Background: an optimization exercise with open tools, aiming at small area. Do not read the settings as production practice. Where RTL was checked, it was by simulation tests only, not by an equivalence proof against the original. Some runs may be left out. An edit can pass the tests and still lose a function that they never use. The RTL of runs 2 to 7 was laid out without a check of its function. Power is estimated from default activity; no workload was simulated.

==> design/flow/run.sh <==
#!/bin/bash
# synth_recipe.tcl (not shown) runs the flow's synth.tcl, then flattens the netlist and writes it again
# the make line also repeats each setting of config.mk as NAME=value (left out here)
make -C /OpenROAD-flow-scripts/flow DESIGN_CONFIG=/design/flow/config.mk WORK_HOME=/design/flow/orfs CLKGATE_MAP_FILE= SYNTH_SCRIPT=/design/flow/synth_recipe.tcl finish
==> design/flow/config.mk <==
export PLATFORM = sky130hd
export DESIGN_NAME = classifier_top
export DESIGN_NICKNAME = classifier_top
export VERILOG_FILES = /design/flow/design.v
export SDC_FILE = /design/flow/constraint.sdc
export NUM_CORES = 4
export LEC_CHECK = 0
export CAP_MARGIN = 20
export CORE_MARGIN = 2
export CORE_UTILIZATION = 40
export SLEW_MARGIN = 20
==> design/flow/constraint.sdc <==
create_clock -name core_clock -period 6.5 [get_ports {clk}]
set_input_delay 1.3000 -clock core_clock [delete_from_list [all_inputs] [get_ports {clk}]]
set_output_delay 1.3000 -clock core_clock [all_outputs]
set_load 0.01 [all_outputs]
==> design/flow/design.v <==
module mul_int4_int8_to_int12 (
    input  wire signed [3:0]  a,    
    input  wire signed [7:0]  b,    
    output wire signed [11:0] y     
);
    assign y = a * b;
endmodule
module add_int12_int20_to_int20 (
    input  wire signed [11:0] in12,  
    input  wire signed [19:0] in20,   
    output wire signed [19:0] out20   
);
    wire signed [19:0] in12_ext;
    assign in12_ext = {{8{in12[11]}}, in12};
    assign out20 = in20 + in12_ext;
endmodule
module cmp_gt_int20 (
    input  wire signed [19:0] a,
    input  wire signed [19:0] b,
    output wire               gt
);
    assign gt = (a > b);
endmodule
module reg_int20_clr_load (
    input  wire               clk,
    input  wire               rst_n,    
    input  wire               clr,      
    input  wire               load,     
    input  wire signed [19:0] d,
    output reg  signed [19:0] q
);
    always @(posedge clk or negedge rst_n) begin
        if (!rst_n)
            q <= '0;
        else if (clr)
            q <= '0;
        else if (load)
            q <= d;
    end
endmodule
module reg_intN_clr_load #(
    parameter N = 3
)(
    input  wire           clk,
    input  wire           rst_n,
    input  wire           clr,
    input  wire           load,
    input  wire [N-1:0]   d,
    output reg  [N-1:0]   q
);
    always @(posedge clk or negedge rst_n) begin
        if (!rst_n) q <= '0;
        else if (clr) q <= '0;
        else if (load) q <= d;
    end
endmodule
`timescale 1ns/1ps
module classifier_mac_argmax_modular #(
    parameter int CLASS_BITS = 3
)(
    input  wire               clk,
    input  wire               rst_n,
    input  wire signed [3:0]  x_int4,
    input  wire signed [7:0]  w_int8,
    input  wire               new_feat,    
    input  wire               new_class,   
    input  wire [CLASS_BITS-1:0] class_id,
    output wire signed [19:0] acc20,
    output wire signed [19:0] max_score,
    output wire [CLASS_BITS-1:0] max_class
);
    wire signed [11:0] prod12;
    wire signed [19:0] acc_fb;
    wire signed [19:0] sum20;
    wire signed [19:0] max_score_q;
    wire               gt;
    wire               update_max;
    mul_int4_int8_to_int12 u_mul (
        .a (x_int4),
        .b (w_int8),
        .y (prod12)
    );
    add_int12_int20_to_int20 u_add (
        .in12 (prod12),
        .in20 (acc_fb),
        .out20(sum20)
    );
    reg_int20_clr_load u_acc (
        .clk  (clk),
        .rst_n(rst_n),
        .clr  (new_class),   
        .load (new_feat & ~new_class),
        .d    (sum20),
        .q    (acc_fb)
    );
    assign acc20 = acc_fb;
    cmp_gt_int20 u_cmp (
        .a  (acc_fb),
        .b  (max_score_q),
        .gt (gt)
    );
    assign update_max = new_class & gt;
    reg_int20_clr_load u_max_score (
        .clk  (clk),
        .rst_n(rst_n),
        .clr  (1'b0),         
        .load (update_max),
        .d    (acc_fb),
        .q    (max_score_q)
    );
    assign max_score = max_score_q;
    reg_intN_clr_load #(
        .N(CLASS_BITS)
    ) u_max_class (
        .clk  (clk),
        .rst_n(rst_n),
        .clr  (1'b0),          
        .load (update_max),
        .d    (class_id),
        .q    (max_class)
    );
endmodule
`timescale 1ns/1ps
module classifier_top (
  input  wire clk,
  input  wire rst_n,
  input  wire signed [3:0]  x_int4,
  input  wire signed [7:0]  w_int8,
  input  wire new_feat,
  input  wire new_class,
  input  wire [2:0] class_id,
  output wire signed [19:0] acc20,
  output wire signed [19:0] max_score,
  output wire [2:0] max_class
);
  classifier_mac_argmax_modular #(.CLASS_BITS(3)) u (
    .clk      (clk),
    .rst_n    (rst_n),
    .x_int4   (x_int4),
    .w_int8   (w_int8),
    .new_feat (new_feat),
    .new_class(new_class),
    .class_id (class_id),
    .acc20    (acc20),
    .max_score(max_score),
    .max_class(max_class)
  );
endmodule
==> run_1/placement.png <==
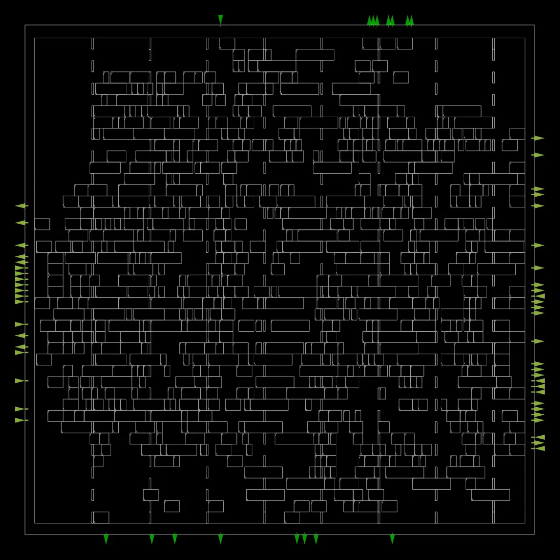
fillcell total: 1329
num sequential: 43
area of the core: 13830 um2
Post-Layout Cell Count: 898

==> run_1/worst_path.png <==
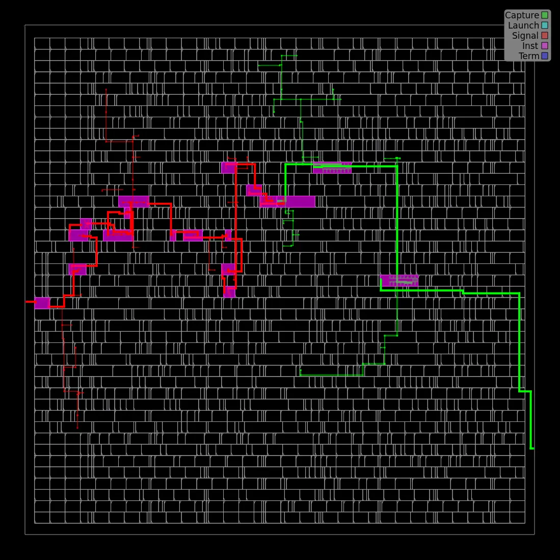
final core utilization: 47.19%
min Tclk post-route: 5675 ps

==> impl_results.md, run 1 <==
* Synthesized netlist net count at 800
* Highest ir drop seen on vdd at around 0.00022 V
* Detailed-route vias per instance at ~5.6
* Count of final hold-check violations at 0
* Initial antenna violation count at 0
* Count of vias placed by the detailed router at between 5000 and 6000
* Wirelength, routed at ~15000 um
* Number of nets in the finished design at between 800 and 900
* Number of standard-cell rows in the floorplan at 43
* Post-route clock skew at around 3.1 ps
* R2R Path Start: u.u_acc.q[3]
* Per-instance average area after synthesis at around 8.3 um2
* Classification of the worst setup path: in -> reg
* Clock sink count at 43
* Gp weighted congestion at ~0.8
* Status: timing/DRC/antenna clean
* Number of antenna-violating nets in the routed design at 0
* Post-synthesis compound-gate area fraction at about 19%
* Clock tree from TritonCTS: yes
* Share of synthesized area spent on multiplexers at about 2.5%
* Die Ht at 122.8 um
* I/O pin count at 62
* Global-route track usage on met3 at 1.766%
* GR met1 Demand/Resource at between 20% and 30%
* Global-route wire length before repair at between 20000 and 25000 um
* Area share of and/or/nand/nor cells after synthesis at between 10% and 20%
* Met2 usage at a little over a third
* Primary flip-flop cell chosen by synthesis mapping: dfrtp_1
* Maximum fanout encountered on the critical timing path at 9
* Clock-pin slew of the registers on the worst-case setup and hold paths at around 60 ps
* Maximum clock frequency at 176.2 MHz
* Sum of overflow across all layers after global routing at 0
* Critical Path End Type: register
* Clk buf depth at 2
* Adder-cell area share of the yosys netlist at 28.41%
* Xor-xnor portion of the synthesized cell area at under 10%
* Placed cells at just under 900
* Endpoints failing setup at 0
* Combinational family with the most area after synthesis: adder cells
* Die area at between 15000 and 20000 um2
* Total Neg Setup Slack at 0 ps
* CTS Buf Count at 5
* Share of post-route cells with drive strength above 1 at around 3.5%
* Destination of the worst hold path: u.u_max_class.q[0]
* Leak Pwr at 3.075 nW
* Layout overhead on the synthesized area at 15.56%
* 1st-pass router iterations at 5
* Hold Path Class: reg -> reg
* WL/cell at 16.41 um
* Worst-Margin Slew at roughly 1100 ps
* Type of origin of the critical path: primary input
* H-tree depth reported by CTS at 2
* Beginning of the worst hold path: u.u_max_class.q[0]
* Power Total at around 3.2 mW
* Count of yosys warnings during synthesis at 2
* Required time of the critical path at about 6700 ps
* Largest net degree at the start of global routing at 70
* Synthesized instance count at 678
* Endpoint arrival time on the critical path at slightly below 6000 ps
* Antenna Cells at 0
* Endpoint of the lowest-slack register-to-register path: u.u_acc.q[16]
* Number of enable-type register cells in the synthesized netlist at 0
* Cell Area, Synth at 5647 um2
* Port bufs at 61
* Die W at between 100 and 150 um
* Depth of the worst register-to-register path at 12
* Maximum capacitance violations at 0
* Fin crit share at between 80 and 90%
* Worst-Skew Late Latency at 290 ps
* Slack of the worst reg-to-reg path at about 2100 ps
* Starting utilization of the core area at 40.84%
* Areal power density over the cells at between 400 and 500 nW/um2
* FFs w/ async S/R, synth at 100.0%
* Worst rel slew slack at ~29%
* Number of hold-repair buffers added at the cts stage at 0
* Count of buffers added by post-CTS timing repair for setup at 0
* Violation count after the first detailed-routing iteration at ~520
* Overall track demand over capacity in global routing at about a fifth
* Number of cells upsized or downsized after cts at 0
* Root buffer selected by CTS: clkbuf_16
* Busiest metal layer after global routing: met2
* Post-synthesis register bit count at 43
* Number of cells on the worst hold path at 2
* Final Hold Slack at about 560 ps
* Setup repair after global routing missed its margin: false
* Number of distinct library cells after synthesis at a little under 60
* Via count of the first global-routing pass at just under 5000
* HPWL after detailed placement at around 11000 um
* Share of the yosys chip area belonging to registers at between 10% and 20%
* Detailed-route DRC error count at 0
* Max-slew violation count at 0
==> run_1/flops_by_reg.png <==
Bar = 20 um. Other sequential cells in the stronger gray, the rest of the logic in the fainter gray.
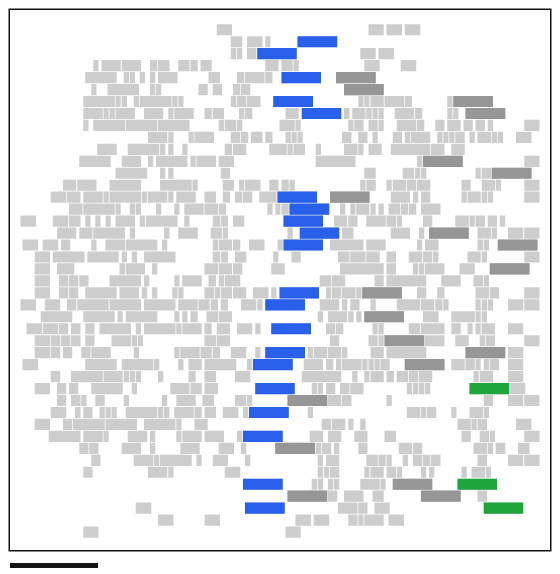
Key: blue = `u.u_acc.q` [sequential cells 20]; green = `u.u_max_class.q` [sequential cells 3]
Another 20 sequential cells are not colored.

[run 1: cells by family (layout without fill, tap and decap cells)]
group,count (synthesis),in the layout
multiplexers,14,14
AND/OR/NAND/NOR,214,214
AO/OA/AOI/OAI,145,145
adder cells (fa/ha/maj),103,103
flip-flops,43,43
buffers and inverters,146,186
XOR/XNOR,13,13
[run 1: routing by layer]
metal / vias up / wire (um)
met3: 8 / 582
li1: 2438 / -
met4: 0 / 93
met5: - / 0
met1: 2424 / 6982
met2: 145 / 7083
[run 1: critical path: stages]
cell and delay [ps]:
clkdlybuf4s50_1 560, mux2_2 340, ha_1 280, buf_4 210
inv_1 120, fa_1 520, fa_1 550, inv_1 50
ha_1 340, nand2_1 120, nor4b_1 280, a21boi_1 400
o21ba_2 220, mux2i_1 210, mux2_1 340
[run 1: sequential cells by signal, summed over array words and instances, names as in the netlist]
signal	flops
u.u_max_score.q	20
u.u_acc.q	20
u.u_max_class.q	3
[run 1: placed cells by master, fill, tap and decap left out, drive strengths merged, types with 12 or more instances in the layout]
cell type      netlist  routed
inv                108     108
nand2               86      86
ha                  61      61
clkdlybuf4s50        0      60
dfrtp               43      43
fa                  42      42
nor2                40      40
a311oi              26      26
a31oi               26      26
and2                26      26
nor4                26      26
a21oi               22      22
a221oi              20      20
mux2i               12      12
[run 1: synthesized netlist by cell type (2+ instances only)]
library cell | number | area [um2]
inv_1 | 108 | 405.4
nand2_1 | 86 | 322.8
ha_1 | 61 | 763.2
dfrtp_1 | 43 | 1076
fa_1 | 42 | 840.8
nor2_1 | 40 | 150.1
a311oi_1 | 26 | 227.7
a31oi_1 | 26 | 162.7
and2_1 | 26 | 162.7
nor4_1 | 25 | 156.4
clkbuf_1 | 23 | 86.33
a21oi_1 | 22 | 110.1
a221oi_1 | 19 | 166.4
mux2i_1 | 12 | 120.1
a21o_1 | 10 | 75.07
xnor2_1 | 10 | 87.58
nor2b_1 | 9 | 56.30
buf_2 | 8 | 40.04
o21ai_0 | 8 | 40.04
a211oi_1 | 6 | 45.04
nand4_1 | 5 | 31.28
nand2b_1 | 4 | 25.02
nand3_1 | 4 | 20.02
o21a_1 | 4 | 30.03
buf_6 | 3 | 33.78
nand3b_1 | 3 | 22.52
nor3_1 | 3 | 15.01
or3_1 | 3 | 18.77
xor2_1 | 3 | 26.28
buf_1 | 2 | 7.510
nor4b_1 | 2 | 17.52
o2111ai_1 | 2 | 17.52
o211a_1 | 2 | 20.02
o211ai_1 | 2 | 15.01
o21ai_1 | 2 | 10.01
o21bai_1 | 2 | 15.01
[run 1: how the worst max path moves through the flow]
| stage | start | cells after the start | to |
|---|---|---|---|
| 5_1_grt | x_int4[3] | 15 | u.u_acc.q[19] |
| 4_1_cts | x_int4[3] | 13 | u.u_acc.q[16] |
| 6_report | x_int4[3] | 15 | u.u_acc.q[19] |
| 3_3_place_gp | x_int4[3] | 13 | u.u_acc.q[16] |
| 3_5_place_dp | x_int4[3] | 13 | u.u_acc.q[16] |
| 2_1_floorplan | w_int8[7] | 13 | u.u_acc.q[19] |
[run 1: power by group]
| group | leakage (nW) | internal, mW | switching (mW) |
|---|---|---|---|
| clock | 0.0669 | 0.142 | 0.105 |
| sequential | 0.547 | 0.384 | 0.180 |
| combinational | 2.46 | 1.01 | 1.40 |
| total | 3.08 | 1.53 | 1.68 |
[run 1: layout make-up]
type,instances,area [um2]
Timing Repair Buffer,69,675.6
Inverter,109,409.1
Multi-Input combinational cell,489,3998
Fill cell,1329,7302
Tap cell,180,225.2
Clock inverter,2,12.51
Clock buffer,6,128.9
Sequential cell,43,1076
[run 1: per-stage QoR]
| step | utilization (%) | instance area [um2] | setup WS (ps) |
|---|---|---|---|
| CTS | 47.06 | 6507 | 827.9 |
| global route | 47.19 | 6525 | 553.8 |
| floorplan | - | 5647 | 1144 |
| global placement | 46.04 | 6366 | 559.9 |
| finish | 47.19 | 6525 | 825.4 |
| detailed placement | 46.04 | 6366 | 531.7 |
==> run_1/power_grid.png <==
Pins as bars on the die edge. Tap cells in gray.
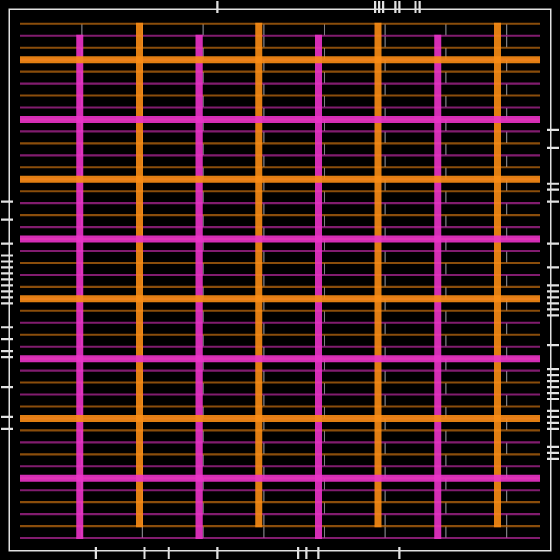

## Run 2: files that changed since run 1, shown whole
==> design/flow/design.v <==
module classifier_top (
  input  wire clk,
  input  wire rst_n,
  input  wire signed [3:0]  x_int4,
  input  wire signed [7:0]  w_int8,
  input  wire new_feat,
  input  wire new_class,
  input  wire [2:0] class_id,
  output reg  signed [19:0] acc20,
  output reg  signed [19:0] max_score,
  output reg  [2:0] max_class
);
  wire en = new_feat & ~new_class;
  wire [3:0] xg = x_int4 & {4{en}};
  wire [19:0] ag = acc20 & {20{~new_class}};
  wire [19:0] sum;
  wire pp1 = (xg[0] & w_int8[0]);
  wire pp2 = (xg[0] & w_int8[1]);
  wire pp3 = (xg[0] & w_int8[2]);
  wire pp4 = (xg[0] & w_int8[3]);
  wire pp5 = (xg[0] & w_int8[4]);
  wire pp6 = (xg[0] & w_int8[5]);
  wire pp7 = (xg[0] & w_int8[6]);
  wire pp8 = ~(xg[0] & w_int8[7]);
  wire pp9 = (xg[1] & w_int8[0]);
  wire pp10 = (xg[1] & w_int8[1]);
  wire pp11 = (xg[1] & w_int8[2]);
  wire pp12 = (xg[1] & w_int8[3]);
  wire pp13 = (xg[1] & w_int8[4]);
  wire pp14 = (xg[1] & w_int8[5]);
  wire pp15 = (xg[1] & w_int8[6]);
  wire pp16 = ~(xg[1] & w_int8[7]);
  wire pp17 = (xg[2] & w_int8[0]);
  wire pp18 = (xg[2] & w_int8[1]);
  wire pp19 = (xg[2] & w_int8[2]);
  wire pp20 = (xg[2] & w_int8[3]);
  wire pp21 = (xg[2] & w_int8[4]);
  wire pp22 = (xg[2] & w_int8[5]);
  wire pp23 = (xg[2] & w_int8[6]);
  wire pp24 = ~(xg[2] & w_int8[7]);
  wire pp25 = ~(xg[3] & w_int8[0]);
  wire pp26 = ~(xg[3] & w_int8[1]);
  wire pp27 = ~(xg[3] & w_int8[2]);
  wire pp28 = ~(xg[3] & w_int8[3]);
  wire pp29 = ~(xg[3] & w_int8[4]);
  wire pp30 = ~(xg[3] & w_int8[5]);
  wire pp31 = ~(xg[3] & w_int8[6]);
  wire pp32 = (xg[3] & w_int8[7]);
  wire s33 = ag[0] ^ pp1;
  wire c34 = ag[0] & pp1;
  wire s35 = ag[1] ^ pp2 ^ pp9;
  wire c36 = (ag[1] & pp2) | (ag[1] & pp9) | (pp2 & pp9);
  wire s37 = c34 ^ s35;
  wire c38 = c34 & s35;
  wire s39 = ag[2] ^ pp3 ^ pp10;
  wire c40 = (ag[2] & pp3) | (ag[2] & pp10) | (pp3 & pp10);
  wire s41 = pp17 ^ c36 ^ s39;
  wire c42 = (pp17 & c36) | (pp17 & s39) | (c36 & s39);
  wire s43 = c38 ^ s41;
  wire c44 = c38 & s41;
  wire s45 = 1'b1 ^ ag[3] ^ pp4;
  wire c46 = (1'b1 & ag[3]) | (1'b1 & pp4) | (ag[3] & pp4);
  wire s47 = pp11 ^ pp18 ^ pp25;
  wire c48 = (pp11 & pp18) | (pp11 & pp25) | (pp18 & pp25);
  wire s49 = c40 ^ s45 ^ s47;
  wire c50 = (c40 & s45) | (c40 & s47) | (s45 & s47);
  wire s51 = c42 ^ s49 ^ c44;
  wire c52 = (c42 & s49) | (c42 & c44) | (s49 & c44);
  wire s53 = ag[4] ^ pp5 ^ pp12;
  wire c54 = (ag[4] & pp5) | (ag[4] & pp12) | (pp5 & pp12);
  wire s55 = pp19 ^ pp26 ^ c46;
  wire c56 = (pp19 & pp26) | (pp19 & c46) | (pp26 & c46);
  wire s57 = c48 ^ s53 ^ c50;
  wire c58 = (c48 & s53) | (c48 & c50) | (s53 & c50);
  wire s59 = s55 ^ s57 ^ c52;
  wire c60 = (s55 & s57) | (s55 & c52) | (s57 & c52);
  wire s61 = ag[5] ^ pp6 ^ pp13;
  wire c62 = (ag[5] & pp6) | (ag[5] & pp13) | (pp6 & pp13);
  wire s63 = pp20 ^ pp27 ^ c54;
  wire c64 = (pp20 & pp27) | (pp20 & c54) | (pp27 & c54);
  wire s65 = s61 ^ c56 ^ s63;
  wire c66 = (s61 & c56) | (s61 & s63) | (c56 & s63);
  wire s67 = c58 ^ s65 ^ c60;
  wire c68 = (c58 & s65) | (c58 & c60) | (s65 & c60);
  wire s69 = ag[6] ^ pp7 ^ pp14;
  wire c70 = (ag[6] & pp7) | (ag[6] & pp14) | (pp7 & pp14);
  wire s71 = pp21 ^ pp28 ^ c62;
  wire c72 = (pp21 & pp28) | (pp21 & c62) | (pp28 & c62);
  wire s73 = s69 ^ c64 ^ s71;
  wire c74 = (s69 & c64) | (s69 & s71) | (c64 & s71);
  wire s75 = c66 ^ s73 ^ c68;
  wire c76 = (c66 & s73) | (c66 & c68) | (s73 & c68);
  wire s77 = 1'b1 ^ ag[7] ^ pp8;
  wire c78 = (1'b1 & ag[7]) | (1'b1 & pp8) | (ag[7] & pp8);
  wire s79 = pp15 ^ pp22 ^ pp29;
  wire c80 = (pp15 & pp22) | (pp15 & pp29) | (pp22 & pp29);
  wire s81 = c70 ^ s77 ^ s79;
  wire c82 = (c70 & s77) | (c70 & s79) | (s77 & s79);
  wire s83 = c72 ^ s81 ^ c74;
  wire c84 = (c72 & s81) | (c72 & c74) | (s81 & c74);
  wire s85 = s83 ^ c76;
  wire c86 = s83 & c76;
  wire s87 = ag[8] ^ pp16 ^ pp23;
  wire c88 = (ag[8] & pp16) | (ag[8] & pp23) | (pp16 & pp23);
  wire s89 = pp30 ^ c78 ^ c80;
  wire c90 = (pp30 & c78) | (pp30 & c80) | (c78 & c80);
  wire s91 = s87 ^ c82 ^ s89;
  wire c92 = (s87 & c82) | (s87 & s89) | (c82 & s89);
  wire s93 = s91 ^ c84 ^ c86;
  wire c94 = (s91 & c84) | (s91 & c86) | (c84 & c86);
  wire s95 = ag[9] ^ pp24 ^ pp31;
  wire c96 = (ag[9] & pp24) | (ag[9] & pp31) | (pp24 & pp31);
  wire s97 = c88 ^ s95 ^ c90;
  wire c98 = (c88 & s95) | (c88 & c90) | (s95 & c90);
  wire s99 = c92 ^ s97 ^ c94;
  wire c100 = (c92 & s97) | (c92 & c94) | (s97 & c94);
  wire s101 = ag[10] ^ pp32 ^ c96;
  wire c102 = (ag[10] & pp32) | (ag[10] & c96) | (pp32 & c96);
  wire s103 = s101 ^ c98 ^ c100;
  wire c104 = (s101 & c98) | (s101 & c100) | (c98 & c100);
  wire inc105 = c102 & c104;
  wire dec106 = ~(c102 | c104);
  wire n107 = ag[11] ^ (inc105 | dec106);
  wire n108 = ag[12] ^ ((inc105 & ag[11]) | (dec106 & ~ag[11]));
  wire all1109 = ag[11] & ag[12];
  wire all0110 = ~ag[11] & ~ag[12];
  wire n111 = ag[13] ^ ((inc105 & all1109) | (dec106 & all0110));
  wire all1112 = all1109 & ag[13];
  wire all0113 = all0110 & ~ag[13];
  wire n114 = ag[14] ^ ((inc105 & all1112) | (dec106 & all0113));
  wire all1115 = all1112 & ag[14];
  wire all0116 = all0113 & ~ag[14];
  wire n117 = ag[15] ^ ((inc105 & all1115) | (dec106 & all0116));
  wire all1118 = all1115 & ag[15];
  wire all0119 = all0116 & ~ag[15];
  wire n120 = ag[16] ^ ((inc105 & all1118) | (dec106 & all0119));
  wire all1121 = all1118 & ag[16];
  wire all0122 = all0119 & ~ag[16];
  wire n123 = ag[17] ^ ((inc105 & all1121) | (dec106 & all0122));
  wire all1124 = all1121 & ag[17];
  wire all0125 = all0122 & ~ag[17];
  wire n126 = ag[18] ^ ((inc105 & all1124) | (dec106 & all0125));
  wire all1127 = all1124 & ag[18];
  wire all0128 = all0125 & ~ag[18];
  wire n129 = ag[19] ^ ((inc105 & all1127) | (dec106 & all0128));
  wire all1130 = all1127 & ag[19];
  wire all0131 = all0128 & ~ag[19];
  assign sum[0] = s33;
  assign sum[1] = s37;
  assign sum[2] = s43;
  assign sum[3] = s51;
  assign sum[4] = s59;
  assign sum[5] = s67;
  assign sum[6] = s75;
  assign sum[7] = s85;
  assign sum[8] = s93;
  assign sum[9] = s99;
  assign sum[10] = s103;
  assign sum[11] = n107;
  assign sum[12] = n108;
  assign sum[13] = n111;
  assign sum[14] = n114;
  assign sum[15] = n117;
  assign sum[16] = n120;
  assign sum[17] = n123;
  assign sum[18] = n126;
  assign sum[19] = n129;
  wire [20:0] g;
  assign g[0] = 1'b0;
  genvar k;
  generate
    for (k = 0; k < 19; k = k + 1) begin : cmp
      assign g[k+1] = (acc20[k] & ~max_score[k]) | ((acc20[k] | ~max_score[k]) & g[k]);
    end
  endgenerate
  assign g[20] = (~acc20[19] & max_score[19]) | ((~acc20[19] | max_score[19]) & g[19]);
  wire upd = new_class & g[20];
  always @(posedge clk or negedge rst_n) begin
    if (!rst_n) begin
      acc20     <= 20'd0;
      max_score <= 20'd0;
      max_class <= 3'd0;
    end else begin
      acc20 <= sum;
      if (upd) begin
        max_score <= acc20;
        max_class <= class_id;
      end
    end
  end
endmodule
==> design/flow/config.mk <==
export PLATFORM = sky130hd
export DESIGN_NAME = classifier_top
export DESIGN_NICKNAME = classifier_top
export VERILOG_FILES = /design/flow/design.v
export SDC_FILE = /design/flow/constraint.sdc
export NUM_CORES = 4
export LEC_CHECK = 0
export ABC_AREA = 1
export CAP_MARGIN = 20
export CORE_MARGIN = 2
export CORE_UTILIZATION = 40
export SLEW_MARGIN = 20
==> run_2/power_grid.png <==
Pins as bars on the die edge. Tap cells in gray.
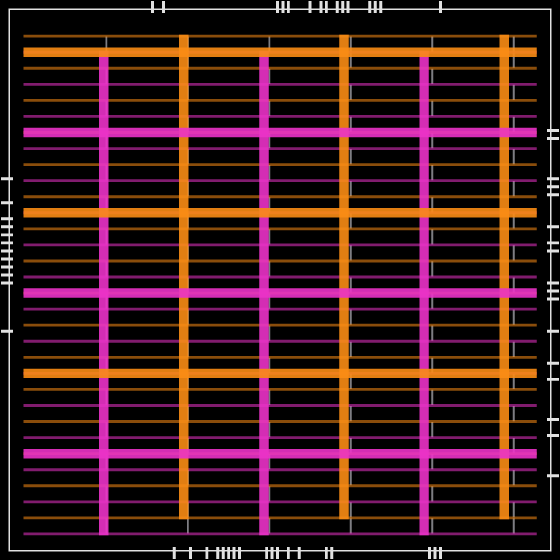
Key: orange = VDD; magenta = VSS
62 signal pins sit on the boundary. 99 tap cells. 6 straps on met5.
Die Ht: 91.47 um
area of the core: 7331 um2
highest ir drop seen on vdd: 0.0001298 V

==> run_2/placement.png <==
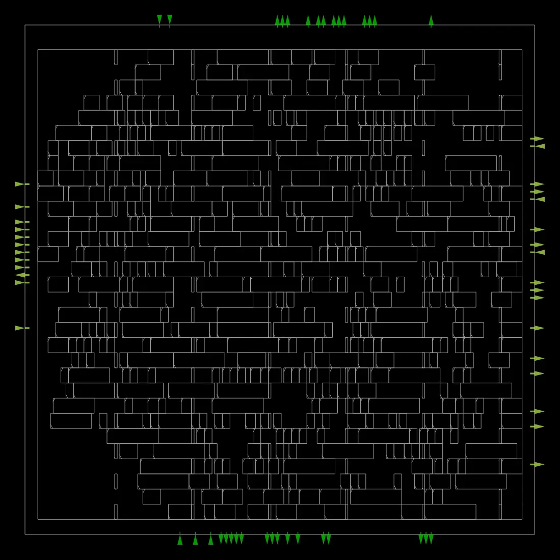
fillcell total: 692
fraction of area in registers: 26.24%
number of standard-cell rows in the floorplan: 31

==> impl_results.md, run 2 <==
* Status: timing/DRC/antenna clean
* Die W at approximately 91 um
* Most common cell after layout, fill and taps aside: nand2_1
* Fin crit share at between 90% and 100%
* Detailed-route vias per instance at roughly 4.6
* Post-synthesis register bit count at 43
* Clock sink count at 43
* Port bufs at 61
* Register area at ~1100 um2
* Most frequent cells after synthesis: nand2_1 (106), inv_1 (75), dfrtp_1 (43), nor2_1 (37), fa_1 (30)
* Post-synth top area share at approximately a third
* Maximum capacitance violations at 0
* Clk buf depth at 2
* Clock tree from TritonCTS: yes
* Endpoint arrival time on the critical path at approximately 6600 ps
* Number of antenna-violating nets in the routed design at 0
* Critical Path End Type: register
* Antenna Cells at 0
* Post-route clock skew at a little over 10 ps
* Gate power share at approximately 59%
* Clock-pin slew of the registers on the worst-case setup and hold paths at approximately 80 ps
* Biggest area contributors in the synthesized netlist: dfrtp_1 (35%), fa_1 (20%), nand2_1 (13%)
* Final standard cell area without fillers at 4101 um2
* Worst rel slew slack at 36.21%
* Maximum fanout encountered on the critical timing path at 5
* Placement-stage cell area at roughly 3900 um2
* Min Tclk post-route at about 6300 ps
* CTS Buf Count at 5
* Hold Path Class: reg -> reg
* Detailed-route DRC error count at 0
* HPWL after detailed placement at ~5500 um
* Sum of overflow across all layers after global routing at 0
* Biggest registers after layout: acc20 x20, max_score x20, max_class x3
* Global-route wire length before repair at ~11000 um
* Per-instance average area after synthesis at just over 8 um2
* Largest net degree at the start of global routing at 44
* Commonest non-fill, non-tap cells in the layout: nand2_1 (105), inv_1 (66), clkdlybuf4s50_1 (51), dfrtp_1 (43), nor2_1 (35)
* Placed cells at between 500 and 600
* Yosys top cell by area: dfrtp_1
* Setup repair after global routing missed its margin: true
* Maximum clock frequency at between 150 and 200 MHz
* Cell occurring most often along the worst timing path: fa_2
* Internal portion of total power at 0.9221 mW
* Largest stage delay, worst path at ~520 ps
* Overall track demand over capacity in global routing at 17.05%
* I/O pin count at between 60 and 70
* Die area at between 8000 and 9000 um2
* Share of post-route cells with drive strength above 1 at approximately 16%
* Clock power share at roughly 10%
* Primary flip-flop cell chosen by synthesis mapping: dfrtp_1
* Required time of the critical path at between 6000 and 7000 ps
* Count of yosys warnings during synthesis at 1
* Worst-Margin Slew at roughly 960 ps
* Wirelength, routed at about 7000 um
* Violation count after the first detailed-routing iteration at 91
* Synthesized netlist net count at roughly 440
* Number of nets in the finished design at between 500 and 600
* Initial antenna violation count at 0
* WL/cell at around 12 um
* Fraction of power spent switching nets at 43.08%
* Worst-Skew Late Latency at 290 ps
* Cell Area, Synth at just over 3000 um2
* 1st-pass router iterations at 5
* Starting utilization of the core area at approximately two fifths
* Number of distinct library cells after synthesis at 24
* Type of origin of the critical path: primary input
* Layout overhead on the synthesized area at 34.01%
* Root buffer selected by CTS: clkbuf_8
* Gp weighted congestion at between 0.8 and 0.9
* Number of enable-type register cells in the synthesized netlist at 0
* Count of vias placed by the detailed router at 2601
* Classification of the worst setup path: in -> reg
* Max-slew violation count at 0
* Number of hold-repair buffers added at the cts stage at 0
* Multi-input gate area in the final layout at ~1700 um2
* Count of final hold-check violations at 0
* Master of the slowest instance on the critical path: fa_1
* FFs w/ async S/R, synth at 100.0%
* Total Neg Setup Slack at 0 ps
* Share of the yosys chip area belonging to registers at around a third
* Part of the total power dissipated in sequential elements at between 30% and 40%
* Areal power density over the cells at 395.0 nW/um2
* Via count of the first global-routing pass at ~2400
* Leading cell type by number of instances after synthesis: nand2_1
* Leak Pwr at roughly 2.1 nW
* Net switching power at around 0.7 mW
* Power Total at between 1.5 and 2 mW
* H-tree depth reported by CTS at 2
* Endpoints failing setup at 0
* Post-Layout Cell Count at 562
* Synthesized instance count at 380
==> run 2: path summary, 6_finish.rpt <==
kind                           start           end  slack (ps)  depth (start not counted)
min in group asynchronous      rst_n     acc20[11]        1140                          1
hold reg to reg             acc20[0]  max_score[0]         500                          2
hold / removal              acc20[0]  max_score[0]         500                          2
setup / recovery           new_class     acc20[19]         170                         32
max in group asynchronous      rst_n      acc20[5]        4740                          1
setup reg to reg            acc20[2]     acc20[19]        1070                         28
==> run 2: cells by family after synthesis <==
| group | Yosys count | share of synthesized area [%] |
|---|---|---|
| xor gates and xnor gates | 9 | 2.576 |
| buffers and inverters | 90 | 11.61 |
| adders and majority gates | 38 | 22.89 |
| AOI/OAI and AO/OA | 22 | 4.007 |
| and+or+nand+nor | 178 | 23.75 |
| DFF | 43 | 35.16 |
==> run 2: critical path: cells and delay by family <==
family / cells / cell delay, ps
xor+xnor: 1 / 140
simple gates: 9 / 850
fa+ha+maj: 12 / 3650
compound gates: 1 / 60
buf+inv: 9 / 540
==> run 2: cell type report <==
| cell class | count | share of cell area [%] |
|---|---|---|
| timing repair buffer | 83 | 18.82 |
| tap | 99 | 3.020 |
| sequential | 43 | 26.24 |
| multi-input combinational | 247 | 42.04 |
| clock inverter | 2 | 0.3051 |
| inverter | 82 | 7.810 |
| clock buffer | 6 | 1.769 |
==> run 2: timing repair <==
item | CTS | global route
pin swaps | 4 | 17
endpoints found under the setup margin | 5 | 4
resized for setup | 8 | 26
buffers inserted | 2 | 4
==> run 2: routing by layer <==
metal	share of wire (%)	up-vias	global-route usage, %
li1	-	1287	-
met1	45	1246	23.27
met2	51	61	28.92
met3	3.5	7	1.992
met4	0.92	0	4.167
met5	0	-	0
==> run 2: power by group through the flow <==
| stage | sequential, mW | clock, mW | combinational (mW) |
|---|---|---|---|
| floorplan | 0.526 | 0 | 0.560 |
| global placement | 0.499 | 0 | 0.925 |
| detailed placement | 0.502 | 0 | 0.948 |
| CTS | 0.497 | 0.171 | 0.959 |
| global route | 0.515 | 0.184 | 1.09 |
| finish | 0.495 | 0.166 | 0.959 |
==> run 2: per-stage QoR <==
step / hold WS, ps / util (%) / setup slack (ps)
global route: 536.7 / 55.95 / -85.45
CTS: 506.9 / 55.09 / 15.91
finish: 502.6 / 55.95 / 167.5
detailed placement: 488.4 / 53.71 / -680.7
floorplan: 522.7 / - / -39.94
global placement: 486.1 / 53.71 / -619.1
==> run_2/worst_path.png <==
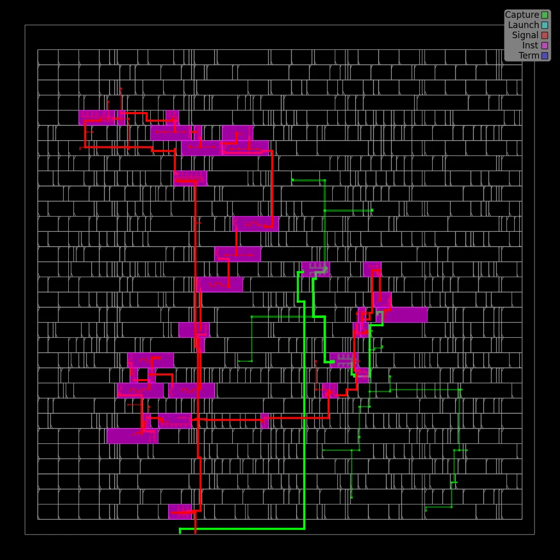

==> run 3: a larger rewrite; changed files in full <==
removed: design/flow/run.sh
==> design/flow/design.v <==
module classifier_top (
  input  wire clk,
  input  wire rst_n,
  input  wire signed [3:0]  x_int4,
  input  wire signed [7:0]  w_int8,
  input  wire new_feat,
  input  wire new_class,
  input  wire [2:0] class_id,
  output reg  signed [19:0] acc20,
  output reg  signed [19:0] max_score,
  output reg  [2:0] max_class
);
  wire en = new_feat & ~new_class;
  wire [3:0] xg = x_int4 & {4{en}};
  wire [19:0] ag = acc20 & {20{~new_class}};
  wire [19:0] sum;
  wire pp1 = (xg[0] & w_int8[0]);
  wire pp2 = (xg[0] & w_int8[1]);
  wire pp3 = (xg[0] & w_int8[2]);
  wire pp4 = (xg[0] & w_int8[3]);
  wire pp5 = (xg[0] & w_int8[4]);
  wire pp6 = (xg[0] & w_int8[5]);
  wire pp7 = (xg[0] & w_int8[6]);
  wire pp8 = ~(xg[0] & w_int8[7]);
  wire pp9 = (xg[1] & w_int8[0]);
  wire pp10 = (xg[1] & w_int8[1]);
  wire pp11 = (xg[1] & w_int8[2]);
  wire pp12 = (xg[1] & w_int8[3]);
  wire pp13 = (xg[1] & w_int8[4]);
  wire pp14 = (xg[1] & w_int8[5]);
  wire pp15 = (xg[1] & w_int8[6]);
  wire pp16 = ~(xg[1] & w_int8[7]);
  wire pp17 = (xg[2] & w_int8[0]);
  wire pp18 = (xg[2] & w_int8[1]);
  wire pp19 = (xg[2] & w_int8[2]);
  wire pp20 = (xg[2] & w_int8[3]);
  wire pp21 = (xg[2] & w_int8[4]);
  wire pp22 = (xg[2] & w_int8[5]);
  wire pp23 = (xg[2] & w_int8[6]);
  wire pp24 = ~(xg[2] & w_int8[7]);
  wire pp25 = ~(xg[3] & w_int8[0]);
  wire pp26 = ~(xg[3] & w_int8[1]);
  wire pp27 = ~(xg[3] & w_int8[2]);
  wire pp28 = ~(xg[3] & w_int8[3]);
  wire pp29 = ~(xg[3] & w_int8[4]);
  wire pp30 = ~(xg[3] & w_int8[5]);
  wire pp31 = ~(xg[3] & w_int8[6]);
  wire pp32 = (xg[3] & w_int8[7]);
  wire s33 = ag[1] ^ pp2 ^ pp9;
  wire c34 = (ag[1] & pp2) | (ag[1] & pp9) | (pp2 & pp9);
  wire s35 = ag[2] ^ pp3 ^ pp10;
  wire c36 = (ag[2] & pp3) | (ag[2] & pp10) | (pp3 & pp10);
  wire s37 = 1'b1 ^ ag[3] ^ pp4;
  wire c38 = (1'b1 & ag[3]) | (1'b1 & pp4) | (ag[3] & pp4);
  wire s39 = pp11 ^ pp18 ^ pp25;
  wire c40 = (pp11 & pp18) | (pp11 & pp25) | (pp18 & pp25);
  wire s41 = ag[4] ^ pp5 ^ pp12;
  wire c42 = (ag[4] & pp5) | (ag[4] & pp12) | (pp5 & pp12);
  wire s43 = ag[5] ^ pp6 ^ pp13;
  wire c44 = (ag[5] & pp6) | (ag[5] & pp13) | (pp6 & pp13);
  wire s45 = ag[6] ^ pp7 ^ pp14;
  wire c46 = (ag[6] & pp7) | (ag[6] & pp14) | (pp7 & pp14);
  wire s47 = 1'b1 ^ ag[7] ^ pp8;
  wire c48 = (1'b1 & ag[7]) | (1'b1 & pp8) | (ag[7] & pp8);
  wire s49 = pp15 ^ pp22 ^ pp29;
  wire c50 = (pp15 & pp22) | (pp15 & pp29) | (pp22 & pp29);
  wire s51 = ag[8] ^ pp16 ^ pp23;
  wire c52 = (ag[8] & pp16) | (ag[8] & pp23) | (pp16 & pp23);
  wire s53 = ag[9] ^ pp24 ^ pp31;
  wire c54 = (ag[9] & pp24) | (ag[9] & pp31) | (pp24 & pp31);
  wire s55 = pp17 ^ c34 ^ s35;
  wire c56 = (pp17 & c34) | (pp17 & s35) | (c34 & s35);
  wire s57 = c36 ^ s37 ^ s39;
  wire c58 = (c36 & s37) | (c36 & s39) | (s37 & s39);
  wire s59 = pp19 ^ pp26 ^ c38;
  wire c60 = (pp19 & pp26) | (pp19 & c38) | (pp26 & c38);
  wire s61 = pp20 ^ pp27 ^ c42;
  wire c62 = (pp20 & pp27) | (pp20 & c42) | (pp27 & c42);
  wire s63 = pp21 ^ pp28 ^ c44;
  wire c64 = (pp21 & pp28) | (pp21 & c44) | (pp28 & c44);
  wire s65 = c46 ^ s47 ^ s49;
  wire c66 = (c46 & s47) | (c46 & s49) | (s47 & s49);
  wire s67 = pp30 ^ c48 ^ c50;
  wire c68 = (pp30 & c48) | (pp30 & c50) | (c48 & c50);
  wire s69 = ag[10] ^ pp32 ^ c54;
  wire c70 = (ag[10] & pp32) | (ag[10] & c54) | (pp32 & c54);
  wire s71 = c40 ^ s41 ^ c58;
  wire c72 = (c40 & s41) | (c40 & c58) | (s41 & c58);
  wire s73 = s43 ^ c60 ^ s61;
  wire c74 = (s43 & c60) | (s43 & s61) | (c60 & s61);
  wire s75 = s45 ^ c62 ^ s63;
  wire c76 = (s45 & c62) | (s45 & s63) | (c62 & s63);
  wire s77 = s51 ^ c66 ^ s67;
  wire c78 = (s51 & c66) | (s51 & s67) | (c66 & s67);
  wire s79 = c52 ^ s53 ^ c68;
  wire c80 = (c52 & s53) | (c52 & c68) | (s53 & c68);
  wire s81 = c64 ^ s65 ^ c76;
  wire c82 = (c64 & s65) | (c64 & c76) | (s65 & c76);
  wire s83 = ag[0] ^ pp1;
  wire c84 = ag[0] & pp1;
  wire s85 = c84 ^ s33;
  wire c86 = c84 & s33;
  wire s87 = c86 ^ s55;
  wire c88 = c86 & s55;
  wire s89 = c56 ^ s57 ^ c88;
  wire c90 = (c56 & s57) | (c56 & c88) | (s57 & c88);
  wire p91 = s59 ^ s71;
  wire g92 = s59 & s71;
  wire s93 = p91 ^ c90;
  wire cy94 = g92 | (p91 & c90);
  wire p95 = c72 ^ s73;
  wire g96 = c72 & s73;
  wire s97 = p95 ^ cy94;
  wire cy98 = g96 | (p95 & cy94);
  wire p99 = c74 ^ s75;
  wire g100 = c74 & s75;
  wire s101 = p99 ^ cy98;
  wire cy102 = g100 | (p99 & cy98);
  wire s103 = s81 ^ cy102;
  wire cy104 = s81 & cy102;
  wire p105 = s77 ^ c82;
  wire g106 = s77 & c82;
  wire s107 = p105 ^ cy104;
  wire cy108 = g106 | (p105 & cy104);
  wire p109 = c78 ^ s79;
  wire g110 = c78 & s79;
  wire s111 = p109 ^ cy108;
  wire cy112 = g110 | (p109 & cy108);
  wire p113 = s69 ^ c80;
  wire g114 = s69 & c80;
  wire s115 = p113 ^ cy112;
  wire cy116 = g114 | (p113 & cy112);
  wire inc117 = c70 & cy116;
  wire dec118 = ~(c70 | cy116);
  wire n119 = ag[11] ^ (inc117 | dec118);
  wire n120 = ag[12] ^ ((inc117 & ag[11]) | (dec118 & ~ag[11]));
  wire all1121 = ag[11] & ag[12];
  wire all0122 = ~ag[11] & ~ag[12];
  wire n123 = ag[13] ^ ((inc117 & all1121) | (dec118 & all0122));
  wire all1124 = all1121 & ag[13];
  wire all0125 = all0122 & ~ag[13];
  wire n126 = ag[14] ^ ((inc117 & all1124) | (dec118 & all0125));
  wire all1127 = all1124 & ag[14];
  wire all0128 = all0125 & ~ag[14];
  wire n129 = ag[15] ^ ((inc117 & all1127) | (dec118 & all0128));
  wire all1130 = all1127 & ag[15];
  wire all0131 = all0128 & ~ag[15];
  wire n132 = ag[16] ^ ((inc117 & all1130) | (dec118 & all0131));
  wire all1133 = all1130 & ag[16];
  wire all0134 = all0131 & ~ag[16];
  wire n135 = ag[17] ^ ((inc117 & all1133) | (dec118 & all0134));
  wire all1136 = all1133 & ag[17];
  wire all0137 = all0134 & ~ag[17];
  wire n138 = ag[18] ^ ((inc117 & all1136) | (dec118 & all0137));
  wire all1139 = all1136 & ag[18];
  wire all0140 = all0137 & ~ag[18];
  wire n141 = ag[19] ^ ((inc117 & all1139) | (dec118 & all0140));
  wire all1142 = all1139 & ag[19];
  wire all0143 = all0140 & ~ag[19];
  assign sum[0] = s83;
  assign sum[1] = s85;
  assign sum[2] = s87;
  assign sum[3] = s89;
  assign sum[4] = s93;
  assign sum[5] = s97;
  assign sum[6] = s101;
  assign sum[7] = s103;
  assign sum[8] = s107;
  assign sum[9] = s111;
  assign sum[10] = s115;
  assign sum[11] = n119;
  assign sum[12] = n120;
  assign sum[13] = n123;
  assign sum[14] = n126;
  assign sum[15] = n129;
  assign sum[16] = n132;
  assign sum[17] = n135;
  assign sum[18] = n138;
  assign sum[19] = n141;
  wire [20:0] g;
  assign g[0] = 1'b0;
  genvar k;
  generate
    for (k = 0; k < 19; k = k + 1) begin : cmp
      assign g[k+1] = (acc20[k] & ~max_score[k]) | ((acc20[k] | ~max_score[k]) & g[k]);
    end
  endgenerate
  assign g[20] = (~acc20[19] & max_score[19]) | ((~acc20[19] | max_score[19]) & g[19]);
  wire upd = new_class & g[20];
  always @(posedge clk or negedge rst_n) begin
    if (!rst_n) begin
      acc20     <= 20'd0;
      max_score <= 20'd0;
      max_class <= 3'd0;
    end else begin
      acc20 <= sum;
      if (upd) begin
        max_score <= acc20;
        max_class <= class_id;
      end
    end
  end
endmodule
==> design/flow/flow/run.sh <==
#!/bin/bash
# Standard ORFS layout (standard.sh, unchanged synthesis), with the port buffers
# that buffer_ports inserts made sky130_fd_sc_hd__buf_1 instead of the default choice.
set -euo pipefail
export BUFFER_PORTS_ARGS="-buffer_cell sky130_fd_sc_hd__buf_1"
bash standard.sh finish > standard_flow.log 2>&1
==> design/flow/standard.sh <==
#!/bin/bash
# synth_recipe.tcl (not shown) runs the flow's synth.tcl, then flattens the netlist and writes it again
# the make line also repeats each setting of config.mk as NAME=value (left out here)
make -C /OpenROAD-flow-scripts/flow DESIGN_CONFIG=/design/flow/config.mk WORK_HOME=/design/flow/orfs CLKGATE_MAP_FILE= SYNTH_SCRIPT=/design/flow/synth_recipe.tcl "${@:-finish}"
==> design/flow/config.mk <==
export PLATFORM = sky130hd
export DESIGN_NAME = classifier_top
export DESIGN_NICKNAME = classifier_top
export VERILOG_FILES = /design/flow/design.v
export SDC_FILE = /design/flow/constraint.sdc
export NUM_CORES = 4
export LEC_CHECK = 0
export ABC_AREA = 1
export CAP_MARGIN = 20
export CORE_MARGIN = 2
export CORE_UTILIZATION = 40
export GPL_TIMING_DRIVEN = 0
export SLEW_MARGIN = 20
==> run_3/worst_path.png <==
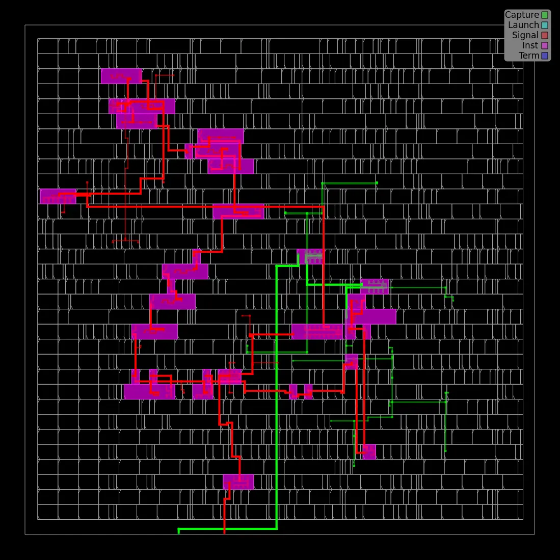
final core utilization: 49.90%
post-layout worst setup margin: 87.46 ps
min Tclk post-route: 6413 ps
Total Neg Setup Slack: 0 ps

==> impl_results.md, run 3 <==
* Layout overhead on the synthesized area at 22.54%
* Fillcell total at between 700 and 800
* Maximum clock frequency at roughly 160 MHz
* Worst-Skew Late Latency at between 200 and 300 ps
* Detailed-route vias per instance at 4.532
* Root buffer selected by CTS: clkbuf_8
* Die Ht at around 92 um
* Share of post-route cells with drive strength above 1 at 18.10%
* Register area at 1076 um2
* Worst-Margin Slew at 540.8 ps
* Die area at around 8500 um2
* Primary flip-flop cell chosen by synthesis mapping: dfrtp_1
* Cell type group with the largest total delay on the critical path: adder cells
* Cell occurring most often along the worst timing path: fa_2
* Destination of the worst hold path: max_class[1]
* Depth of the worst register-to-register path at 29
* Clock-pin slew of the registers on the worst-case setup and hold paths at ~80 ps
* Wirelength, routed at between 7000 and 8000 um
* Per-instance average area after synthesis at 8.047 um2
* Sum of overflow across all layers after global routing at 0
* Antenna Cells at 0
* FFs w/ async S/R, synth at 100.0%
* Biggest registers after layout: acc20 x20, max_score x20, max_class x3
* Worst rel slew slack at approximately 64%
* Die W at between 90 and 100 um
* Power Total at between 1.5 and 2 mW
* Starting utilization of the core area at between 40% and 50%
* Number of antenna-violating nets in the routed design at 0
* Number of hold-repair buffers added at the cts stage at 0
* Gp weighted congestion at between 0.8 and 0.9
* Overall track demand over capacity in global routing at approximately 18%
* Classification of the worst setup path: in -> reg
* R2R Path Start: acc20[2]
* Leading cell type by number of instances after synthesis: nand2_1
* Port bufs at 61
* Commonest non-fill, non-tap cells in the layout: nand2_1 (99), inv_1 (62), buf_1 (58), dfrtp_1 (43), nor2_1 (34)
* Final Hold Slack at roughly 470 ps
* Post-Place Setup Slack at -717.1 ps
* Share of the yosys chip area belonging to registers at 34.55%
* Post-synth top area share at ~35%
* WL/cell at about 12 um
* Leak Pwr at approximately 2 nW
* Clk buf depth at 2
* Cell Area, Synth at roughly 3100 um2
* Endpoint arrival time on the critical path at 6600 ps
* Required time of the critical path at 6680 ps
* Number of cells on the worst hold path at 2
* Hold Path Class: reg -> reg
* Global-route wire length before repair at 11900 um
* Max-slew violation count at 0
* Clock tree from TritonCTS: yes
* Areal power density over the cells at about 420 nW/um2
* Number of enable-type register cells in the synthesized netlist at 0
* Post-synthesis register bit count at 43
* Slack of the worst reg-to-reg path at just over 1000 ps
* Highest ir drop seen on vdd at around 0.00012 V
* Bufs and invs on worst path at 10
* 1st-pass router iterations at 4
* Biggest area contributors in the synthesized netlist: dfrtp_1 (35%), fa_1 (19%), nand2_1 (12%)
* Detailed-route DRC error count at 0
* Setup repair after global routing missed its margin: true
* Largest stage delay, worst path at 550 ps
* Endpoints failing setup at 0
* H-tree depth reported by CTS at 2
* HPWL after detailed placement at roughly 5600 um
* Most common cell after layout, fill and taps aside: nand2_1
* Beginning of the critical path: new_class
* Area of the core at approximately 7600 um2
* Master of the slowest instance on the critical path: fa_1
* Count of vias placed by the detailed router at between 2000 and 3000
* Beginning of the worst hold path: max_class[1]
* Via count of the first global-routing pass at roughly 2500
* Number of nets in the finished design at 520
* Most frequent cells after synthesis: nand2_1 (100), inv_1 (70), dfrtp_1 (43), nor2_1 (39), fa_1 (30)
* Type of origin of the critical path: primary input
* Initial antenna violation count at 0
* Multi-input gate area in the final layout at roughly 1800 um2
* Fin crit share at between 90% and 100%
* Largest net degree at the start of global routing at 24
* Number of distinct library cells after synthesis at 25
* I/O pin count at 62
* Clock sink count at 43
* Total number of cells along the worst setup path at 31
* Violation count after the first detailed-routing iteration at a little over 80
* Endpoint of the lowest-slack register-to-register path: acc20[19]
* Critical Path End Type: register
* CTS Buf Count at 5
* Placed cells at roughly 550
* Status: timing/DRC/antenna clean
* Maximum capacitance violations at 0
* Yosys top cell by area: dfrtp_1
* Synthesized netlist net count at approximately 440
* Synthesized instance count at 387
* Maximum fanout encountered on the critical timing path at 4
* Count of yosys warnings during synthesis at 1
* Count of final hold-check violations at 0
* Post-route clock skew at about 11 ps
==> run_3/placement.png <==
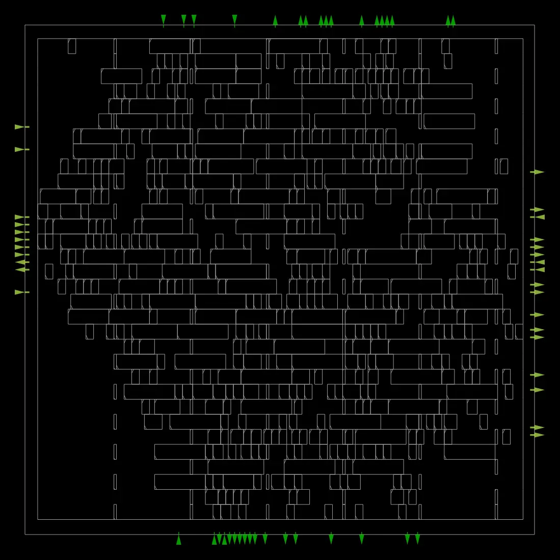
Post-Layout Cell Count: 566
number of standard-cell rows in the floorplan: 32
Tapcell Cnt: 102
fraction of area in registers: 28.20%

[run 3: final cells by class]
class / instances / area share [%]
buffer: 8 / 2.066
clock inverter: 2 / 0.3279
multi-input combinational: 249 / 46.49
sequential: 43 / 28.20
tap: 102 / 3.344
timing repair buffer: 69 / 8.787
inverter: 87 / 8.885
clock buffer: 6 / 1.902
[run 3: layer usage]
layer,global-route usage [%],wire length [um]
met1,25.13,3323
met2,28.49,3397
met3,2.547,232
met4,4.478,78
met5,0,0
[run 3: worst max path at each step]
stage,to,slack (ps)
floorplan,acc20[19],6
global placement,acc20[19],-670
detailed placement,acc20[19],-720
CTS,acc20[19],3
global route,acc20[19],-170
finish,acc20[19],90
[run 3: logic make-up (layout without fill, tap and decap cells)]
logic type      count (synthesis)  after routing  share of synthesized area (%)
xor+xnor                        9              9                          2.531
fa+ha+maj                      38             38                          22.50
flops                          43             43                          34.55
simple gates                  184            184                          24.91
compound gates                 18             18                          3.214
buf+inv                        95            172                          12.29
[run 3: power by group]
part           internal [mW]  switching [mW]
logic                  0.373           0.572
registers              0.387           0.113
clock network         0.0751          0.0904
[run 3: repair_timing]
action / 4_1_cts / 5_1_grt
pin swaps: 6 / 1
endpoints found under the setup margin: 5 / 4
setup buffers: 6 / 1
resized for setup: 13 / 24
[run 3: stage by stage]
stage               util [%]  area [um2]
finish                 49.90        3816
global route           49.90        3816
CTS                    48.71        3725
detailed placement     46.45        3552
global placement       46.07        3523
floorplan                  -        3167
[run 3: worst min-delay path, cell delays in order (launching register included)]
cell and delay, ps:
dfrtp_1 350, nand2_1 50, nand2_1 50
==> run_3/layer_met1.png <==
Bar = 20 um.
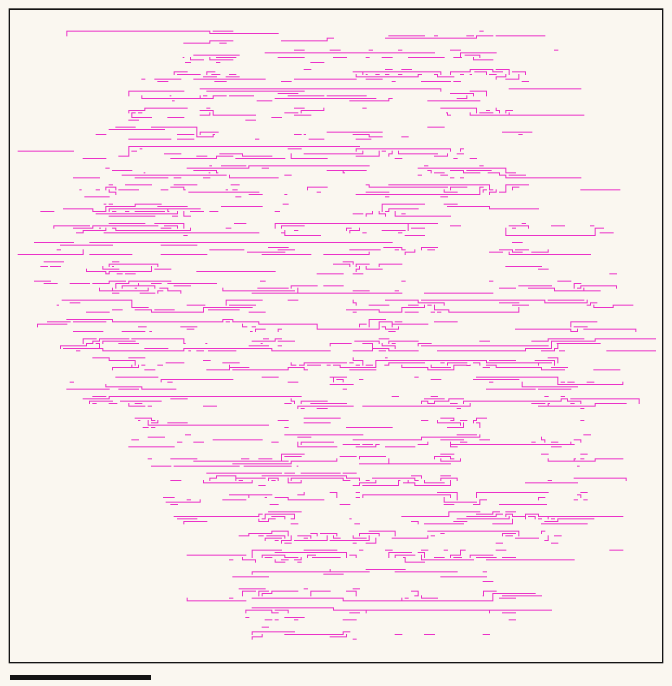

==> run 4: changes to the inputs <==
--- a/design/flow/design.v
+++ b/design/flow/design.v
@@ -104,34 +104,34 @@
   wire c88 = c86 & s55;
   wire s89 = c56 ^ s57 ^ c88;
   wire c90 = (c56 & s57) | (c56 & c88) | (s57 & c88);
-  wire p91 = s59 ^ s71;
-  wire g92 = s59 & s71;
-  wire s93 = p91 ^ c90;
-  wire cy94 = g92 | (p91 & c90);
-  wire p95 = c72 ^ s73;
-  wire g96 = c72 & s73;
-  wire s97 = p95 ^ cy94;
-  wire cy98 = g96 | (p95 & cy94);
-  wire p99 = c74 ^ s75;
-  wire g100 = c74 & s75;
-  wire s101 = p99 ^ cy98;
-  wire cy102 = g100 | (p99 & cy98);
-  wire s103 = s81 ^ cy102;
-  wire cy104 = s81 & cy102;
-  wire p105 = s77 ^ c82;
-  wire g106 = s77 & c82;
-  wire s107 = p105 ^ cy104;
-  wire cy108 = g106 | (p105 & cy104);
-  wire p109 = c78 ^ s79;
-  wire g110 = c78 & s79;
-  wire s111 = p109 ^ cy108;
-  wire cy112 = g110 | (p109 & cy108);
-  wire p113 = s69 ^ c80;
-  wire g114 = s69 & c80;
-  wire s115 = p113 ^ cy112;
-  wire cy116 = g114 | (p113 & cy112);
-  wire inc117 = c70 & cy116;
-  wire dec118 = ~(c70 | cy116);
+  wire p91, g92, cy93;
+  mac_gp u_p91 (.a(s59), .b(s71), .p(p91), .g(g92));
+  mac_cy u_cy93 (.g(g92), .p(p91), .c(c90), .co(cy93));
+  wire s94 = p91 ^ c90;
+  wire p95, g96, cy97;
+  mac_gp u_p95 (.a(c72), .b(s73), .p(p95), .g(g96));
+  mac_cy u_cy97 (.g(g96), .p(p95), .c(cy93), .co(cy97));
+  wire s98 = p95 ^ cy93;
+  wire p99, g100, cy101;
+  mac_gp u_p99 (.a(c74), .b(s75), .p(p99), .g(g100));
+  mac_cy u_cy101 (.g(g100), .p(p99), .c(cy97), .co(cy101));
+  wire s102 = p99 ^ cy97;
+  wire s103 = s81 ^ cy101;
+  wire cy104 = s81 & cy101;
+  wire p105, g106, cy107;
+  mac_gp u_p105 (.a(s77), .b(c82), .p(p105), .g(g106));
+  mac_cy u_cy107 (.g(g106), .p(p105), .c(cy104), .co(cy107));
+  wire s108 = p105 ^ cy104;
+  wire p109, g110, cy111;
+  mac_gp u_p109 (.a(c78), .b(s79), .p(p109), .g(g110));
+  mac_cy u_cy111 (.g(g110), .p(p109), .c(cy107), .co(cy111));
+  wire s112 = p109 ^ cy107;
+  wire p113, g114, cy115;
+  mac_gp u_p113 (.a(s69), .b(c80), .p(p113), .g(g114));
+  mac_cy u_cy115 (.g(g114), .p(p113), .c(cy111), .co(cy115));
+  wire s116 = p113 ^ cy111;
+  wire inc117 = c70 & cy115;
+  wire dec118 = ~(c70 | cy115);
   wire n119 = ag[11] ^ (inc117 | dec118);
   wire n120 = ag[12] ^ ((inc117 & ag[11]) | (dec118 & ~ag[11]));
   wire all1121 = ag[11] & ag[12];
@@ -161,13 +161,13 @@
   assign sum[1] = s85;
   assign sum[2] = s87;
   assign sum[3] = s89;
-  assign sum[4] = s93;
-  assign sum[5] = s97;
-  assign sum[6] = s101;
+  assign sum[4] = s94;
+  assign sum[5] = s98;
+  assign sum[6] = s102;
   assign sum[7] = s103;
-  assign sum[8] = s107;
-  assign sum[9] = s111;
-  assign sum[10] = s115;
+  assign sum[8] = s108;
+  assign sum[9] = s112;
+  assign sum[10] = s116;
   assign sum[11] = n119;
   assign sum[12] = n120;
   assign sum[13] = n123;
@@ -201,3 +201,10 @@
     end
   end
 endmodule
+module mac_gp (input wire a, input wire b, output wire p, output wire g);
+  assign p = a ^ b;
+  assign g = a & b;
+endmodule
+module mac_cy (input wire g, input wire p, input wire c, output wire co);
+  assign co = g | (p & c);
+endmodule
--- a/design/flow/config.mk
+++ b/design/flow/config.mk
@@ -11,3 +11,5 @@
 export CORE_UTILIZATION = 40
 export GPL_TIMING_DRIVEN = 0
 export SLEW_MARGIN = 20
+export SYNTH_HIERARCHICAL = 1
+export SYNTH_MINIMUM_KEEP_SIZE = 0
==> run_4/layer_met1.png <==
Bar = 20 um.
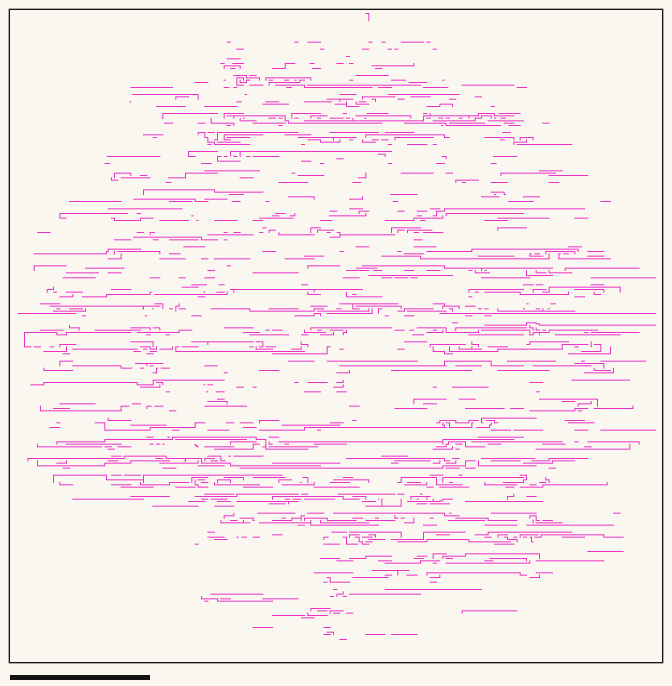
The layer carries 3300 um of wire. The layer holds 47% of the routed length. The wires run mostly horizontal.
GR met1 Demand/Resource: 23.93%
count of vias placed by the detailed router: 2697
wirelength, routed: 7065 um

==> run_4/power_grid.png <==
Pins as bars on the die edge. Tap cells in gray.
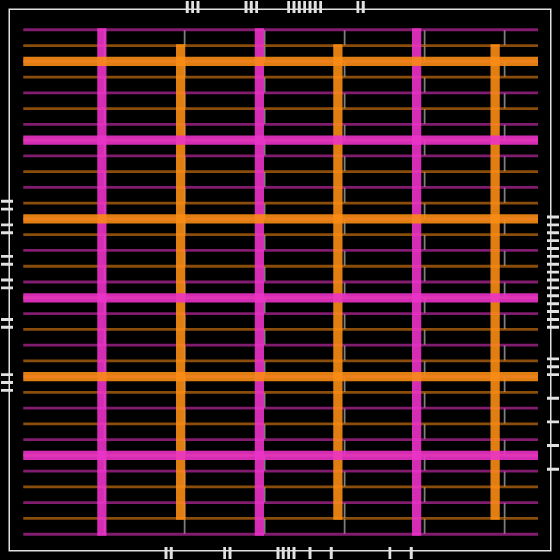
Key: magenta = VSS; orange = VDD
6 straps on met5. 33 met1 rails follow the rows. 62 signal pins sit on the boundary. 6 straps on met4. The core has 32 rows.
highest ir drop seen on vdd: 0.0002421 V
Die Ht: 93.17 um

==> impl_results.md, run 4 <==
* Per-instance average area after synthesis at between 8 and 9 um2
* Number of standard-cell rows in the floorplan at 32
* Maximum capacitance violations at 0
* Required time of the critical path at between 6000 and 7000 ps
* Biggest area contributors in the synthesized netlist: dfrtp_1 (34%), fa_1 (15%), nand2_1 (11%)
* Areal power density over the cells at ~430 nW/um2
* Worst-Skew Late Latency at 300 ps
* Number of nets in the finished design at ~530
* Cell Area, Synth at 3181 um2
* Number of antenna-violating nets in the routed design at 0
* Master of the slowest instance on the critical path: fa_1
* Number of hold-repair buffers added at the cts stage at 0
* Commonest non-fill, non-tap cells in the layout: nand2_1 (96), inv_1 (78), buf_1 (60), dfrtp_1 (43), nor2_1 (40)
* Clock tree from TritonCTS: yes
* HPWL after detailed placement at around 5600 um
* Share of post-route cells with drive strength above 1 at about a tenth
* Clk buf depth at 2
* Biggest registers after layout: acc20 x20, max_score x20, max_class x3
* Largest net degree at the start of global routing at 24
* Die W at 93.17 um
* Most common cell after layout, fill and taps aside: nand2_1
* Final Hold Slack at slightly below 500 ps
* Post-synth top area share at about a third
* Primary flip-flop cell chosen by synthesis mapping: dfrtp_1
* Sum of overflow across all layers after global routing at 0
* Die area at around 8700 um2
* Antenna Cells at 0
* Share of the yosys chip area belonging to registers at between 30% and 40%
* Leading cell type by number of instances after synthesis: nand2_1
* Setup repair after global routing missed its margin: false
* Port bufs at 60
* Endpoint arrival time on the critical path at between 6000 and 7000 ps
* CTS Buf Count at 5
* Clock-pin slew of the registers on the worst-case setup and hold paths at approximately 90 ps
* Global-route wire length before repair at between 10000 and 15000 um
* Status: timing/DRC/antenna clean
* Bufs and invs on worst path at 9
* Hold Path Class: reg -> reg
* FFs w/ async S/R, synth at 100.0%
* 1st-pass router iterations at 4
* Synthesized netlist net count at about 450
* Via count of the first global-routing pass at ~2500
* Yosys top cell by area: dfrtp_1
* Violation count after the first detailed-routing iteration at ~160
* Fin crit share at 91.55%
* Number of distinct library cells after synthesis at 28
* Leak Pwr at ~2.0 nW
* Maximum fanout encountered on the critical timing path at 10
* Initial antenna violation count at 0
* Post-Layout Cell Count at about 570
* Final standard cell area without fillers at about 3700 um2
* Gp weighted congestion at roughly 0.8
* Placement-stage cell area at around 3600 um2
* Starting utilization of the core area at between 40% and 50%
* Endpoints failing setup at 0
* Area of the core at just under 8000 um2
* Min Tclk post-route at between 5000 and 6000 ps
* Clock sink count at 43
* Worst rel slew slack at between 60% and 70%
* Detailed-route vias per instance at around 4.7
* Number of enable-type register cells in the synthesized netlist at 0
* Maximum clock frequency at 168.0 MHz
* H-tree depth reported by CTS at 2
* Most frequent cells after synthesis: nand2_1 (96), inv_1 (79), dfrtp_1 (43), nor2_1 (40), nand3_1 (30)
* Detailed-route DRC error count at 0
* Critical Path End Type: register
* Count of yosys warnings during synthesis at 7
* I/O pin count at 62
* Count of final hold-check violations at 0
* WL/cell at between 10 and 15 um
* Placed cells at 559
* Classification of the worst setup path: in -> reg
* Cell occurring most often along the worst timing path: nand2_1
* Type of origin of the critical path: primary input
* Synthesized instance count at slightly below 400
* Cell type group with the largest total delay on the critical path: adder cells
* Largest stage delay, worst path at ~530 ps
* Max-slew violation count at 0
* Layout overhead on the synthesized area at 16.60%
* Fillcell total at approximately 780
* Worst-Margin Slew at 506.6 ps
* Root buffer selected by CTS: clkbuf_8
* Post-route clock skew at 9.203 ps
* Post-synthesis register bit count at 43
* Overall track demand over capacity in global routing at between 10% and 20%
run 4: worst min-delay path, cell delays in order (launching register included):
cell	delay, ps
dfrtp_1	370
nand2_1	60
nand2_1	50
run 4: Yosys stat by module (local to each module, per instance):
module	cells inside	flip-flops and latches
mac_cy	3	0
classifier_top	372	43
mac_gp	1	0
run 4: cell families (layout without fill, tap and decap cells):
| family | count (synthesis) | count (layout) | share of synthesized area [%] |
|---|---|---|---|
| AO/OA/AOI/OAI | 20 | 20 | 3.659 |
| XOR/XNOR | 15 | 15 | 4.131 |
| adder cells (fa/ha/maj) | 38 | 38 | 20.61 |
| buffers and inverters | 89 | 162 | 11.80 |
| flip-flops | 43 | 43 | 33.83 |
| AND/OR/NAND/NOR | 191 | 191 | 25.96 |
run 4: cell type report:
type	instances	area, um2	area share [%]
Multi-Input combinational cell	264	1762	47.50
Sequential cell	43	1076	29.01
Inverter	81	307.8	8.300
Timing Repair Buffer	65	276.5	7.456
Tap cell	102	127.6	3.441
Buffer	8	73.82	1.991
Clock buffer	6	72.57	1.957
Clock inverter	2	12.51	0.3374
run 4: metal layers:
layer	track usage (%)	vias up	routed length, um
li1	-	1329	-
met1	23.93	1291	3300
met2	26.69	70	3353
met3	3.223	7	345
met4	4.779	0	66
met5	0	-	0
run 4: power breakdown:
group          internal, mW  switching (mW)
Sequential            0.389           0.125
Clock                0.0752          0.0950
Combinational         0.363           0.534
run 4: worst paths after layout:
path	slack, ps	endpoint	depth (start not counted)	startpoint
worst max-delay path	550	acc20[18]	36	new_class
worst min-delay path	500	max_score[14]	2	acc20[14]
max in group asynchronous	5050	acc20[7]	2	rst_n
worst max register to register	1790	acc20[18]	30	acc20[4]
min in group asynchronous	950	max_score[17]	1	rst_n
worst min register to register	500	max_score[14]	2	acc20[14]
run 4: timing repair:
item	in CTS	in global routing
hold endpoints to repair	0	0
buffers inserted	0	4
setup endpoints to repair	0	4
resized for setup	0	9
run 4: metrics by stage:
stage          setup TNS, ps  total power, mW  utilization, %  worst slack [ps]
6_report                   0            1.581           47.99             549.0
5_1_grt                    0            1.754           47.99             4.305
4_1_cts                    0            1.598           47.10             143.0
3_5_place_dp          -251.0            1.418           46.00            -161.5
3_3_place_gp          -104.6            1.394           45.73            -80.44
2_1_floorplan              0            1.165               -             652.6
==> run_4/placement.png <==
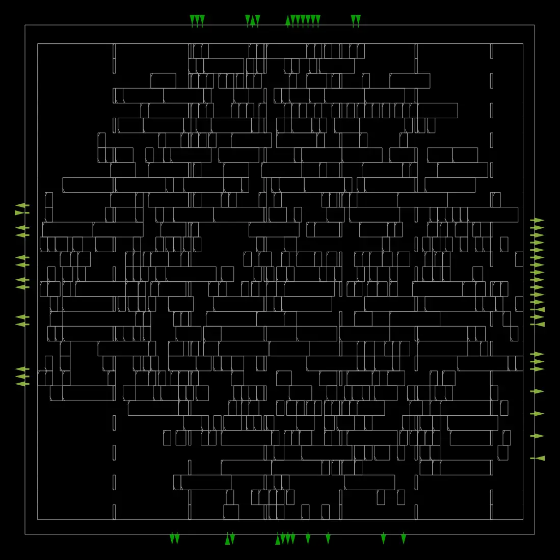

==> run 5: a larger rewrite; changed files in full <==
==> design/flow/design.v <==
module classifier_top (
  input  wire clk,
  input  wire rst_n,
  input  wire signed [3:0]  x_int4,
  input  wire signed [7:0]  w_int8,
  input  wire new_feat,
  input  wire new_class,
  input  wire [2:0] class_id,
  output reg  signed [19:0] acc20,
  output reg  signed [19:0] max_score,
  output reg  [2:0] max_class
);
  wire en = new_feat & ~new_class;
  wire [3:0] xg = x_int4 & {4{en}};
  wire [19:0] ag = acc20 & {20{~new_class}};
  wire [19:0] sum;
  wire pp1 = (xg[0] & w_int8[0]);
  wire pp2 = (xg[0] & w_int8[1]);
  wire pp3 = (xg[0] & w_int8[2]);
  wire pp4 = (xg[0] & w_int8[3]);
  wire pp5 = (xg[0] & w_int8[4]);
  wire pp6 = (xg[0] & w_int8[5]);
  wire pp7 = (xg[0] & w_int8[6]);
  wire pp8 = ~(xg[0] & w_int8[7]);
  wire pp9 = (xg[1] & w_int8[0]);
  wire pp10 = (xg[1] & w_int8[1]);
  wire pp11 = (xg[1] & w_int8[2]);
  wire pp12 = (xg[1] & w_int8[3]);
  wire pp13 = (xg[1] & w_int8[4]);
  wire pp14 = (xg[1] & w_int8[5]);
  wire pp15 = (xg[1] & w_int8[6]);
  wire pp16 = ~(xg[1] & w_int8[7]);
  wire pp17 = (xg[2] & w_int8[0]);
  wire pp18 = (xg[2] & w_int8[1]);
  wire pp19 = (xg[2] & w_int8[2]);
  wire pp20 = (xg[2] & w_int8[3]);
  wire pp21 = (xg[2] & w_int8[4]);
  wire pp22 = (xg[2] & w_int8[5]);
  wire pp23 = (xg[2] & w_int8[6]);
  wire pp24 = ~(xg[2] & w_int8[7]);
  wire pp25 = ~(xg[3] & w_int8[0]);
  wire pp26 = ~(xg[3] & w_int8[1]);
  wire pp27 = ~(xg[3] & w_int8[2]);
  wire pp28 = ~(xg[3] & w_int8[3]);
  wire pp29 = ~(xg[3] & w_int8[4]);
  wire pp30 = ~(xg[3] & w_int8[5]);
  wire pp31 = ~(xg[3] & w_int8[6]);
  wire pp32 = (xg[3] & w_int8[7]);
  wire s33 = ag[1] ^ pp2;
  wire c34 = ag[1] & pp2;
  wire s35 = ag[2] ^ pp3 ^ pp10;
  wire c36 = (ag[2] & pp3) | (ag[2] & pp10) | (pp3 & pp10);
  wire s37 = pp17 ^ c34;
  wire c38 = pp17 & c34;
  wire s39 = 1'b1 ^ ag[3] ^ pp4;
  wire c40 = (1'b1 & ag[3]) | (1'b1 & pp4) | (ag[3] & pp4);
  wire s41 = pp11 ^ pp18 ^ pp25;
  wire c42 = (pp11 & pp18) | (pp11 & pp25) | (pp18 & pp25);
  wire s43 = c36 ^ c38 ^ s39;
  wire c44 = (c36 & c38) | (c36 & s39) | (c38 & s39);
  wire s45 = ag[4] ^ pp5 ^ pp12;
  wire c46 = (ag[4] & pp5) | (ag[4] & pp12) | (pp5 & pp12);
  wire s47 = pp19 ^ pp26 ^ c40;
  wire c48 = (pp19 & pp26) | (pp19 & c40) | (pp26 & c40);
  wire s49 = c42 ^ s45 ^ c44;
  wire c50 = (c42 & s45) | (c42 & c44) | (s45 & c44);
  wire s51 = ag[5] ^ pp6 ^ pp13;
  wire c52 = (ag[5] & pp6) | (ag[5] & pp13) | (pp6 & pp13);
  wire s53 = pp20 ^ pp27 ^ c46;
  wire c54 = (pp20 & pp27) | (pp20 & c46) | (pp27 & c46);
  wire s55 = s51 ^ c48 ^ s53;
  wire c56 = (s51 & c48) | (s51 & s53) | (c48 & s53);
  wire s57 = ag[6] ^ pp7 ^ pp14;
  wire c58 = (ag[6] & pp7) | (ag[6] & pp14) | (pp7 & pp14);
  wire s59 = pp21 ^ pp28 ^ c52;
  wire c60 = (pp21 & pp28) | (pp21 & c52) | (pp28 & c52);
  wire s61 = s57 ^ c54 ^ s59;
  wire c62 = (s57 & c54) | (s57 & s59) | (c54 & s59);
  wire s63 = 1'b1 ^ ag[7] ^ pp8;
  wire c64 = (1'b1 & ag[7]) | (1'b1 & pp8) | (ag[7] & pp8);
  wire s65 = pp15 ^ pp22 ^ pp29;
  wire c66 = (pp15 & pp22) | (pp15 & pp29) | (pp22 & pp29);
  wire s67 = c58 ^ s63 ^ s65;
  wire c68 = (c58 & s63) | (c58 & s65) | (s63 & s65);
  wire s69 = c60 ^ s67 ^ c62;
  wire c70 = (c60 & s67) | (c60 & c62) | (s67 & c62);
  wire s71 = ag[8] ^ pp16 ^ pp23;
  wire c72 = (ag[8] & pp16) | (ag[8] & pp23) | (pp16 & pp23);
  wire s73 = pp30 ^ c64 ^ c66;
  wire c74 = (pp30 & c64) | (pp30 & c66) | (c64 & c66);
  wire s75 = s71 ^ c68 ^ s73;
  wire c76 = (s71 & c68) | (s71 & s73) | (c68 & s73);
  wire s77 = ag[9] ^ pp24 ^ pp31;
  wire c78 = (ag[9] & pp24) | (ag[9] & pp31) | (pp24 & pp31);
  wire s79 = c72 ^ s77 ^ c74;
  wire c80 = (c72 & s77) | (c72 & c74) | (s77 & c74);
  wire s81 = ag[10] ^ pp32 ^ c78;
  wire c82 = (ag[10] & pp32) | (ag[10] & c78) | (pp32 & c78);
  wire s83 = ag[0] ^ pp1;
  wire c84 = ag[0] & pp1;
  wire s85 = pp9 ^ s33 ^ c84;
  wire c86 = (pp9 & s33) | (pp9 & c84) | (s33 & c84);
  wire s87 = s35 ^ s37 ^ c86;
  wire c88 = (s35 & s37) | (s35 & c86) | (s37 & c86);
  wire s89 = s41 ^ s43 ^ c88;
  wire c90 = (s41 & s43) | (s41 & c88) | (s43 & c88);
  wire p91 = s47 ^ s49;
  wire g92 = s47 & s49;
  wire cy93;
  mac_cy u_cy93 (.g(g92), .p(p91), .c(c90), .co(cy93));
  wire s94 = p91 ^ c90;
  wire p95 = c50 ^ s55;
  wire g96 = c50 & s55;
  wire cy97;
  mac_cy u_cy97 (.g(g96), .p(p95), .c(cy93), .co(cy97));
  wire s98 = p95 ^ cy93;
  wire p99 = c56 ^ s61;
  wire g100 = c56 & s61;
  wire cy101;
  mac_cy u_cy101 (.g(g100), .p(p99), .c(cy97), .co(cy101));
  wire s102 = p99 ^ cy97;
  wire s103 = s69 ^ cy101;
  wire c104 = s69 & cy101;
  wire p105 = s75 ^ c70;
  wire g106 = s75 & c70;
  wire cy107;
  mac_cy u_cy107 (.g(g106), .p(p105), .c(c104), .co(cy107));
  wire s108 = p105 ^ c104;
  wire p109 = c76 ^ s79;
  wire g110 = c76 & s79;
  wire cy111;
  mac_cy u_cy111 (.g(g110), .p(p109), .c(cy107), .co(cy111));
  wire s112 = p109 ^ cy107;
  wire p113 = s81 ^ c80;
  wire g114 = s81 & c80;
  wire cy115;
  mac_cy u_cy115 (.g(g114), .p(p113), .c(cy111), .co(cy115));
  wire s116 = p113 ^ cy111;
  wire inc117 = c82 & cy115;
  wire dec118 = ~(c82 | cy115);
  wire n119 = ag[11] ^ (inc117 | dec118);
  wire n120 = ag[12] ^ ((inc117 & ag[11]) | (dec118 & ~ag[11]));
  wire all1121 = ag[11] & ag[12];
  wire all0122 = ~ag[11] & ~ag[12];
  wire n123 = ag[13] ^ ((inc117 & all1121) | (dec118 & all0122));
  wire all1124 = all1121 & ag[13];
  wire all0125 = all0122 & ~ag[13];
  wire n126 = ag[14] ^ ((inc117 & all1124) | (dec118 & all0125));
  wire all1127 = all1124 & ag[14];
  wire all0128 = all0125 & ~ag[14];
  wire n129 = ag[15] ^ ((inc117 & all1127) | (dec118 & all0128));
  wire all1130 = all1127 & ag[15];
  wire all0131 = all0128 & ~ag[15];
  wire n132 = ag[16] ^ ((inc117 & all1130) | (dec118 & all0131));
  wire all1133 = all1130 & ag[16];
  wire all0134 = all0131 & ~ag[16];
  wire n135 = ag[17] ^ ((inc117 & all1133) | (dec118 & all0134));
  wire all1136 = all1133 & ag[17];
  wire all0137 = all0134 & ~ag[17];
  wire n138 = ag[18] ^ ((inc117 & all1136) | (dec118 & all0137));
  wire all1139 = all1136 & ag[18];
  wire all0140 = all0137 & ~ag[18];
  wire n141 = ag[19] ^ ((inc117 & all1139) | (dec118 & all0140));
  wire all1142 = all1139 & ag[19];
  wire all0143 = all0140 & ~ag[19];
  assign sum[0] = s83;
  assign sum[1] = s85;
  assign sum[2] = s87;
  assign sum[3] = s89;
  assign sum[4] = s94;
  assign sum[5] = s98;
  assign sum[6] = s102;
  assign sum[7] = s103;
  assign sum[8] = s108;
  assign sum[9] = s112;
  assign sum[10] = s116;
  assign sum[11] = n119;
  assign sum[12] = n120;
  assign sum[13] = n123;
  assign sum[14] = n126;
  assign sum[15] = n129;
  assign sum[16] = n132;
  assign sum[17] = n135;
  assign sum[18] = n138;
  assign sum[19] = n141;
  wire [20:0] g;
  assign g[0] = 1'b0;
  genvar k;
  generate
    for (k = 0; k < 19; k = k + 1) begin : cmp
      assign g[k+1] = (acc20[k] & ~max_score[k]) | ((acc20[k] | ~max_score[k]) & g[k]);
    end
  endgenerate
  assign g[20] = (~acc20[19] & max_score[19]) | ((~acc20[19] | max_score[19]) & g[19]);
  wire upd = new_class & g[20];
  always @(posedge clk or negedge rst_n) begin
    if (!rst_n) begin
      acc20     <= 20'd0;
      max_score <= 20'd0;
      max_class <= 3'd0;
    end else begin
      acc20 <= sum;
      if (upd) begin
        max_score <= acc20;
        max_class <= class_id;
      end
    end
  end
endmodule
module mac_cy (
  input  wire g,
  input  wire p,
  input  wire c,
  output wire co
);
  assign co = g | (p & c);
endmodule
==> run_5/placement.png <==
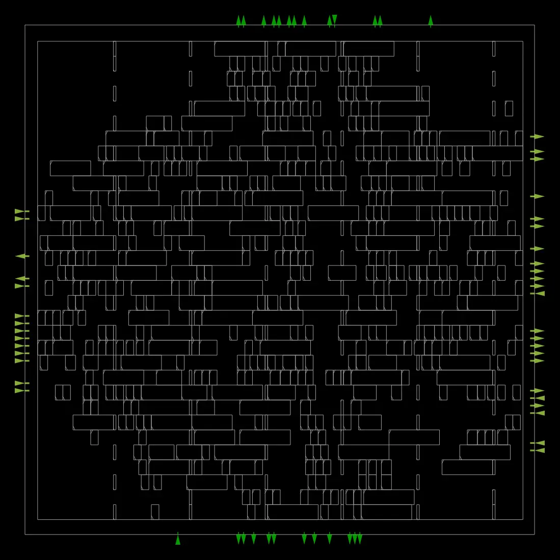
fraction of area in registers: 29.74%
final core utilization: 47.07%
area of the core: 7687 um2

==> run_5/power_grid.png <==
Pins as bars on the die edge. Tap cells in gray.
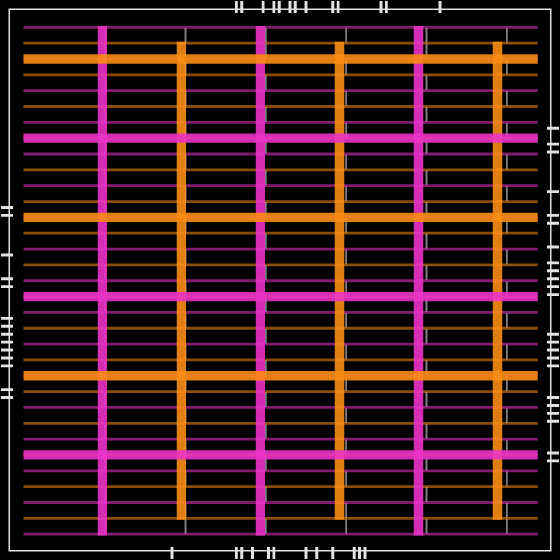
Key: orange = VDD; magenta = VSS
33 met1 rails follow the rows. 102 tap cells. 6 straps on met5. 6 straps on met4. The core has 32 rows.
highest ir drop seen on vdd: 0.0001203 V
Die Ht: 92.73 um
Die W: 92.73 um

==> impl_results.md, run 5 <==
* Status: timing/DRC/antenna clean
* Count of vias placed by the detailed router at 2619
* Overall track demand over capacity in global routing at 16.83%
* Global-route wire length before repair at ~12000 um
* Synthesized instance count at 412
* Synthesized netlist net count at 469
* Share of the yosys chip area belonging to registers at roughly 34%
* Total Neg Setup Slack at 0 ps
* Count of final hold-check violations at 0
* Placement-stage cell area at 3531 um2
* Most common cell after layout, fill and taps aside: nand2_1
* Commonest non-fill, non-tap cells in the layout: nand2_1 (128), inv_1 (90), buf_1 (59), dfrtp_1 (43), nor2_1 (37)
* Required time of the critical path at around 6700 ps
* Critical Path End Type: register
* Post-synth top area share at between 30% and 40%
* Maximum fanout encountered on the critical timing path at 8
* Detailed-route DRC error count at 0
* Hold Path Class: reg -> reg
* Sum of overflow across all layers after global routing at 0
* Setup repair after global routing missed its margin: false
* Port bufs at 60
* Biggest registers after layout: acc20 x20, max_score x20, max_class x3
* Fillcell total at around 800
* Starting utilization of the core area at approximately two fifths
* Violation count after the first detailed-routing iteration at 85
* Fin crit share at 91.33%
* Yosys top cell by area: dfrtp_1
* CTS Buf Count at 5
* Final Hold Slack at 497.3 ps
* Cell Area, Synth at around 3100 um2
* Register area at ~1100 um2
* Post-synthesis register bit count at 43
* Maximum clock frequency at 168.5 MHz
* Post-Layout Cell Count at ~580
* 1st-pass router iterations at 4
* Via count of the first global-routing pass at about 2600
* Master of the slowest instance on the critical path: fa_1
* Max-slew violation count at 0
* Leading cell type by number of instances after synthesis: nand2_1
* Post-route clock skew at between 3 and 4 ps
* Largest stage delay, worst path at slightly below 500 ps
* Largest net degree at the start of global routing at 24
* Endpoints failing setup at 0
* WL/cell at around 12 um
* Number of enable-type register cells in the synthesized netlist at 0
* Number of antenna-violating nets in the routed design at 0
* H-tree depth reported by CTS at 2
* Die area at 8599 um2
* Detailed-route vias per instance at between 4 and 5
* Per-instance average area after synthesis at between 7 and 8 um2
* Endpoint arrival time on the critical path at between 6000 and 7000 ps
* Classification of the worst setup path: in -> reg
* Maximum capacitance violations at 0
* HPWL after detailed placement at around 5600 um
* Initial antenna violation count at 0
* Min Tclk post-route at roughly 5900 ps
* Most frequent cells after synthesis: nand2_1 (128), inv_1 (91), dfrtp_1 (43), nor2_1 (37), nand3_1 (29)
* Share of post-route cells with drive strength above 1 at under 10%
* Clock tree from TritonCTS: yes
* Areal power density over the cells at around 400 nW/um2
* Final standard cell area without fillers at ~3600 um2
* Placed cells at around 580
* Clk buf depth at 2
* Count of yosys warnings during synthesis at 7
* Layout overhead on the synthesized area at 14.90%
* FFs w/ async S/R, synth at 100.0%
* Cell occurring most often along the worst timing path: nand2_1
* Wirelength, routed at 6841 um
* Worst rel slew slack at between 60% and 70%
* Gp weighted congestion at around 0.85
* Clock-pin slew of the registers on the worst-case setup and hold paths at roughly 80 ps
* I/O pin count at between 60 and 70
* Primary flip-flop cell chosen by synthesis mapping: dfrtp_1
* Biggest area contributors in the synthesized netlist: dfrtp_1 (34%), fa_1 (15%), nand2_1 (15%)
* Clock sink count at 43
* Root buffer selected by CTS: clkbuf_8
* Type of origin of the critical path: primary input
* Leak Pwr at 2.002 nW
* Number of nets in the finished design at 537
* Number of standard-cell rows in the floorplan at 32
* Multi-input gate area in the final layout at 1685 um2
* Antenna Cells at 0
* Number of distinct library cells after synthesis at 17
* Worst-Margin Slew at roughly 580 ps
* Worst-Skew Late Latency at approximately 290 ps
run 5: cell count changes after synthesis, moves of 2 or more:
cell      before  now
buf_4          2    0
clkbuf_1       2    5
nor2_1        40   37
nand2_1       96  128
o21ai_0       10   12
inv_1         79   91
buf_12         2    0
buf_6          0    2
nand2_2       19    0
run 5: area by class of cell:
cell class | count | area share (%)
buffer | 8 | 1.383
clock buffer | 6 | 2.006
timing repair buffer | 62 | 7.227
sequential | 43 | 29.74
inverter | 91 | 9.544
multi-input combinational | 269 | 46.58
tap | 102 | 3.527
run 5: worst paths after layout:
check	depth (start not counted)	from	to	slack (ps)
setup / recovery	36	new_class	acc20[19]	560
hold / removal	2	acc20[13]	max_score[13]	500
setup reg to reg	32	acc20[4]	acc20[19]	1800
hold reg to reg	2	acc20[13]	max_score[13]	500
max in group asynchronous	2	rst_n	acc20[12]	4990
min in group asynchronous	1	rst_n	max_class[1]	1000
run 5: repair_timing:
item / 4_1_cts / 5_1_grt
buffers inserted: 0 / 1
endpoints found under the setup margin: 2 / 4
pin swaps: 0 / 0
resized for setup: 0 / 6
hold buffers: 0 / 0
run 5: cells by family (layout without fill, tap and decap cells):
group | after synthesis | in the layout | synth area share (%)
DFF | 43 | 43 | 34.17
and+or+nand+nor | 197 | 197 | 25.15
buffers and inverters | 100 | 167 | 12.48
adders and majority gates | 38 | 38 | 20.82
xor gates and xnor gates | 15 | 15 | 4.172
AOI/OAI and AO/OA | 19 | 19 | 3.218
run 5: power breakdown:
group          switching (mW)  internal (mW)
registers               0.112          0.387
logic                   0.493          0.319
clock network          0.0861         0.0717
run 5: Yosys stat by module, one instance, submodules excluded:
module	cells	flip-flops and latches	area [um2]	copies in the design
classifier_top	394	43	3082	1
mac_cy	3	0	11.26	6
run 5: metal layers:
layer	vias up	part of all wire, %	global-route usage [%]
li1	1354	-	-
met1	1200	46	21.16
met2	54	49	30.05
met3	11	3.7	2.604
met4	0	1.5	4.657
met5	-	0	0
run 5: critical path: cells and delay by family:
kind | cells | cell delay, ps
buffers and inverters | 7 | 750
AO/OA/AOI/OAI | 1 | 90
adder cells (fa/ha/maj) | 6 | 2020
AND/OR/NAND/NOR | 21 | 1800
XOR/XNOR | 1 | 180
run 5: through the flow:
step                power, mW  setup WS (ps)
floorplan               1.090          590.7
global placement        1.298         -268.6
detailed placement      1.329         -394.0
CTS                     1.491          151.8
global route            1.646          20.65
finish                  1.470          563.6
==> run_5/flops_by_reg.png <==
Bar = 20 um. Other sequential cells in the stronger gray, the rest of the logic in the fainter gray.
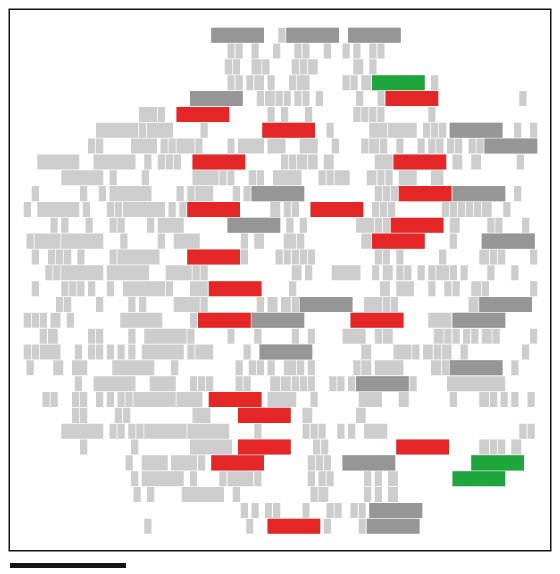

==> run 6: changes to the inputs <==
==> design/flow/flow/run.sh (replaced) <==
#!/bin/bash
# Standard ORFS layout (standard.sh, unchanged synthesis), with the port buffers
# that buffer_ports inserts made sky130_fd_sc_hd__buf_1 instead of the default choice, and
# ORFS's power recovery (downsizing gates off the critical paths) after global routing.
set -euo pipefail
export BUFFER_PORTS_ARGS="-buffer_cell sky130_fd_sc_hd__buf_1"
export RECOVER_POWER=100
bash standard.sh finish > standard_flow.log 2>&1
==> run_6/flops_by_reg.png <==
Bar = 20 um. Other sequential cells in the stronger gray, the rest of the logic in the fainter gray.
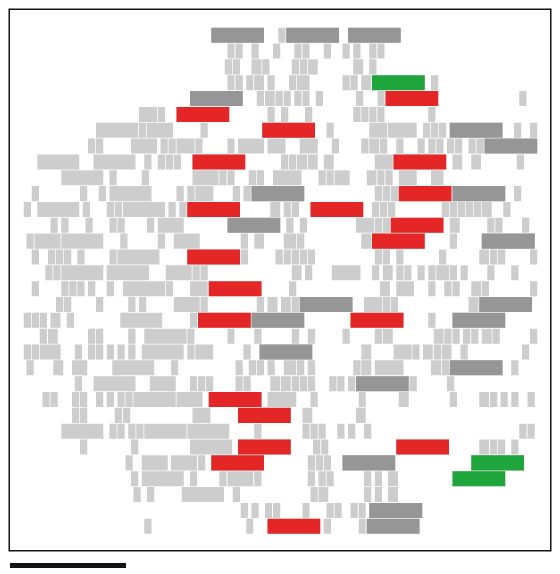
Key: red = `acc20` [sequential cells 20]; green = `max_class` [sequential cells 3]

==> impl_results.md, run 6 <==
* Clock sink count at 43
* Part of the total power dissipated in sequential elements at between 30% and 40%
* Synthesized instance count at between 400 and 500
* Number of antenna-violating nets in the routed design at 0
* Type of origin of the critical path: primary input
* Via count of the first global-routing pass at 2593
* Count of vias placed by the detailed router at around 2600
* Biggest registers after layout: acc20 x20, max_score x20, max_class x3
* Overall track demand over capacity in global routing at between 15 and 20%
* Detailed-route vias per instance at about 4.5
* Share of the yosys chip area belonging to registers at between 30% and 40%
* Largest net degree at the start of global routing at 24
* Die W at 92.73 um
* Cell type group with the largest total delay on the critical path: adder cells
* Per-instance average area after synthesis at around 7.6 um2
* Total Neg Setup Slack at 0 ps
* Endpoints failing setup at 0
* Maximum capacitance violations at 0
* WL/cell at 11.75 um
* Sum of overflow across all layers after global routing at 0
* Cell occurring most often along the worst timing path: nand2_1
* Leak Pwr at approximately 2.0 nW
* Classification of the worst setup path: in -> reg
* Critical Path End Type: register
* I/O pin count at 62
* Net switching power at roughly 0.68 mW
* Share of post-route cells with drive strength above 1 at 2.505%
* Starting utilization of the core area at roughly two fifths
* Maximum fanout encountered on the critical timing path at 8
* Primary flip-flop cell chosen by synthesis mapping: dfrtp_1
* Number of standard-cell rows in the floorplan at 32
* CTS Buf Count at 5
* Highest ir drop seen on vdd at around 0.00012 V
* Most frequent cells after synthesis: nand2_1 (128), inv_1 (91), dfrtp_1 (43), nor2_1 (37), nand3_1 (29)
* Die Ht at 92.73 um
* Max-slew violation count at 0
* Initial antenna violation count at 0
* Master of the slowest instance on the critical path: fa_1
* HPWL after detailed placement at 5618 um
* Worst-Margin Slew at roughly 1200 ps
* Maximum clock frequency at 168.3 MHz
* Detailed-route DRC error count at 0
* Placement-stage cell area at between 3000 and 4000 um2
* Number of hold-repair buffers added at the cts stage at 0
* Clock power share at between 10% and 20%
* Leading cell type by number of instances after synthesis: nand2_1
* Biggest area contributors in the synthesized netlist: dfrtp_1 (34%), fa_1 (15%), nand2_1 (15%)
* Post-route clock skew at between 2 and 3 ps
* Clk buf depth at 2
* Clock tree from TritonCTS: yes
* Gp weighted congestion at approximately 0.85
* Commonest non-fill, non-tap cells in the layout: nand2_1 (130), inv_1 (90), buf_1 (59), dfrtp_1 (43), nor2_1 (37)
* Number of nets in the finished design at 537
* Final standard cell area without fillers at roughly 3600 um2
* Yosys top cell by area: dfrtp_1
* Fin crit share at around nine tenths
* Count of final hold-check violations at 0
* Violation count after the first detailed-routing iteration at 96
* Cell Area, Synth at about 3100 um2
* Status: timing/DRC/antenna clean
* Hold Path Class: reg -> reg
* Endpoint arrival time on the critical path at between 6000 and 7000 ps
* Setup repair after global routing missed its margin: false
* Post-synthesis register bit count at 43
* Count of yosys warnings during synthesis at 7
* Wirelength, routed at 6827 um
* Area of the core at roughly 7700 um2
* Clock-pin slew of the registers on the worst-case setup and hold paths at roughly 70 ps
* Layout overhead on the synthesized area at 13.15%
* Worst rel slew slack at between 10% and 20%
* Die area at between 8000 and 9000 um2
* H-tree depth reported by CTS at 2
* Gate power share at a little over half
* Number of enable-type register cells in the synthesized netlist at 0
* FFs w/ async S/R, synth at 100.0%
* Number of distinct library cells after synthesis at 17
* Global-route wire length before repair at about 12000 um
* Port bufs at 60
* Synthesized netlist net count at about 470
* Internal portion of total power at 0.7623 mW
* Root buffer selected by CTS: clkbuf_8
* Post-synth top area share at 34.17%
* Fraction of power spent switching nets at a little under half
* Required time of the critical path at 6710 ps
* Final Hold Slack at 498.6 ps
* Bufs and invs on worst path at 7
* 1st-pass router iterations at 4
* Areal power density over the cells at approximately 400 nW/um2
* Antenna Cells at 0
* Most common cell after layout, fill and taps aside: nand2_1
* Worst-Skew Late Latency at 290 ps
* Largest stage delay, worst path at just under 500 ps
==> run_6/worst_path.png <==
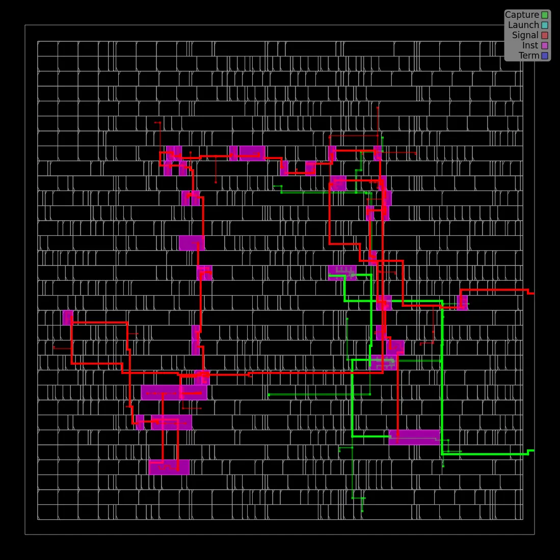
min Tclk post-route: 5941 ps
Post-Layout Cell Count: 581
final core utilization: 46.35%
post-layout worst setup margin: 559.3 ps

==> run 6: cell counts after synthesis <==
No cell type changed its count.
==> run 6: per-module statistics from Yosys (local to each module, per instance) <==
| module | copies in the design | flip-flops and latches |
|---|---|---|
| mac_cy | 6 | 0 |
| classifier_top | 1 | 43 |
==> run 6: final timing paths <==
kind / cells past startpoint / to / slack [ps] / from
worst min register to register: 2 / max_score[13] / 500 / acc20[13]
worst max-delay path: 36 / acc20[19] / 560 / new_class
max in group asynchronous: 2 / acc20[12] / 3610 / rst_n
worst max register to register: 32 / acc20[19] / 1800 / acc20[4]
worst min-delay path: 2 / max_score[13] / 500 / acc20[13]
min in group asynchronous: 1 / acc20[1] / 1250 / rst_n
==> run 6: timing repair <==
| item | CTS | global route |
|---|---|---|
| setup endpoints to repair | 2 | 4 |
| resized for setup | 0 | 6 |
| buffers inserted | 0 | 1 |
==> run 6: kinds of logic (layout without fill, tap and decap cells) <==
kind of cell,after synthesis,count (layout),synth area share [%]
AOI/OAI and AO/OA,19,19,3.218
adders and majority gates,38,38,20.82
and+or+nand+nor,197,197,25.15
buffers and inverters,100,167,12.48
DFF,43,43,34.17
xor gates and xnor gates,15,15,4.172
==> run 6: final cells by class <==
type	count	area [um2]
clock buffer	6	72.57
buffer	8	35.03
fill	805	4124
timing repair buffer	62	236.5
multi-input combinational	269	1670
sequential	43	1076
inverter	91	345.3
tap	102	127.6
==> run 6: worst min-delay path, cell delays in order (launching register included) <==
cell     delay, ps
dfrtp_1        370
nand2_1         60
nand2_1         50
==> run 6: power by group through the flow <==
stage / Combinational (mW) / Clock (mW) / Sequential [mW]
after floorplan: 0.559 / 0 / 0.530
after global placement: 0.796 / 0 / 0.502
after detailed placement: 0.823 / 0 / 0.506
after CTS: 0.828 / 0.163 / 0.500
after global routing: 0.934 / 0.171 / 0.517
final: 0.789 / 0.157 / 0.500
==> run 6: per-stage QoR <==
stage	instances	power, mW	setup WS, ps
floorplan	412	1.090	590.7
global placement	574	1.298	-268.6
detailed placement	575	1.329	-394.0
CTS	580	1.491	151.8
global route	581	1.622	20.65
finish	581	1.446	559.3
==> run 6: per-layer routing <==
metal / vias up / routed length, um / GRT usage, %
li1: 1350 / - / -
met1: 1208 / 3148 / 21.16
met2: 62 / 3304 / 30.05
met3: 9 / 280 / 2.604
met4: 0 / 93 / 4.657
met5: - / 0 / 0
==> run_6/detail.png <==
Window x 21 to 71, y 3 to 53 um. Cells in gray, sequential cells in the stronger gray; small squares are vias.
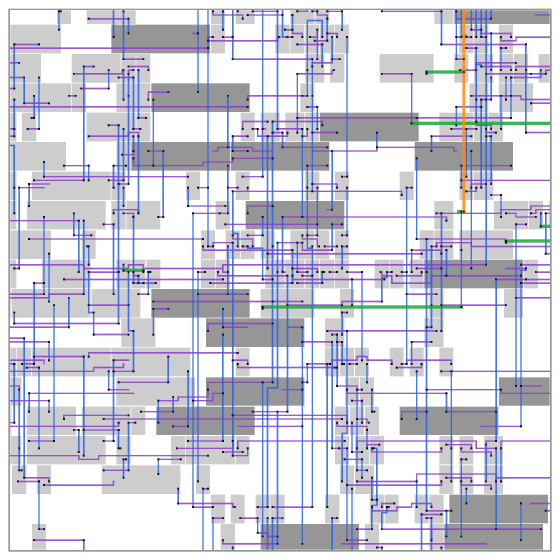

## Run 7: files that changed since run 6, shown whole
==> design/flow/design.v <==
module classifier_top (
  input  wire clk,
  input  wire rst_n,
  input  wire signed [3:0]  x_int4,
  input  wire signed [7:0]  w_int8,
  input  wire new_feat,
  input  wire new_class,
  input  wire [2:0] class_id,
  output reg  signed [19:0] acc20,
  output reg  signed [19:0] max_score,
  output reg  [2:0] max_class
);
  wire en = new_feat & ~new_class;
  wire [3:0] xg = x_int4 & {4{en}};
  wire [19:0] ag = acc20 & {20{~new_class}};
  wire [19:0] sum;
  wire two1 = xg[1] & ~xg[0];
  wire pp2 = ((xg[0] & w_int8[0]) | (two1 & 1'b0)) ^ xg[1];
  wire pp3 = ((xg[0] & w_int8[1]) | (two1 & w_int8[0])) ^ xg[1];
  wire pp4 = ((xg[0] & w_int8[2]) | (two1 & w_int8[1])) ^ xg[1];
  wire pp5 = ((xg[0] & w_int8[3]) | (two1 & w_int8[2])) ^ xg[1];
  wire pp6 = ((xg[0] & w_int8[4]) | (two1 & w_int8[3])) ^ xg[1];
  wire pp7 = ((xg[0] & w_int8[5]) | (two1 & w_int8[4])) ^ xg[1];
  wire pp8 = ((xg[0] & w_int8[6]) | (two1 & w_int8[5])) ^ xg[1];
  wire pp9 = ((xg[0] & w_int8[7]) | (two1 & w_int8[6])) ^ xg[1];
  wire pp10 = ~(((xg[0] & w_int8[7]) | (two1 & w_int8[7])) ^ xg[1]);
  wire one11 = xg[2] ^ xg[1];
  wire two12 = (xg[3] & ~xg[2] & ~xg[1]) | (~xg[3] & xg[2] & xg[1]);
  wire pp13 = ((one11 & w_int8[0]) | (two12 & 1'b0)) ^ xg[3];
  wire pp14 = ((one11 & w_int8[1]) | (two12 & w_int8[0])) ^ xg[3];
  wire pp15 = ((one11 & w_int8[2]) | (two12 & w_int8[1])) ^ xg[3];
  wire pp16 = ((one11 & w_int8[3]) | (two12 & w_int8[2])) ^ xg[3];
  wire pp17 = ((one11 & w_int8[4]) | (two12 & w_int8[3])) ^ xg[3];
  wire pp18 = ((one11 & w_int8[5]) | (two12 & w_int8[4])) ^ xg[3];
  wire pp19 = ((one11 & w_int8[6]) | (two12 & w_int8[5])) ^ xg[3];
  wire pp20 = ((one11 & w_int8[7]) | (two12 & w_int8[6])) ^ xg[3];
  wire pp21 = ~(((one11 & w_int8[7]) | (two12 & w_int8[7])) ^ xg[3]);
  wire s22 = ag[0] ^ xg[1] ^ pp2;
  wire c23 = (ag[0] & xg[1]) | (ag[0] & pp2) | (xg[1] & pp2);
  wire s24 = ag[1] ^ pp3 ^ c23;
  wire c25 = (ag[1] & pp3) | (ag[1] & c23) | (pp3 & c23);
  wire s26 = ag[2] ^ xg[3] ^ pp4;
  wire c27 = (ag[2] & xg[3]) | (ag[2] & pp4) | (xg[3] & pp4);
  wire s28 = pp13 ^ s26;
  wire c29 = pp13 & s26;
  wire s30 = ag[3] ^ pp5 ^ pp14;
  wire c31 = (ag[3] & pp5) | (ag[3] & pp14) | (pp5 & pp14);
  wire s32 = c27 ^ s30;
  wire c33 = c27 & s30;
  wire s34 = ag[4] ^ pp6 ^ pp15;
  wire c35 = (ag[4] & pp6) | (ag[4] & pp15) | (pp6 & pp15);
  wire s36 = c31 ^ s34;
  wire c37 = c31 & s34;
  wire s38 = ag[5] ^ pp7 ^ pp16;
  wire c39 = (ag[5] & pp7) | (ag[5] & pp16) | (pp7 & pp16);
  wire s40 = c35 ^ s38;
  wire c41 = c35 & s38;
  wire s42 = ag[6] ^ pp8 ^ pp17;
  wire c43 = (ag[6] & pp8) | (ag[6] & pp17) | (pp8 & pp17);
  wire s44 = c39 ^ s42 ^ c41;
  wire c45 = (c39 & s42) | (c39 & c41) | (s42 & c41);
  wire s46 = ag[7] ^ pp9 ^ pp18;
  wire c47 = (ag[7] & pp9) | (ag[7] & pp18) | (pp9 & pp18);
  wire s48 = c43 ^ s46 ^ c45;
  wire c49 = (c43 & s46) | (c43 & c45) | (s46 & c45);
  wire s50 = 1'b1 ^ ag[8] ^ pp10;
  wire c51 = (1'b1 & ag[8]) | (1'b1 & pp10) | (ag[8] & pp10);
  wire s52 = pp19 ^ c47 ^ s50;
  wire c53 = (pp19 & c47) | (pp19 & s50) | (c47 & s50);
  wire s54 = 1'b1 ^ ag[9] ^ pp20;
  wire c55 = (1'b1 & ag[9]) | (1'b1 & pp20) | (ag[9] & pp20);
  wire s56 = c51 ^ s54 ^ c53;
  wire c57 = (c51 & s54) | (c51 & c53) | (s54 & c53);
  wire s58 = ag[10] ^ pp21 ^ c55;
  wire c59 = (ag[10] & pp21) | (ag[10] & c55) | (pp21 & c55);
  wire s60 = s28 ^ c25;
  wire c61 = s28 & c25;
  wire p62 = c29 ^ s32;
  wire g63 = c29 & s32;
  wire cy64;
  mac_cy u_cy64 (.g(g63), .p(p62), .c(c61), .co(cy64));
  wire s65 = p62 ^ c61;
  wire p66 = c33 ^ s36;
  wire g67 = c33 & s36;
  wire cy68;
  mac_cy u_cy68 (.g(g67), .p(p66), .c(cy64), .co(cy68));
  wire s69 = p66 ^ cy64;
  wire p70 = c37 ^ s40;
  wire g71 = c37 & s40;
  wire cy72;
  mac_cy u_cy72 (.g(g71), .p(p70), .c(cy68), .co(cy72));
  wire s73 = p70 ^ cy68;
  wire s74 = s44 ^ cy72;
  wire c75 = s44 & cy72;
  wire s76 = s48 ^ c75;
  wire c77 = s48 & c75;
  wire p78 = s52 ^ c49;
  wire g79 = s52 & c49;
  wire cy80;
  mac_cy u_cy80 (.g(g79), .p(p78), .c(c77), .co(cy80));
  wire s81 = p78 ^ c77;
  wire s82 = s56 ^ cy80;
  wire c83 = s56 & cy80;
  wire p84 = s58 ^ c57;
  wire g85 = s58 & c57;
  wire cy86;
  mac_cy u_cy86 (.g(g85), .p(p84), .c(c83), .co(cy86));
  wire s87 = p84 ^ c83;
  wire inc88 = c59 & cy86;
  wire dec89 = ~(c59 | cy86);
  wire n90 = ag[11] ^ (inc88 | dec89);
  wire n91 = ag[12] ^ ((inc88 & ag[11]) | (dec89 & ~ag[11]));
  wire all192 = ag[11] & ag[12];
  wire all093 = ~ag[11] & ~ag[12];
  wire n94 = ag[13] ^ ((inc88 & all192) | (dec89 & all093));
  wire all195 = all192 & ag[13];
  wire all096 = all093 & ~ag[13];
  wire n97 = ag[14] ^ ((inc88 & all195) | (dec89 & all096));
  wire all198 = all195 & ag[14];
  wire all099 = all096 & ~ag[14];
  wire n100 = ag[15] ^ ((inc88 & all198) | (dec89 & all099));
  wire all1101 = all198 & ag[15];
  wire all0102 = all099 & ~ag[15];
  wire n103 = ag[16] ^ ((inc88 & all1101) | (dec89 & all0102));
  wire all1104 = all1101 & ag[16];
  wire all0105 = all0102 & ~ag[16];
  wire n106 = ag[17] ^ ((inc88 & all1104) | (dec89 & all0105));
  wire all1107 = all1104 & ag[17];
  wire all0108 = all0105 & ~ag[17];
  wire n109 = ag[18] ^ ((inc88 & all1107) | (dec89 & all0108));
  wire all1110 = all1107 & ag[18];
  wire all0111 = all0108 & ~ag[18];
  wire n112 = ag[19] ^ ((inc88 & all1110) | (dec89 & all0111));
  wire all1113 = all1110 & ag[19];
  wire all0114 = all0111 & ~ag[19];
  assign sum[0] = s22;
  assign sum[1] = s24;
  assign sum[2] = s60;
  assign sum[3] = s65;
  assign sum[4] = s69;
  assign sum[5] = s73;
  assign sum[6] = s74;
  assign sum[7] = s76;
  assign sum[8] = s81;
  assign sum[9] = s82;
  assign sum[10] = s87;
  assign sum[11] = n90;
  assign sum[12] = n91;
  assign sum[13] = n94;
  assign sum[14] = n97;
  assign sum[15] = n100;
  assign sum[16] = n103;
  assign sum[17] = n106;
  assign sum[18] = n109;
  assign sum[19] = n112;
  wire [20:0] g;
  assign g[0] = 1'b0;
  genvar k;
  generate
    for (k = 0; k < 19; k = k + 1) begin : cmp
      assign g[k+1] = (acc20[k] & ~max_score[k]) | ((acc20[k] | ~max_score[k]) & g[k]);
    end
  endgenerate
  assign g[20] = (~acc20[19] & max_score[19]) | ((~acc20[19] | max_score[19]) & g[19]);
  wire upd = new_class & g[20];
  always @(posedge clk or negedge rst_n) begin
    if (!rst_n) begin
      acc20     <= 20'd0;
      max_score <= 20'd0;
      max_class <= 3'd0;
    end else begin
      acc20 <= sum;
      if (upd) begin
        max_score <= acc20;
        max_class <= class_id;
      end
    end
  end
endmodule
module mac_cy (
  input  wire g,
  input  wire p,
  input  wire c,
  output wire co
);
  assign co = g | (p & c);
endmodule
==> design/flow/flow/run.sh <==
#!/bin/bash
# Standard ORFS layout (standard.sh, unchanged synthesis), with the port buffers
# that buffer_ports inserts made sky130_fd_sc_hd__buf_1 instead of the default choice.
set -euo pipefail
export BUFFER_PORTS_ARGS="-buffer_cell sky130_fd_sc_hd__buf_1"
bash standard.sh finish > standard_flow.log 2>&1
==> run_7/detail.png <==
Window x 21 to 71, y 3 to 53 um. Cells in gray, sequential cells in the stronger gray; small squares are vias.
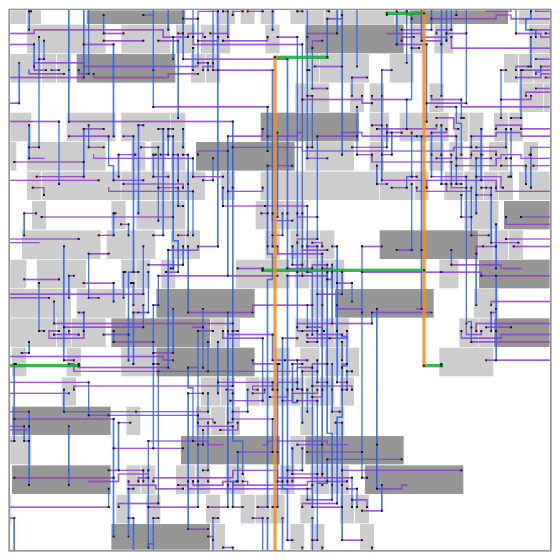
Key: orange = metal 4; green = metal 3; purple = metal 1; blue = metal 2
164 logic cells have their middle in the window. Most frequent: nand2_1 (44), inv_1 (26), dfrtp_1 (17). Netlist names of flops here include `acc20` (9), `max_score` (8). Sequential cells in the window: 17.

==> run_7/layer_met1.png <==
Bar = 20 um.
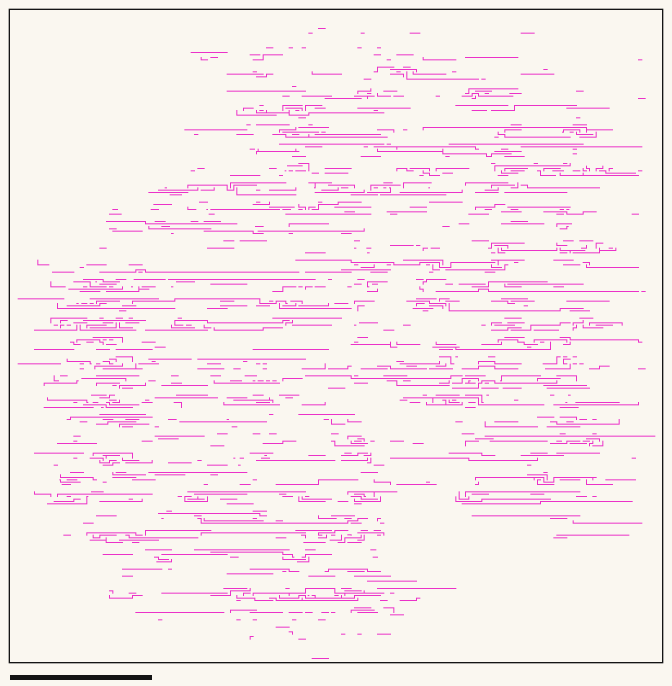
450 nets have wire on it. The wires run mostly horizontal. The longest straight run is 23.9 um.
wirelength, routed: 7068 um
count of vias placed by the detailed router: 2732
GR met1 Demand/Resource: 22.34%

==> impl_results.md, run 7 <==
* Status: timing/DRC/antenna clean
* Starting utilization of the core area at between 40% and 50%
* Slack of the worst reg-to-reg path at between 2000 and 2500 ps
* Largest net degree at the start of global routing at 24
* Post-synthesis register bit count at 43
* Die W at roughly 92 um
* Detailed-route vias per instance at 4.785
* Largest stage delay, worst path at 490 ps
* Overall track demand over capacity in global routing at 17.91%
* Number of distinct library cells after synthesis at 26
* CTS Buf Count at 5
* Maximum capacitance violations at 0
* Final core utilization at 48.24%
* Leak Pwr at about 2 nW
* Endpoints failing setup at 0
* Share of the yosys chip area belonging to registers at a little over a third
* Root buffer selected by CTS: clkbuf_8
* Sum of overflow across all layers after global routing at 0
* Final Hold Slack at 501.4 ps
* Post-synth top area share at about a third
* Endpoint arrival time on the critical path at between 6000 and 7000 ps
* Per-instance average area after synthesis at a little under 8 um2
* Maximum fanout encountered on the critical timing path at 9
* Count of yosys warnings during synthesis at 7
* Number of nets in the finished design at 516
* Worst rel slew slack at around three fifths
* Synthesized instance count at approximately 400
* Hold Path Class: reg -> reg
* Initial antenna violation count at 0
* Via count of the first global-routing pass at roughly 2700
* Final standard cell area without fillers at between 3000 and 4000 um2
* Bufs and invs on worst path at 5
* Placed cells at 559
* Primary flip-flop cell chosen by synthesis mapping: dfrtp_1
* Most frequent cells after synthesis: nand2_1 (102), inv_1 (68), dfrtp_1 (43), xor2_1 (27), nand3_1 (25)
* Cell type group with the largest total delay on the critical path: adder cells
* Min Tclk post-route at 6008 ps
* Clock sink count at 43
* Number of standard-cell rows in the floorplan at 32
* Register area at around 1100 um2
* Max-slew violation count at 0
* Classification of the worst setup path: in -> reg
* Antenna Cells at 0
* Leading cell type by number of instances after synthesis: nand2_1
* Worst-Margin Slew at roughly 590 ps
* Maximum clock frequency at approximately 170 MHz
* Global-route wire length before repair at 12120 um
* Biggest registers after layout: acc20 x20, max_score x20, max_class x3
* Count of final hold-check violations at 0
* Biggest area contributors in the synthesized netlist: dfrtp_1 (35%), nand2_1 (12%), inv_1 (8.3%)
* Commonest non-fill, non-tap cells in the layout: nand2_1 (98), inv_1 (68), buf_1 (59), dfrtp_1 (43), xor2_1 (27)
* HPWL after detailed placement at ~5600 um
* Fillcell total at roughly 800
* Number of antenna-violating nets in the routed design at 0
* Type of origin of the critical path: primary input
* Post-Layout Cell Count at between 500 and 600
* I/O pin count at 62
* Violation count after the first detailed-routing iteration at 117
* Master of the slowest instance on the critical path: fa_1
* Port bufs at 60
* Synthesized netlist net count at around 440
* 1st-pass router iterations at 5
* Fin crit share at about 92%
* Post-route clock skew at roughly 11 ps
* Required time of the critical path at between 6000 and 7000 ps
* Yosys top cell by area: dfrtp_1
* Clock tree from TritonCTS: yes
* Power Total at between 1.5 and 2 mW
* Number of hold-repair buffers added at the cts stage at 0
* FFs w/ async S/R, synth at 100.0%
* Placement-stage cell area at around 3500 um2
* Post-Place Setup Slack at -477.0 ps
* H-tree depth reported by CTS at 2
* Clock-pin slew of the registers on the worst-case setup and hold paths at around 90 ps
* Detailed-route DRC error count at 0
* Area of the core at roughly 7600 um2
* Cell occurring most often along the worst timing path: nand2_1
* Number of enable-type register cells in the synthesized netlist at 0
* Clk buf depth at 2
* Critical Path End Type: register
* Multi-input gate area in the final layout at 1717 um2
* Post-layout worst setup margin at about 490 ps
* Share of post-route cells with drive strength above 1 at approximately 11%
* Total Neg Setup Slack at 0 ps
* Gp weighted congestion at ~0.83
* Most common cell after layout, fill and taps aside: nand2_1
* WL/cell at between 10 and 15 um
* Die area at roughly 8400 um2
* Highest ir drop seen on vdd at 0.0001220 V
* Areal power density over the cells at around 420 nW/um2
* Cell Area, Synth at a little over 3000 um2
* Worst-Skew Late Latency at approximately 300 ps
* Layout overhead on the synthesized area at 18.89%
* Die Ht at slightly above 90 um
run 7: kinds of logic after synthesis:
| kind of cell | share of synthesized area, % |
|---|---|
| flip-flops | 34.86 |
| AND/OR/NAND/NOR | 22.38 |
| XOR/XNOR | 8.513 |
| buffers and inverters | 11.19 |
| AO/OA/AOI/OAI | 8.391 |
| adder cells (fa/ha/maj) | 14.67 |
run 7: layout make-up:
cell class | count | share of cell area (%)
Multi-Input combinational cell | 267 | 46.78
Sequential cell | 43 | 29.32
Inverter | 78 | 8.046
Timing Repair Buffer | 65 | 7.740
Tap cell | 102 | 3.478
Clock buffer | 6 | 2.250
Buffer | 8 | 1.432
Clock inverter | 2 | 0.9547
run 7: worst register-to-register path: cells and delay by family, from the launching register on:
kind,cells,cell delay [ps]
flops,1,450
fa+ha+maj,7,1890
simple gates,16,1450
buf+inv,2,110
compound gates,2,330
xor+xnor,1,160
run 7: worst paths after layout:
path,end,from,depth (start not counted)
setup reg to reg,acc20[19],acc20[3],28
setup / recovery,acc20[19],new_class,36
hold / removal,max_score[7],acc20[7],2
hold reg to reg,max_score[7],acc20[7],2
max in group asynchronous,acc20[10],rst_n,2
min in group asynchronous,max_class[2],rst_n,1
run 7: repair_timing:
item,4_1_cts,5_1_grt
gates cloned,0,0
setup endpoints to repair,2,4
pin swaps,0,1
buffers inserted,0,4
gates resized for setup,2,12
run 7: power by group:
| part | total, mW | leakage [nW] | switching, mW | internal (mW) |
|---|---|---|---|---|
| sequential | 0.505 | 0.540 | 0.118 | 0.387 |
| clock | 0.220 | 0.0612 | 0.0953 | 0.124 |
| combinational | 0.803 | 1.36 | 0.492 | 0.311 |
| total | 1.53 | 1.96 | 0.706 | 0.822 |
run 7: per-module statistics from Yosys, one instance, submodules excluded:
module	flip-flops and latches	cells inside
mac_cy	0	3
classifier_top	43	381
run 7: per-layer routing:
metal	GRT usage, %	up-vias	share of wire, %
met3	2.383	8	3.6
li1	-	1371	-
met1	22.34	1299	44
met5	0	-	0
met2	31.80	54	51
met4	6.219	0	1.5
==> run_7/worst_path.png <==
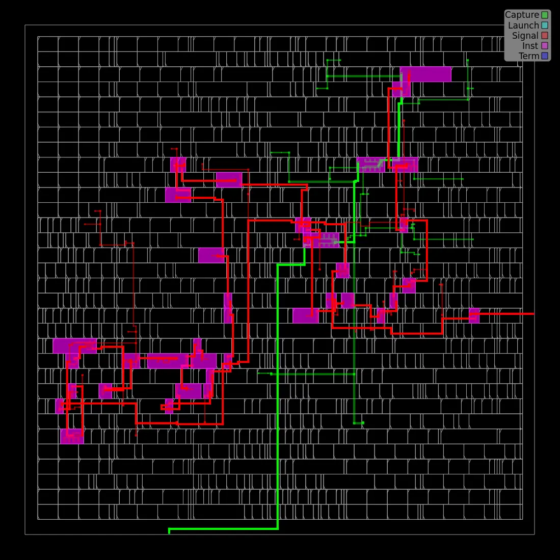

==> run 8: too many edits to list; what changed since run 7 <==
design/flow/design.v: 187 -> 156 lines; modules unchanged: 0
  classifier_top: edited, 179 -> 156 lines
  removed: mac_cy
==> design/flow/run.sh (new file) <==
#!/bin/bash
# synth_recipe.tcl (not shown) runs the flow's synth.tcl, then flattens the netlist and writes it again
# the make line also repeats each setting of config.mk as NAME=value (left out here)
make -C /OpenROAD-flow-scripts/flow DESIGN_CONFIG=/design/flow/config.mk WORK_HOME=/design/flow/orfs CLKGATE_MAP_FILE= SYNTH_SCRIPT=/design/flow/synth_recipe.tcl finish
--- a/design/flow/config.mk
+++ b/design/flow/config.mk
@@ -10,6 +10,3 @@
 export CORE_MARGIN = 2
 export CORE_UTILIZATION = 40
-export GPL_TIMING_DRIVEN = 0
 export SLEW_MARGIN = 20
-export SYNTH_HIERARCHICAL = 1
-export SYNTH_MINIMUM_KEEP_SIZE = 0
removed: design/flow/flow/run.sh
removed: design/flow/standard.sh
==> run_8/worst_path.png <==
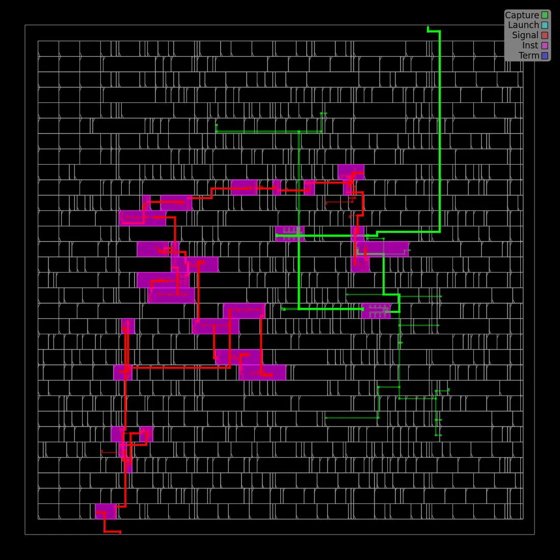
min Tclk post-route: 6341 ps
final core utilization: 56.35%
post-layout worst setup margin: 159.4 ps
Post-Layout Cell Count: 554

==> run_8/power_grid.png <==
Pins as bars on the die edge. Tap cells in gray.
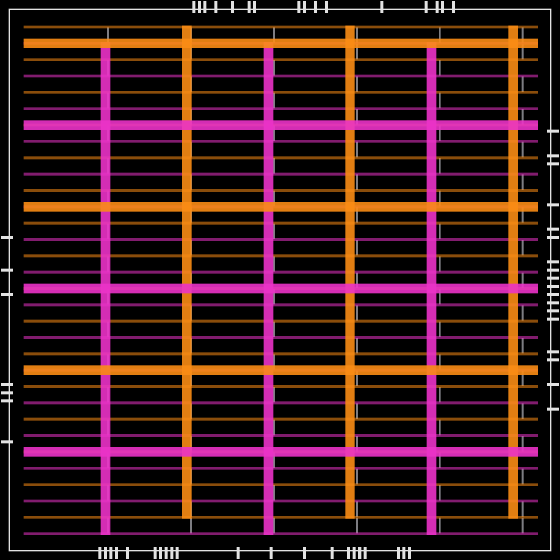
Key: orange = VDD; magenta = VSS
6 straps on met4. 6 straps on met5. 62 signal pins sit on the boundary. 32 met1 rails follow the rows. The core has 31 rows.
Die Ht: 89.87 um
area of the core: 7214 um2
highest ir drop seen on vdd: 0.0001480 V

==> impl_results.md, run 8 <==
* WL/cell at ~12 um
* Root buffer selected by CTS: clkbuf_8
* Leak Pwr at a little over 2 nW
* Initial antenna violation count at 0
* Total Neg Setup Slack at 0 ps
* Number of standard-cell rows in the floorplan at 31
* Global-route wire length before repair at roughly 12000 um
* Primary flip-flop cell chosen by synthesis mapping: dfrtp_1
* Gp weighted congestion at around 0.85
* Starting utilization of the core area at between 40 and 50%
* Via count of the first global-routing pass at around 2500
* Beginning of the critical path: x_int4[2]
* Biggest registers after layout: acc20 x20, max_score x20, max_class x3
* Maximum fanout encountered on the critical timing path at 2
* Violation count after the first detailed-routing iteration at approximately 120
* Required time of the critical path at ~6700 ps
* Number of nets in the finished design at about 500
* Wirelength, routed at roughly 7000 um
* H-tree depth reported by CTS at 2
* Commonest non-fill, non-tap cells in the layout: nand2_1 (94), inv_1 (63), clkdlybuf4s50_1 (56), dfrtp_1 (43), buf_4 (30)
* Busiest metal layer after global routing: met2
* Endpoint arrival time on the critical path at about 6500 ps
* Per-instance average area after synthesis at 8.058 um2
* Post-synthesis compound-gate area fraction at under 10%
* Share of post-route cells with drive strength above 1 at between 10% and 20%
* Global-route track usage on met3 at about 2.8%
* Die W at around 90 um
* Post-synth top area share at ~36%
* Post-synthesis register bit count at 43
* Fillcell total at 684
* Count of yosys warnings during synthesis at 1
* Sum of overflow across all layers after global routing at 0
* Classification of the worst setup path: in -> reg
* Maximum clock frequency at around 160 MHz
* Clock tree from TritonCTS: yes
* Most frequent cells after synthesis: nand2_1 (97), inv_1 (67), dfrtp_1 (43), nand3_1 (24), nor2_1 (22)
* Area share of and/or/nand/nor cells after synthesis at around 22%
* Worst rel slew slack at a little over three fifths
* FFs w/ async S/R, synth at 100.0%
* GR met1 Demand/Resource at 25.40%
* Detailed-route vias per instance at 4.597
* Largest stage delay, worst path at about 490 ps
* Antenna Cells at 0
* Final Hold Slack at approximately 500 ps
* Port bufs at ~60
* Yosys top cell by area: dfrtp_1
* Worst-Margin Slew at approximately 560 ps
* Met2 usage at approximately 30%
* Overall track demand over capacity in global routing at 18.11%
* Hold Path Class: reg -> reg
* HPWL after detailed placement at approximately 5300 um
* Synthesized netlist net count at 410
* Final standard cell area without fillers at between 4000 and 5000 um2
* Die area at 8076 um2
* Adder-cell area share of the yosys netlist at 14.93%
* 1st-pass router iterations at 4
* Post-route clock skew at ~3.7 ps
* CTS Buf Count at 5
* Leading cell type by number of instances after synthesis: nand2_1
* Xor-xnor portion of the synthesized cell area at 7.425%
* Endpoints failing setup at 0
* Detailed-route DRC error count at 0
* Placement-stage cell area at ~4000 um2
* Type of origin of the critical path: primary input
* Biggest area contributors in the synthesized netlist: dfrtp_1 (36%), nand2_1 (12%), fa_1 (12%)
* Multi-input gate area in the final layout at 1657 um2
* Fin crit share at just under 100%
* Clk buf depth at 2
* Number of distinct library cells after synthesis at 31
* Status: timing/DRC/antenna clean
* Maximum capacitance violations at 0
* Cell occurring most often along the worst timing path: fa_2
* Register area at roughly 1100 um2
* Count of final hold-check violations at 0
* Most common cell after layout, fill and taps aside: nand2_1
* Share of synthesized area spent on multiplexers at less than 1%
* Clock-pin slew of the registers on the worst-case setup and hold paths at approximately 80 ps
* Largest net degree at the start of global routing at 44
* R2R Path Start: acc20[0]
* Synthesized instance count at 366
* Beginning of the worst hold path: acc20[18]
* Layout overhead on the synthesized area at 37.84%
* Clock sink count at 43
* Worst-Skew Late Latency at 290 ps
* Count of vias placed by the detailed router at between 2000 and 3000
* Share of the yosys chip area belonging to registers at 36.49%
* Combinational family with the most area after synthesis: simple AND/OR/NAND/NOR gates
* Placed cells at about 540
* Master of the slowest instance on the critical path: clkdlybuf4s50_1
* Number of enable-type register cells in the synthesized netlist at 0
* I/O pin count at between 60 and 70
* Max-slew violation count at 0
* Cell Area, Synth at a little under 3000 um2
* Areal power density over the cells at approximately 400 nW/um2
* Critical Path End Type: register
* Number of antenna-violating nets in the routed design at 0
==> run 8: power breakdown <==
group	total [mW]	switching (mW)	internal (mW)
logic	0.929	0.473	0.456
clock network	0.186	0.0887	0.0970
registers	0.506	0.116	0.390
total	1.62	0.678	0.943
==> run 8: path summary, 6_finish.rpt <==
path                                 endpoint  slack (ps)  depth (start not counted)
worst max-delay path                acc20[19]         160                         26
worst min-delay path            max_score[18]         500                          2
worst max register to register      acc20[19]        1460                         23
worst min register to register  max_score[18]         500                          2
max in group asynchronous       max_score[13]        5120                          1
min in group asynchronous            acc20[0]         990                          1
==> run 8: repair_timing <==
action / in CTS / in global routing
setup endpoints to repair: 7 / 7
gates cloned: 0 / 0
buffers inserted: 1 / 2
pin swaps: 4 / 15
hold buffers: 0 / 0
resized for setup: 5 / 11
endpoints found under the hold margin: 0 / 0
==> run 8: layer usage <==
metal / vias up / wire length [um]
met3: 5 / 199
li1: 1311 / -
met4: 0 / 66
met2: 34 / 3238
met1: 1197 / 3402
met5: - / 0
==> run 8: cell families (layout without fill, tap and decap cells) <==
group	after synthesis	after routing
compound gates	40	40
xor+xnor	25	25
fa+ha+maj	25	25
buf+inv	79	168
flops	43	43
mux	1	1
simple gates	153	153
==> run 8: area by class of cell <==
class | count | area share, %
Clock buffer | 8 | 2.462
Inverter | 69 | 6.679
Multi-Input combinational cell | 244 | 40.75
Sequential cell | 43 | 26.47
Tap cell | 99 | 3.047
Timing Repair Buffer | 91 | 20.59
==> run 8: worst max-delay path, delay by kind of cell <==
family | cells | cell delay [ps]
adders and majority gates | 11 | 3160
buffers and inverters | 4 | 650
and+or+nand+nor | 6 | 530
AOI/OAI and AO/OA | 3 | 440
xor gates and xnor gates | 2 | 440
==> run 8: stage by stage <==
| step | worst slack, ps | power, mW |
|---|---|---|
| after global placement | -550.3 | 1.432 |
| after CTS | 6.273 | 1.645 |
| after floorplan | 5.255 | 1.059 |
| after detailed placement | -641.2 | 1.453 |
| final | 159.4 | 1.621 |
| after global routing | -61.26 | 1.788 |
==> run_8/detail.png <==
Window x 20 to 70, y 2 to 52 um. Cells in gray, sequential cells in the stronger gray; small squares are vias.
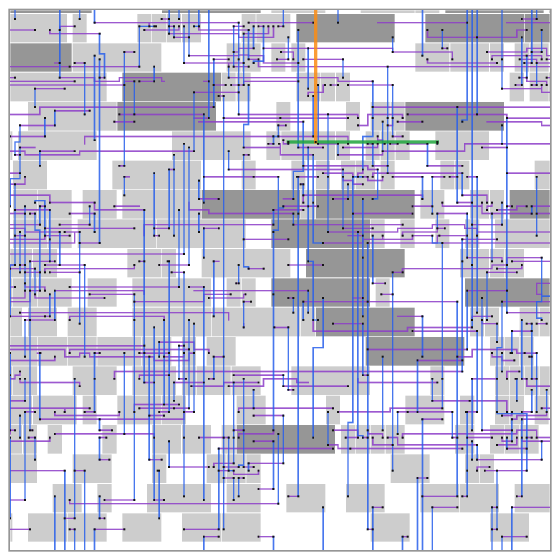

==> run 9: changes to the inputs <==
==> design/flow/flow/run.sh (new file) <==
#!/bin/bash
# Standard ORFS layout (standard.sh, unchanged synthesis), with the port buffers
# that buffer_ports inserts made sky130_fd_sc_hd__buf_1 instead of the default choice.
set -euo pipefail
export BUFFER_PORTS_ARGS="-buffer_cell sky130_fd_sc_hd__buf_1"
bash standard.sh finish > standard_flow.log 2>&1
==> design/flow/standard.sh (new file) <==
#!/bin/bash
# synth_recipe.tcl (not shown) runs the flow's synth.tcl, then flattens the netlist and writes it again
# the make line also repeats each setting of config.mk as NAME=value (left out here)
make -C /OpenROAD-flow-scripts/flow DESIGN_CONFIG=/design/flow/config.mk WORK_HOME=/design/flow/orfs CLKGATE_MAP_FILE= SYNTH_SCRIPT=/design/flow/synth_recipe.tcl "${@:-finish}"
--- a/design/flow/config.mk
+++ b/design/flow/config.mk
@@ -9,4 +9,5 @@
 export CAP_MARGIN = 20
 export CORE_MARGIN = 2
 export CORE_UTILIZATION = 40
+export GPL_TIMING_DRIVEN = 0
 export SLEW_MARGIN = 20
removed: design/flow/run.sh
==> run_9/detail.png <==
Window x 20 to 70, y 2 to 52 um. Cells in gray, sequential cells in the stronger gray; small squares are vias.
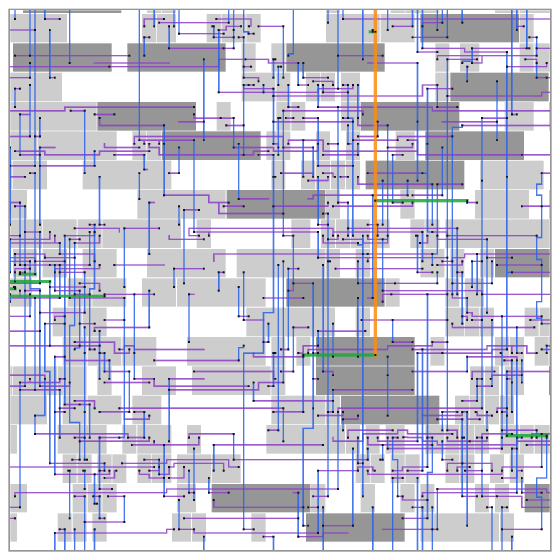
Key: green = metal 3; orange = metal 4; purple = metal 1; blue = metal 2
Sequential cells in the window: 18. Most frequent: nand2_1 (37), inv_1 (28), dfrtp_1 (18). Netlist names of flops here include `acc20` (10), `max_score` (8). 184 logic cells have their middle in the window.

==> impl_results.md, run 9 <==
* Status: timing/DRC/antenna clean
* Count of final hold-check violations at 0
* Yosys top cell by area: dfrtp_1
* Post-synthesis register bit count at 43
* Per-instance average area after synthesis at 8.058 um2
* Max-slew violation count at 0
* Register area at roughly 1100 um2
* WL/cell at roughly 12 um
* Synthesized netlist net count at roughly 400
* Detailed-route DRC error count at 0
* Required time of the critical path at 6680 ps
* Biggest registers after layout: acc20 x20, max_score x20, max_class x3
* Most frequent cells after synthesis: nand2_1 (97), inv_1 (67), dfrtp_1 (43), nand3_1 (24), nor2_1 (22)
* Classification of the worst setup path: in -> reg
* Areal power density over the cells at between 400 and 500 nW/um2
* Cell Area, Synth at a little under 3000 um2
* Primary flip-flop cell chosen by synthesis mapping: dfrtp_1
* Area share of and/or/nand/nor cells after synthesis at between 20 and 25%
* Die W at 89.87 um
* Post-route clock skew at just under 4 ps
* 1st-pass router iterations at 4
* Share of the yosys chip area belonging to registers at roughly 36%
* Count of vias placed by the detailed router at approximately 2500
* Xor-xnor portion of the synthesized cell area at between 7 and 8%
* Destination of the worst hold path: max_score[17]
* Endpoint of the lowest-slack register-to-register path: acc20[19]
* R2R Path Start: acc20[0]
* Min Tclk post-route at 6279 ps
* Clock-pin slew of the registers on the worst-case setup and hold paths at about 80 ps
* Share of synthesized area spent on multiplexers at 0.3394%
* Most common cell after layout, fill and taps aside: nand2_1
* Violation count after the first detailed-routing iteration at 94
* Setup repair after global routing missed its margin: false
* Via count of the first global-routing pass at roughly 2500
* Hold Path Class: reg -> reg
* Multi-input gate area in the final layout at 1654 um2
* Largest stage delay, worst path at between 500 and 600 ps
* Clock tree from TritonCTS: yes
* HPWL after detailed placement at just over 5000 um
* Number of enable-type register cells in the synthesized netlist at 0
* Depth of the worst register-to-register path at 23
* Post-synth top area share at 36.49%
* Number of nets in the finished design at about 480
* Clk buf depth at 2
* Number of antenna-violating nets in the routed design at 0
* Number of cells on the worst hold path at 2
* Highest ir drop seen on vdd at between 0.0001 and 0.00015 V
* Type of origin of the critical path: primary input
* Wirelength, routed at ~6700 um
* Gp weighted congestion at slightly above 0.8
* Endpoint arrival time on the critical path at around 6500 ps
* Root buffer selected by CTS: clkbuf_8
* Maximum capacitance violations at 0
* Adder-cell area share of the yosys netlist at between 10% and 20%
==> run_9/placement.png <==
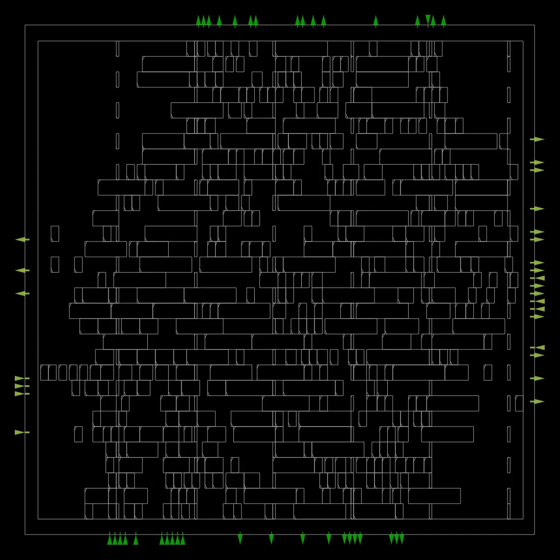
fillcell total: 739
final core utilization: 49.95%
number of standard-cell rows in the floorplan: 31
fraction of area in registers: 29.86%

run 9: power by group:
group          switching (mW)  internal [mW]
combinational           0.471          0.308
clock                  0.0902          0.124
sequential              0.114          0.390
total                   0.676          0.822
run 9: how the worst max path moves through the flow:
stage | cells after the start | endpoint | slack, ps | startpoint
2_1_floorplan | 28 | acc20[17] | 5 | new_class
3_3_place_gp | 27 | acc20[17] | -260 | new_class
3_5_place_dp | 27 | acc20[16] | -290 | new_class
4_1_cts | 27 | acc20[16] | 20 | new_class
5_1_grt | 29 | acc20[19] | 8 | new_class
6_report | 29 | acc20[19] | 220 | new_class
run 9: what timing repair did:
item                       CTS  global route
setup buffers                0             5
setup endpoints to repair    0             8
gates resized for setup      0             8
run 9: through the flow:
stage                     TNS, ps  instance area, um2  cells
after floorplan                 0                3055    366
after global placement      -1456                3405    525
after detailed placement    -1620                3426    526
after CTS                       0                3543    534
after global routing            0                3603    539
final                           0                3603    539
run 9: routing by layer:
layer / global-route usage [%] / share of wire [%]
met1: 24.18 / 48
met5: 0 / 0
met4: 5.128 / 1.3
met3: 2.850 / 3.2
met2: 29.67 / 47
run 9: area by class of cell:
type                            instances  share of cell area, %
Timing Repair Buffer                   66                  7.917
Multi-Input combinational cell        244                  45.90
Clock buffer                            6                  2.292
Inverter                               69                  7.535
Sequential cell                        43                  29.86
Tap cell                               99                  3.438
Clock inverter                          2                 0.9722
Buffer                                 10                  2.083
run 9: cells by family (layout without fill, tap and decap cells):
| group | Yosys count | count (layout) |
|---|---|---|
| muxes | 1 | 1 |
| AOI/OAI and AO/OA | 40 | 40 |
| DFF | 43 | 43 |
| and+or+nand+nor | 153 | 153 |
| xor gates and xnor gates | 25 | 25 |
| buffers and inverters | 79 | 153 |
| adders and majority gates | 25 | 25 |
run 9: tightest hold or removal path, delay by kind of cell (launching register included):
| kind | cells | cell delay (ps) |
|---|---|---|
| DFF | 1 | 370 |
| and+or+nand+nor | 2 | 100 |

Check on run 9: ideal ports give 0.221 ns setup slack; a clkbuf_16 on the clock port and buf_2 on the inputs give 0.211 ns; moving port delays by the midpoint clock arrival (0.324 ns) as well gives -0.112 ns.
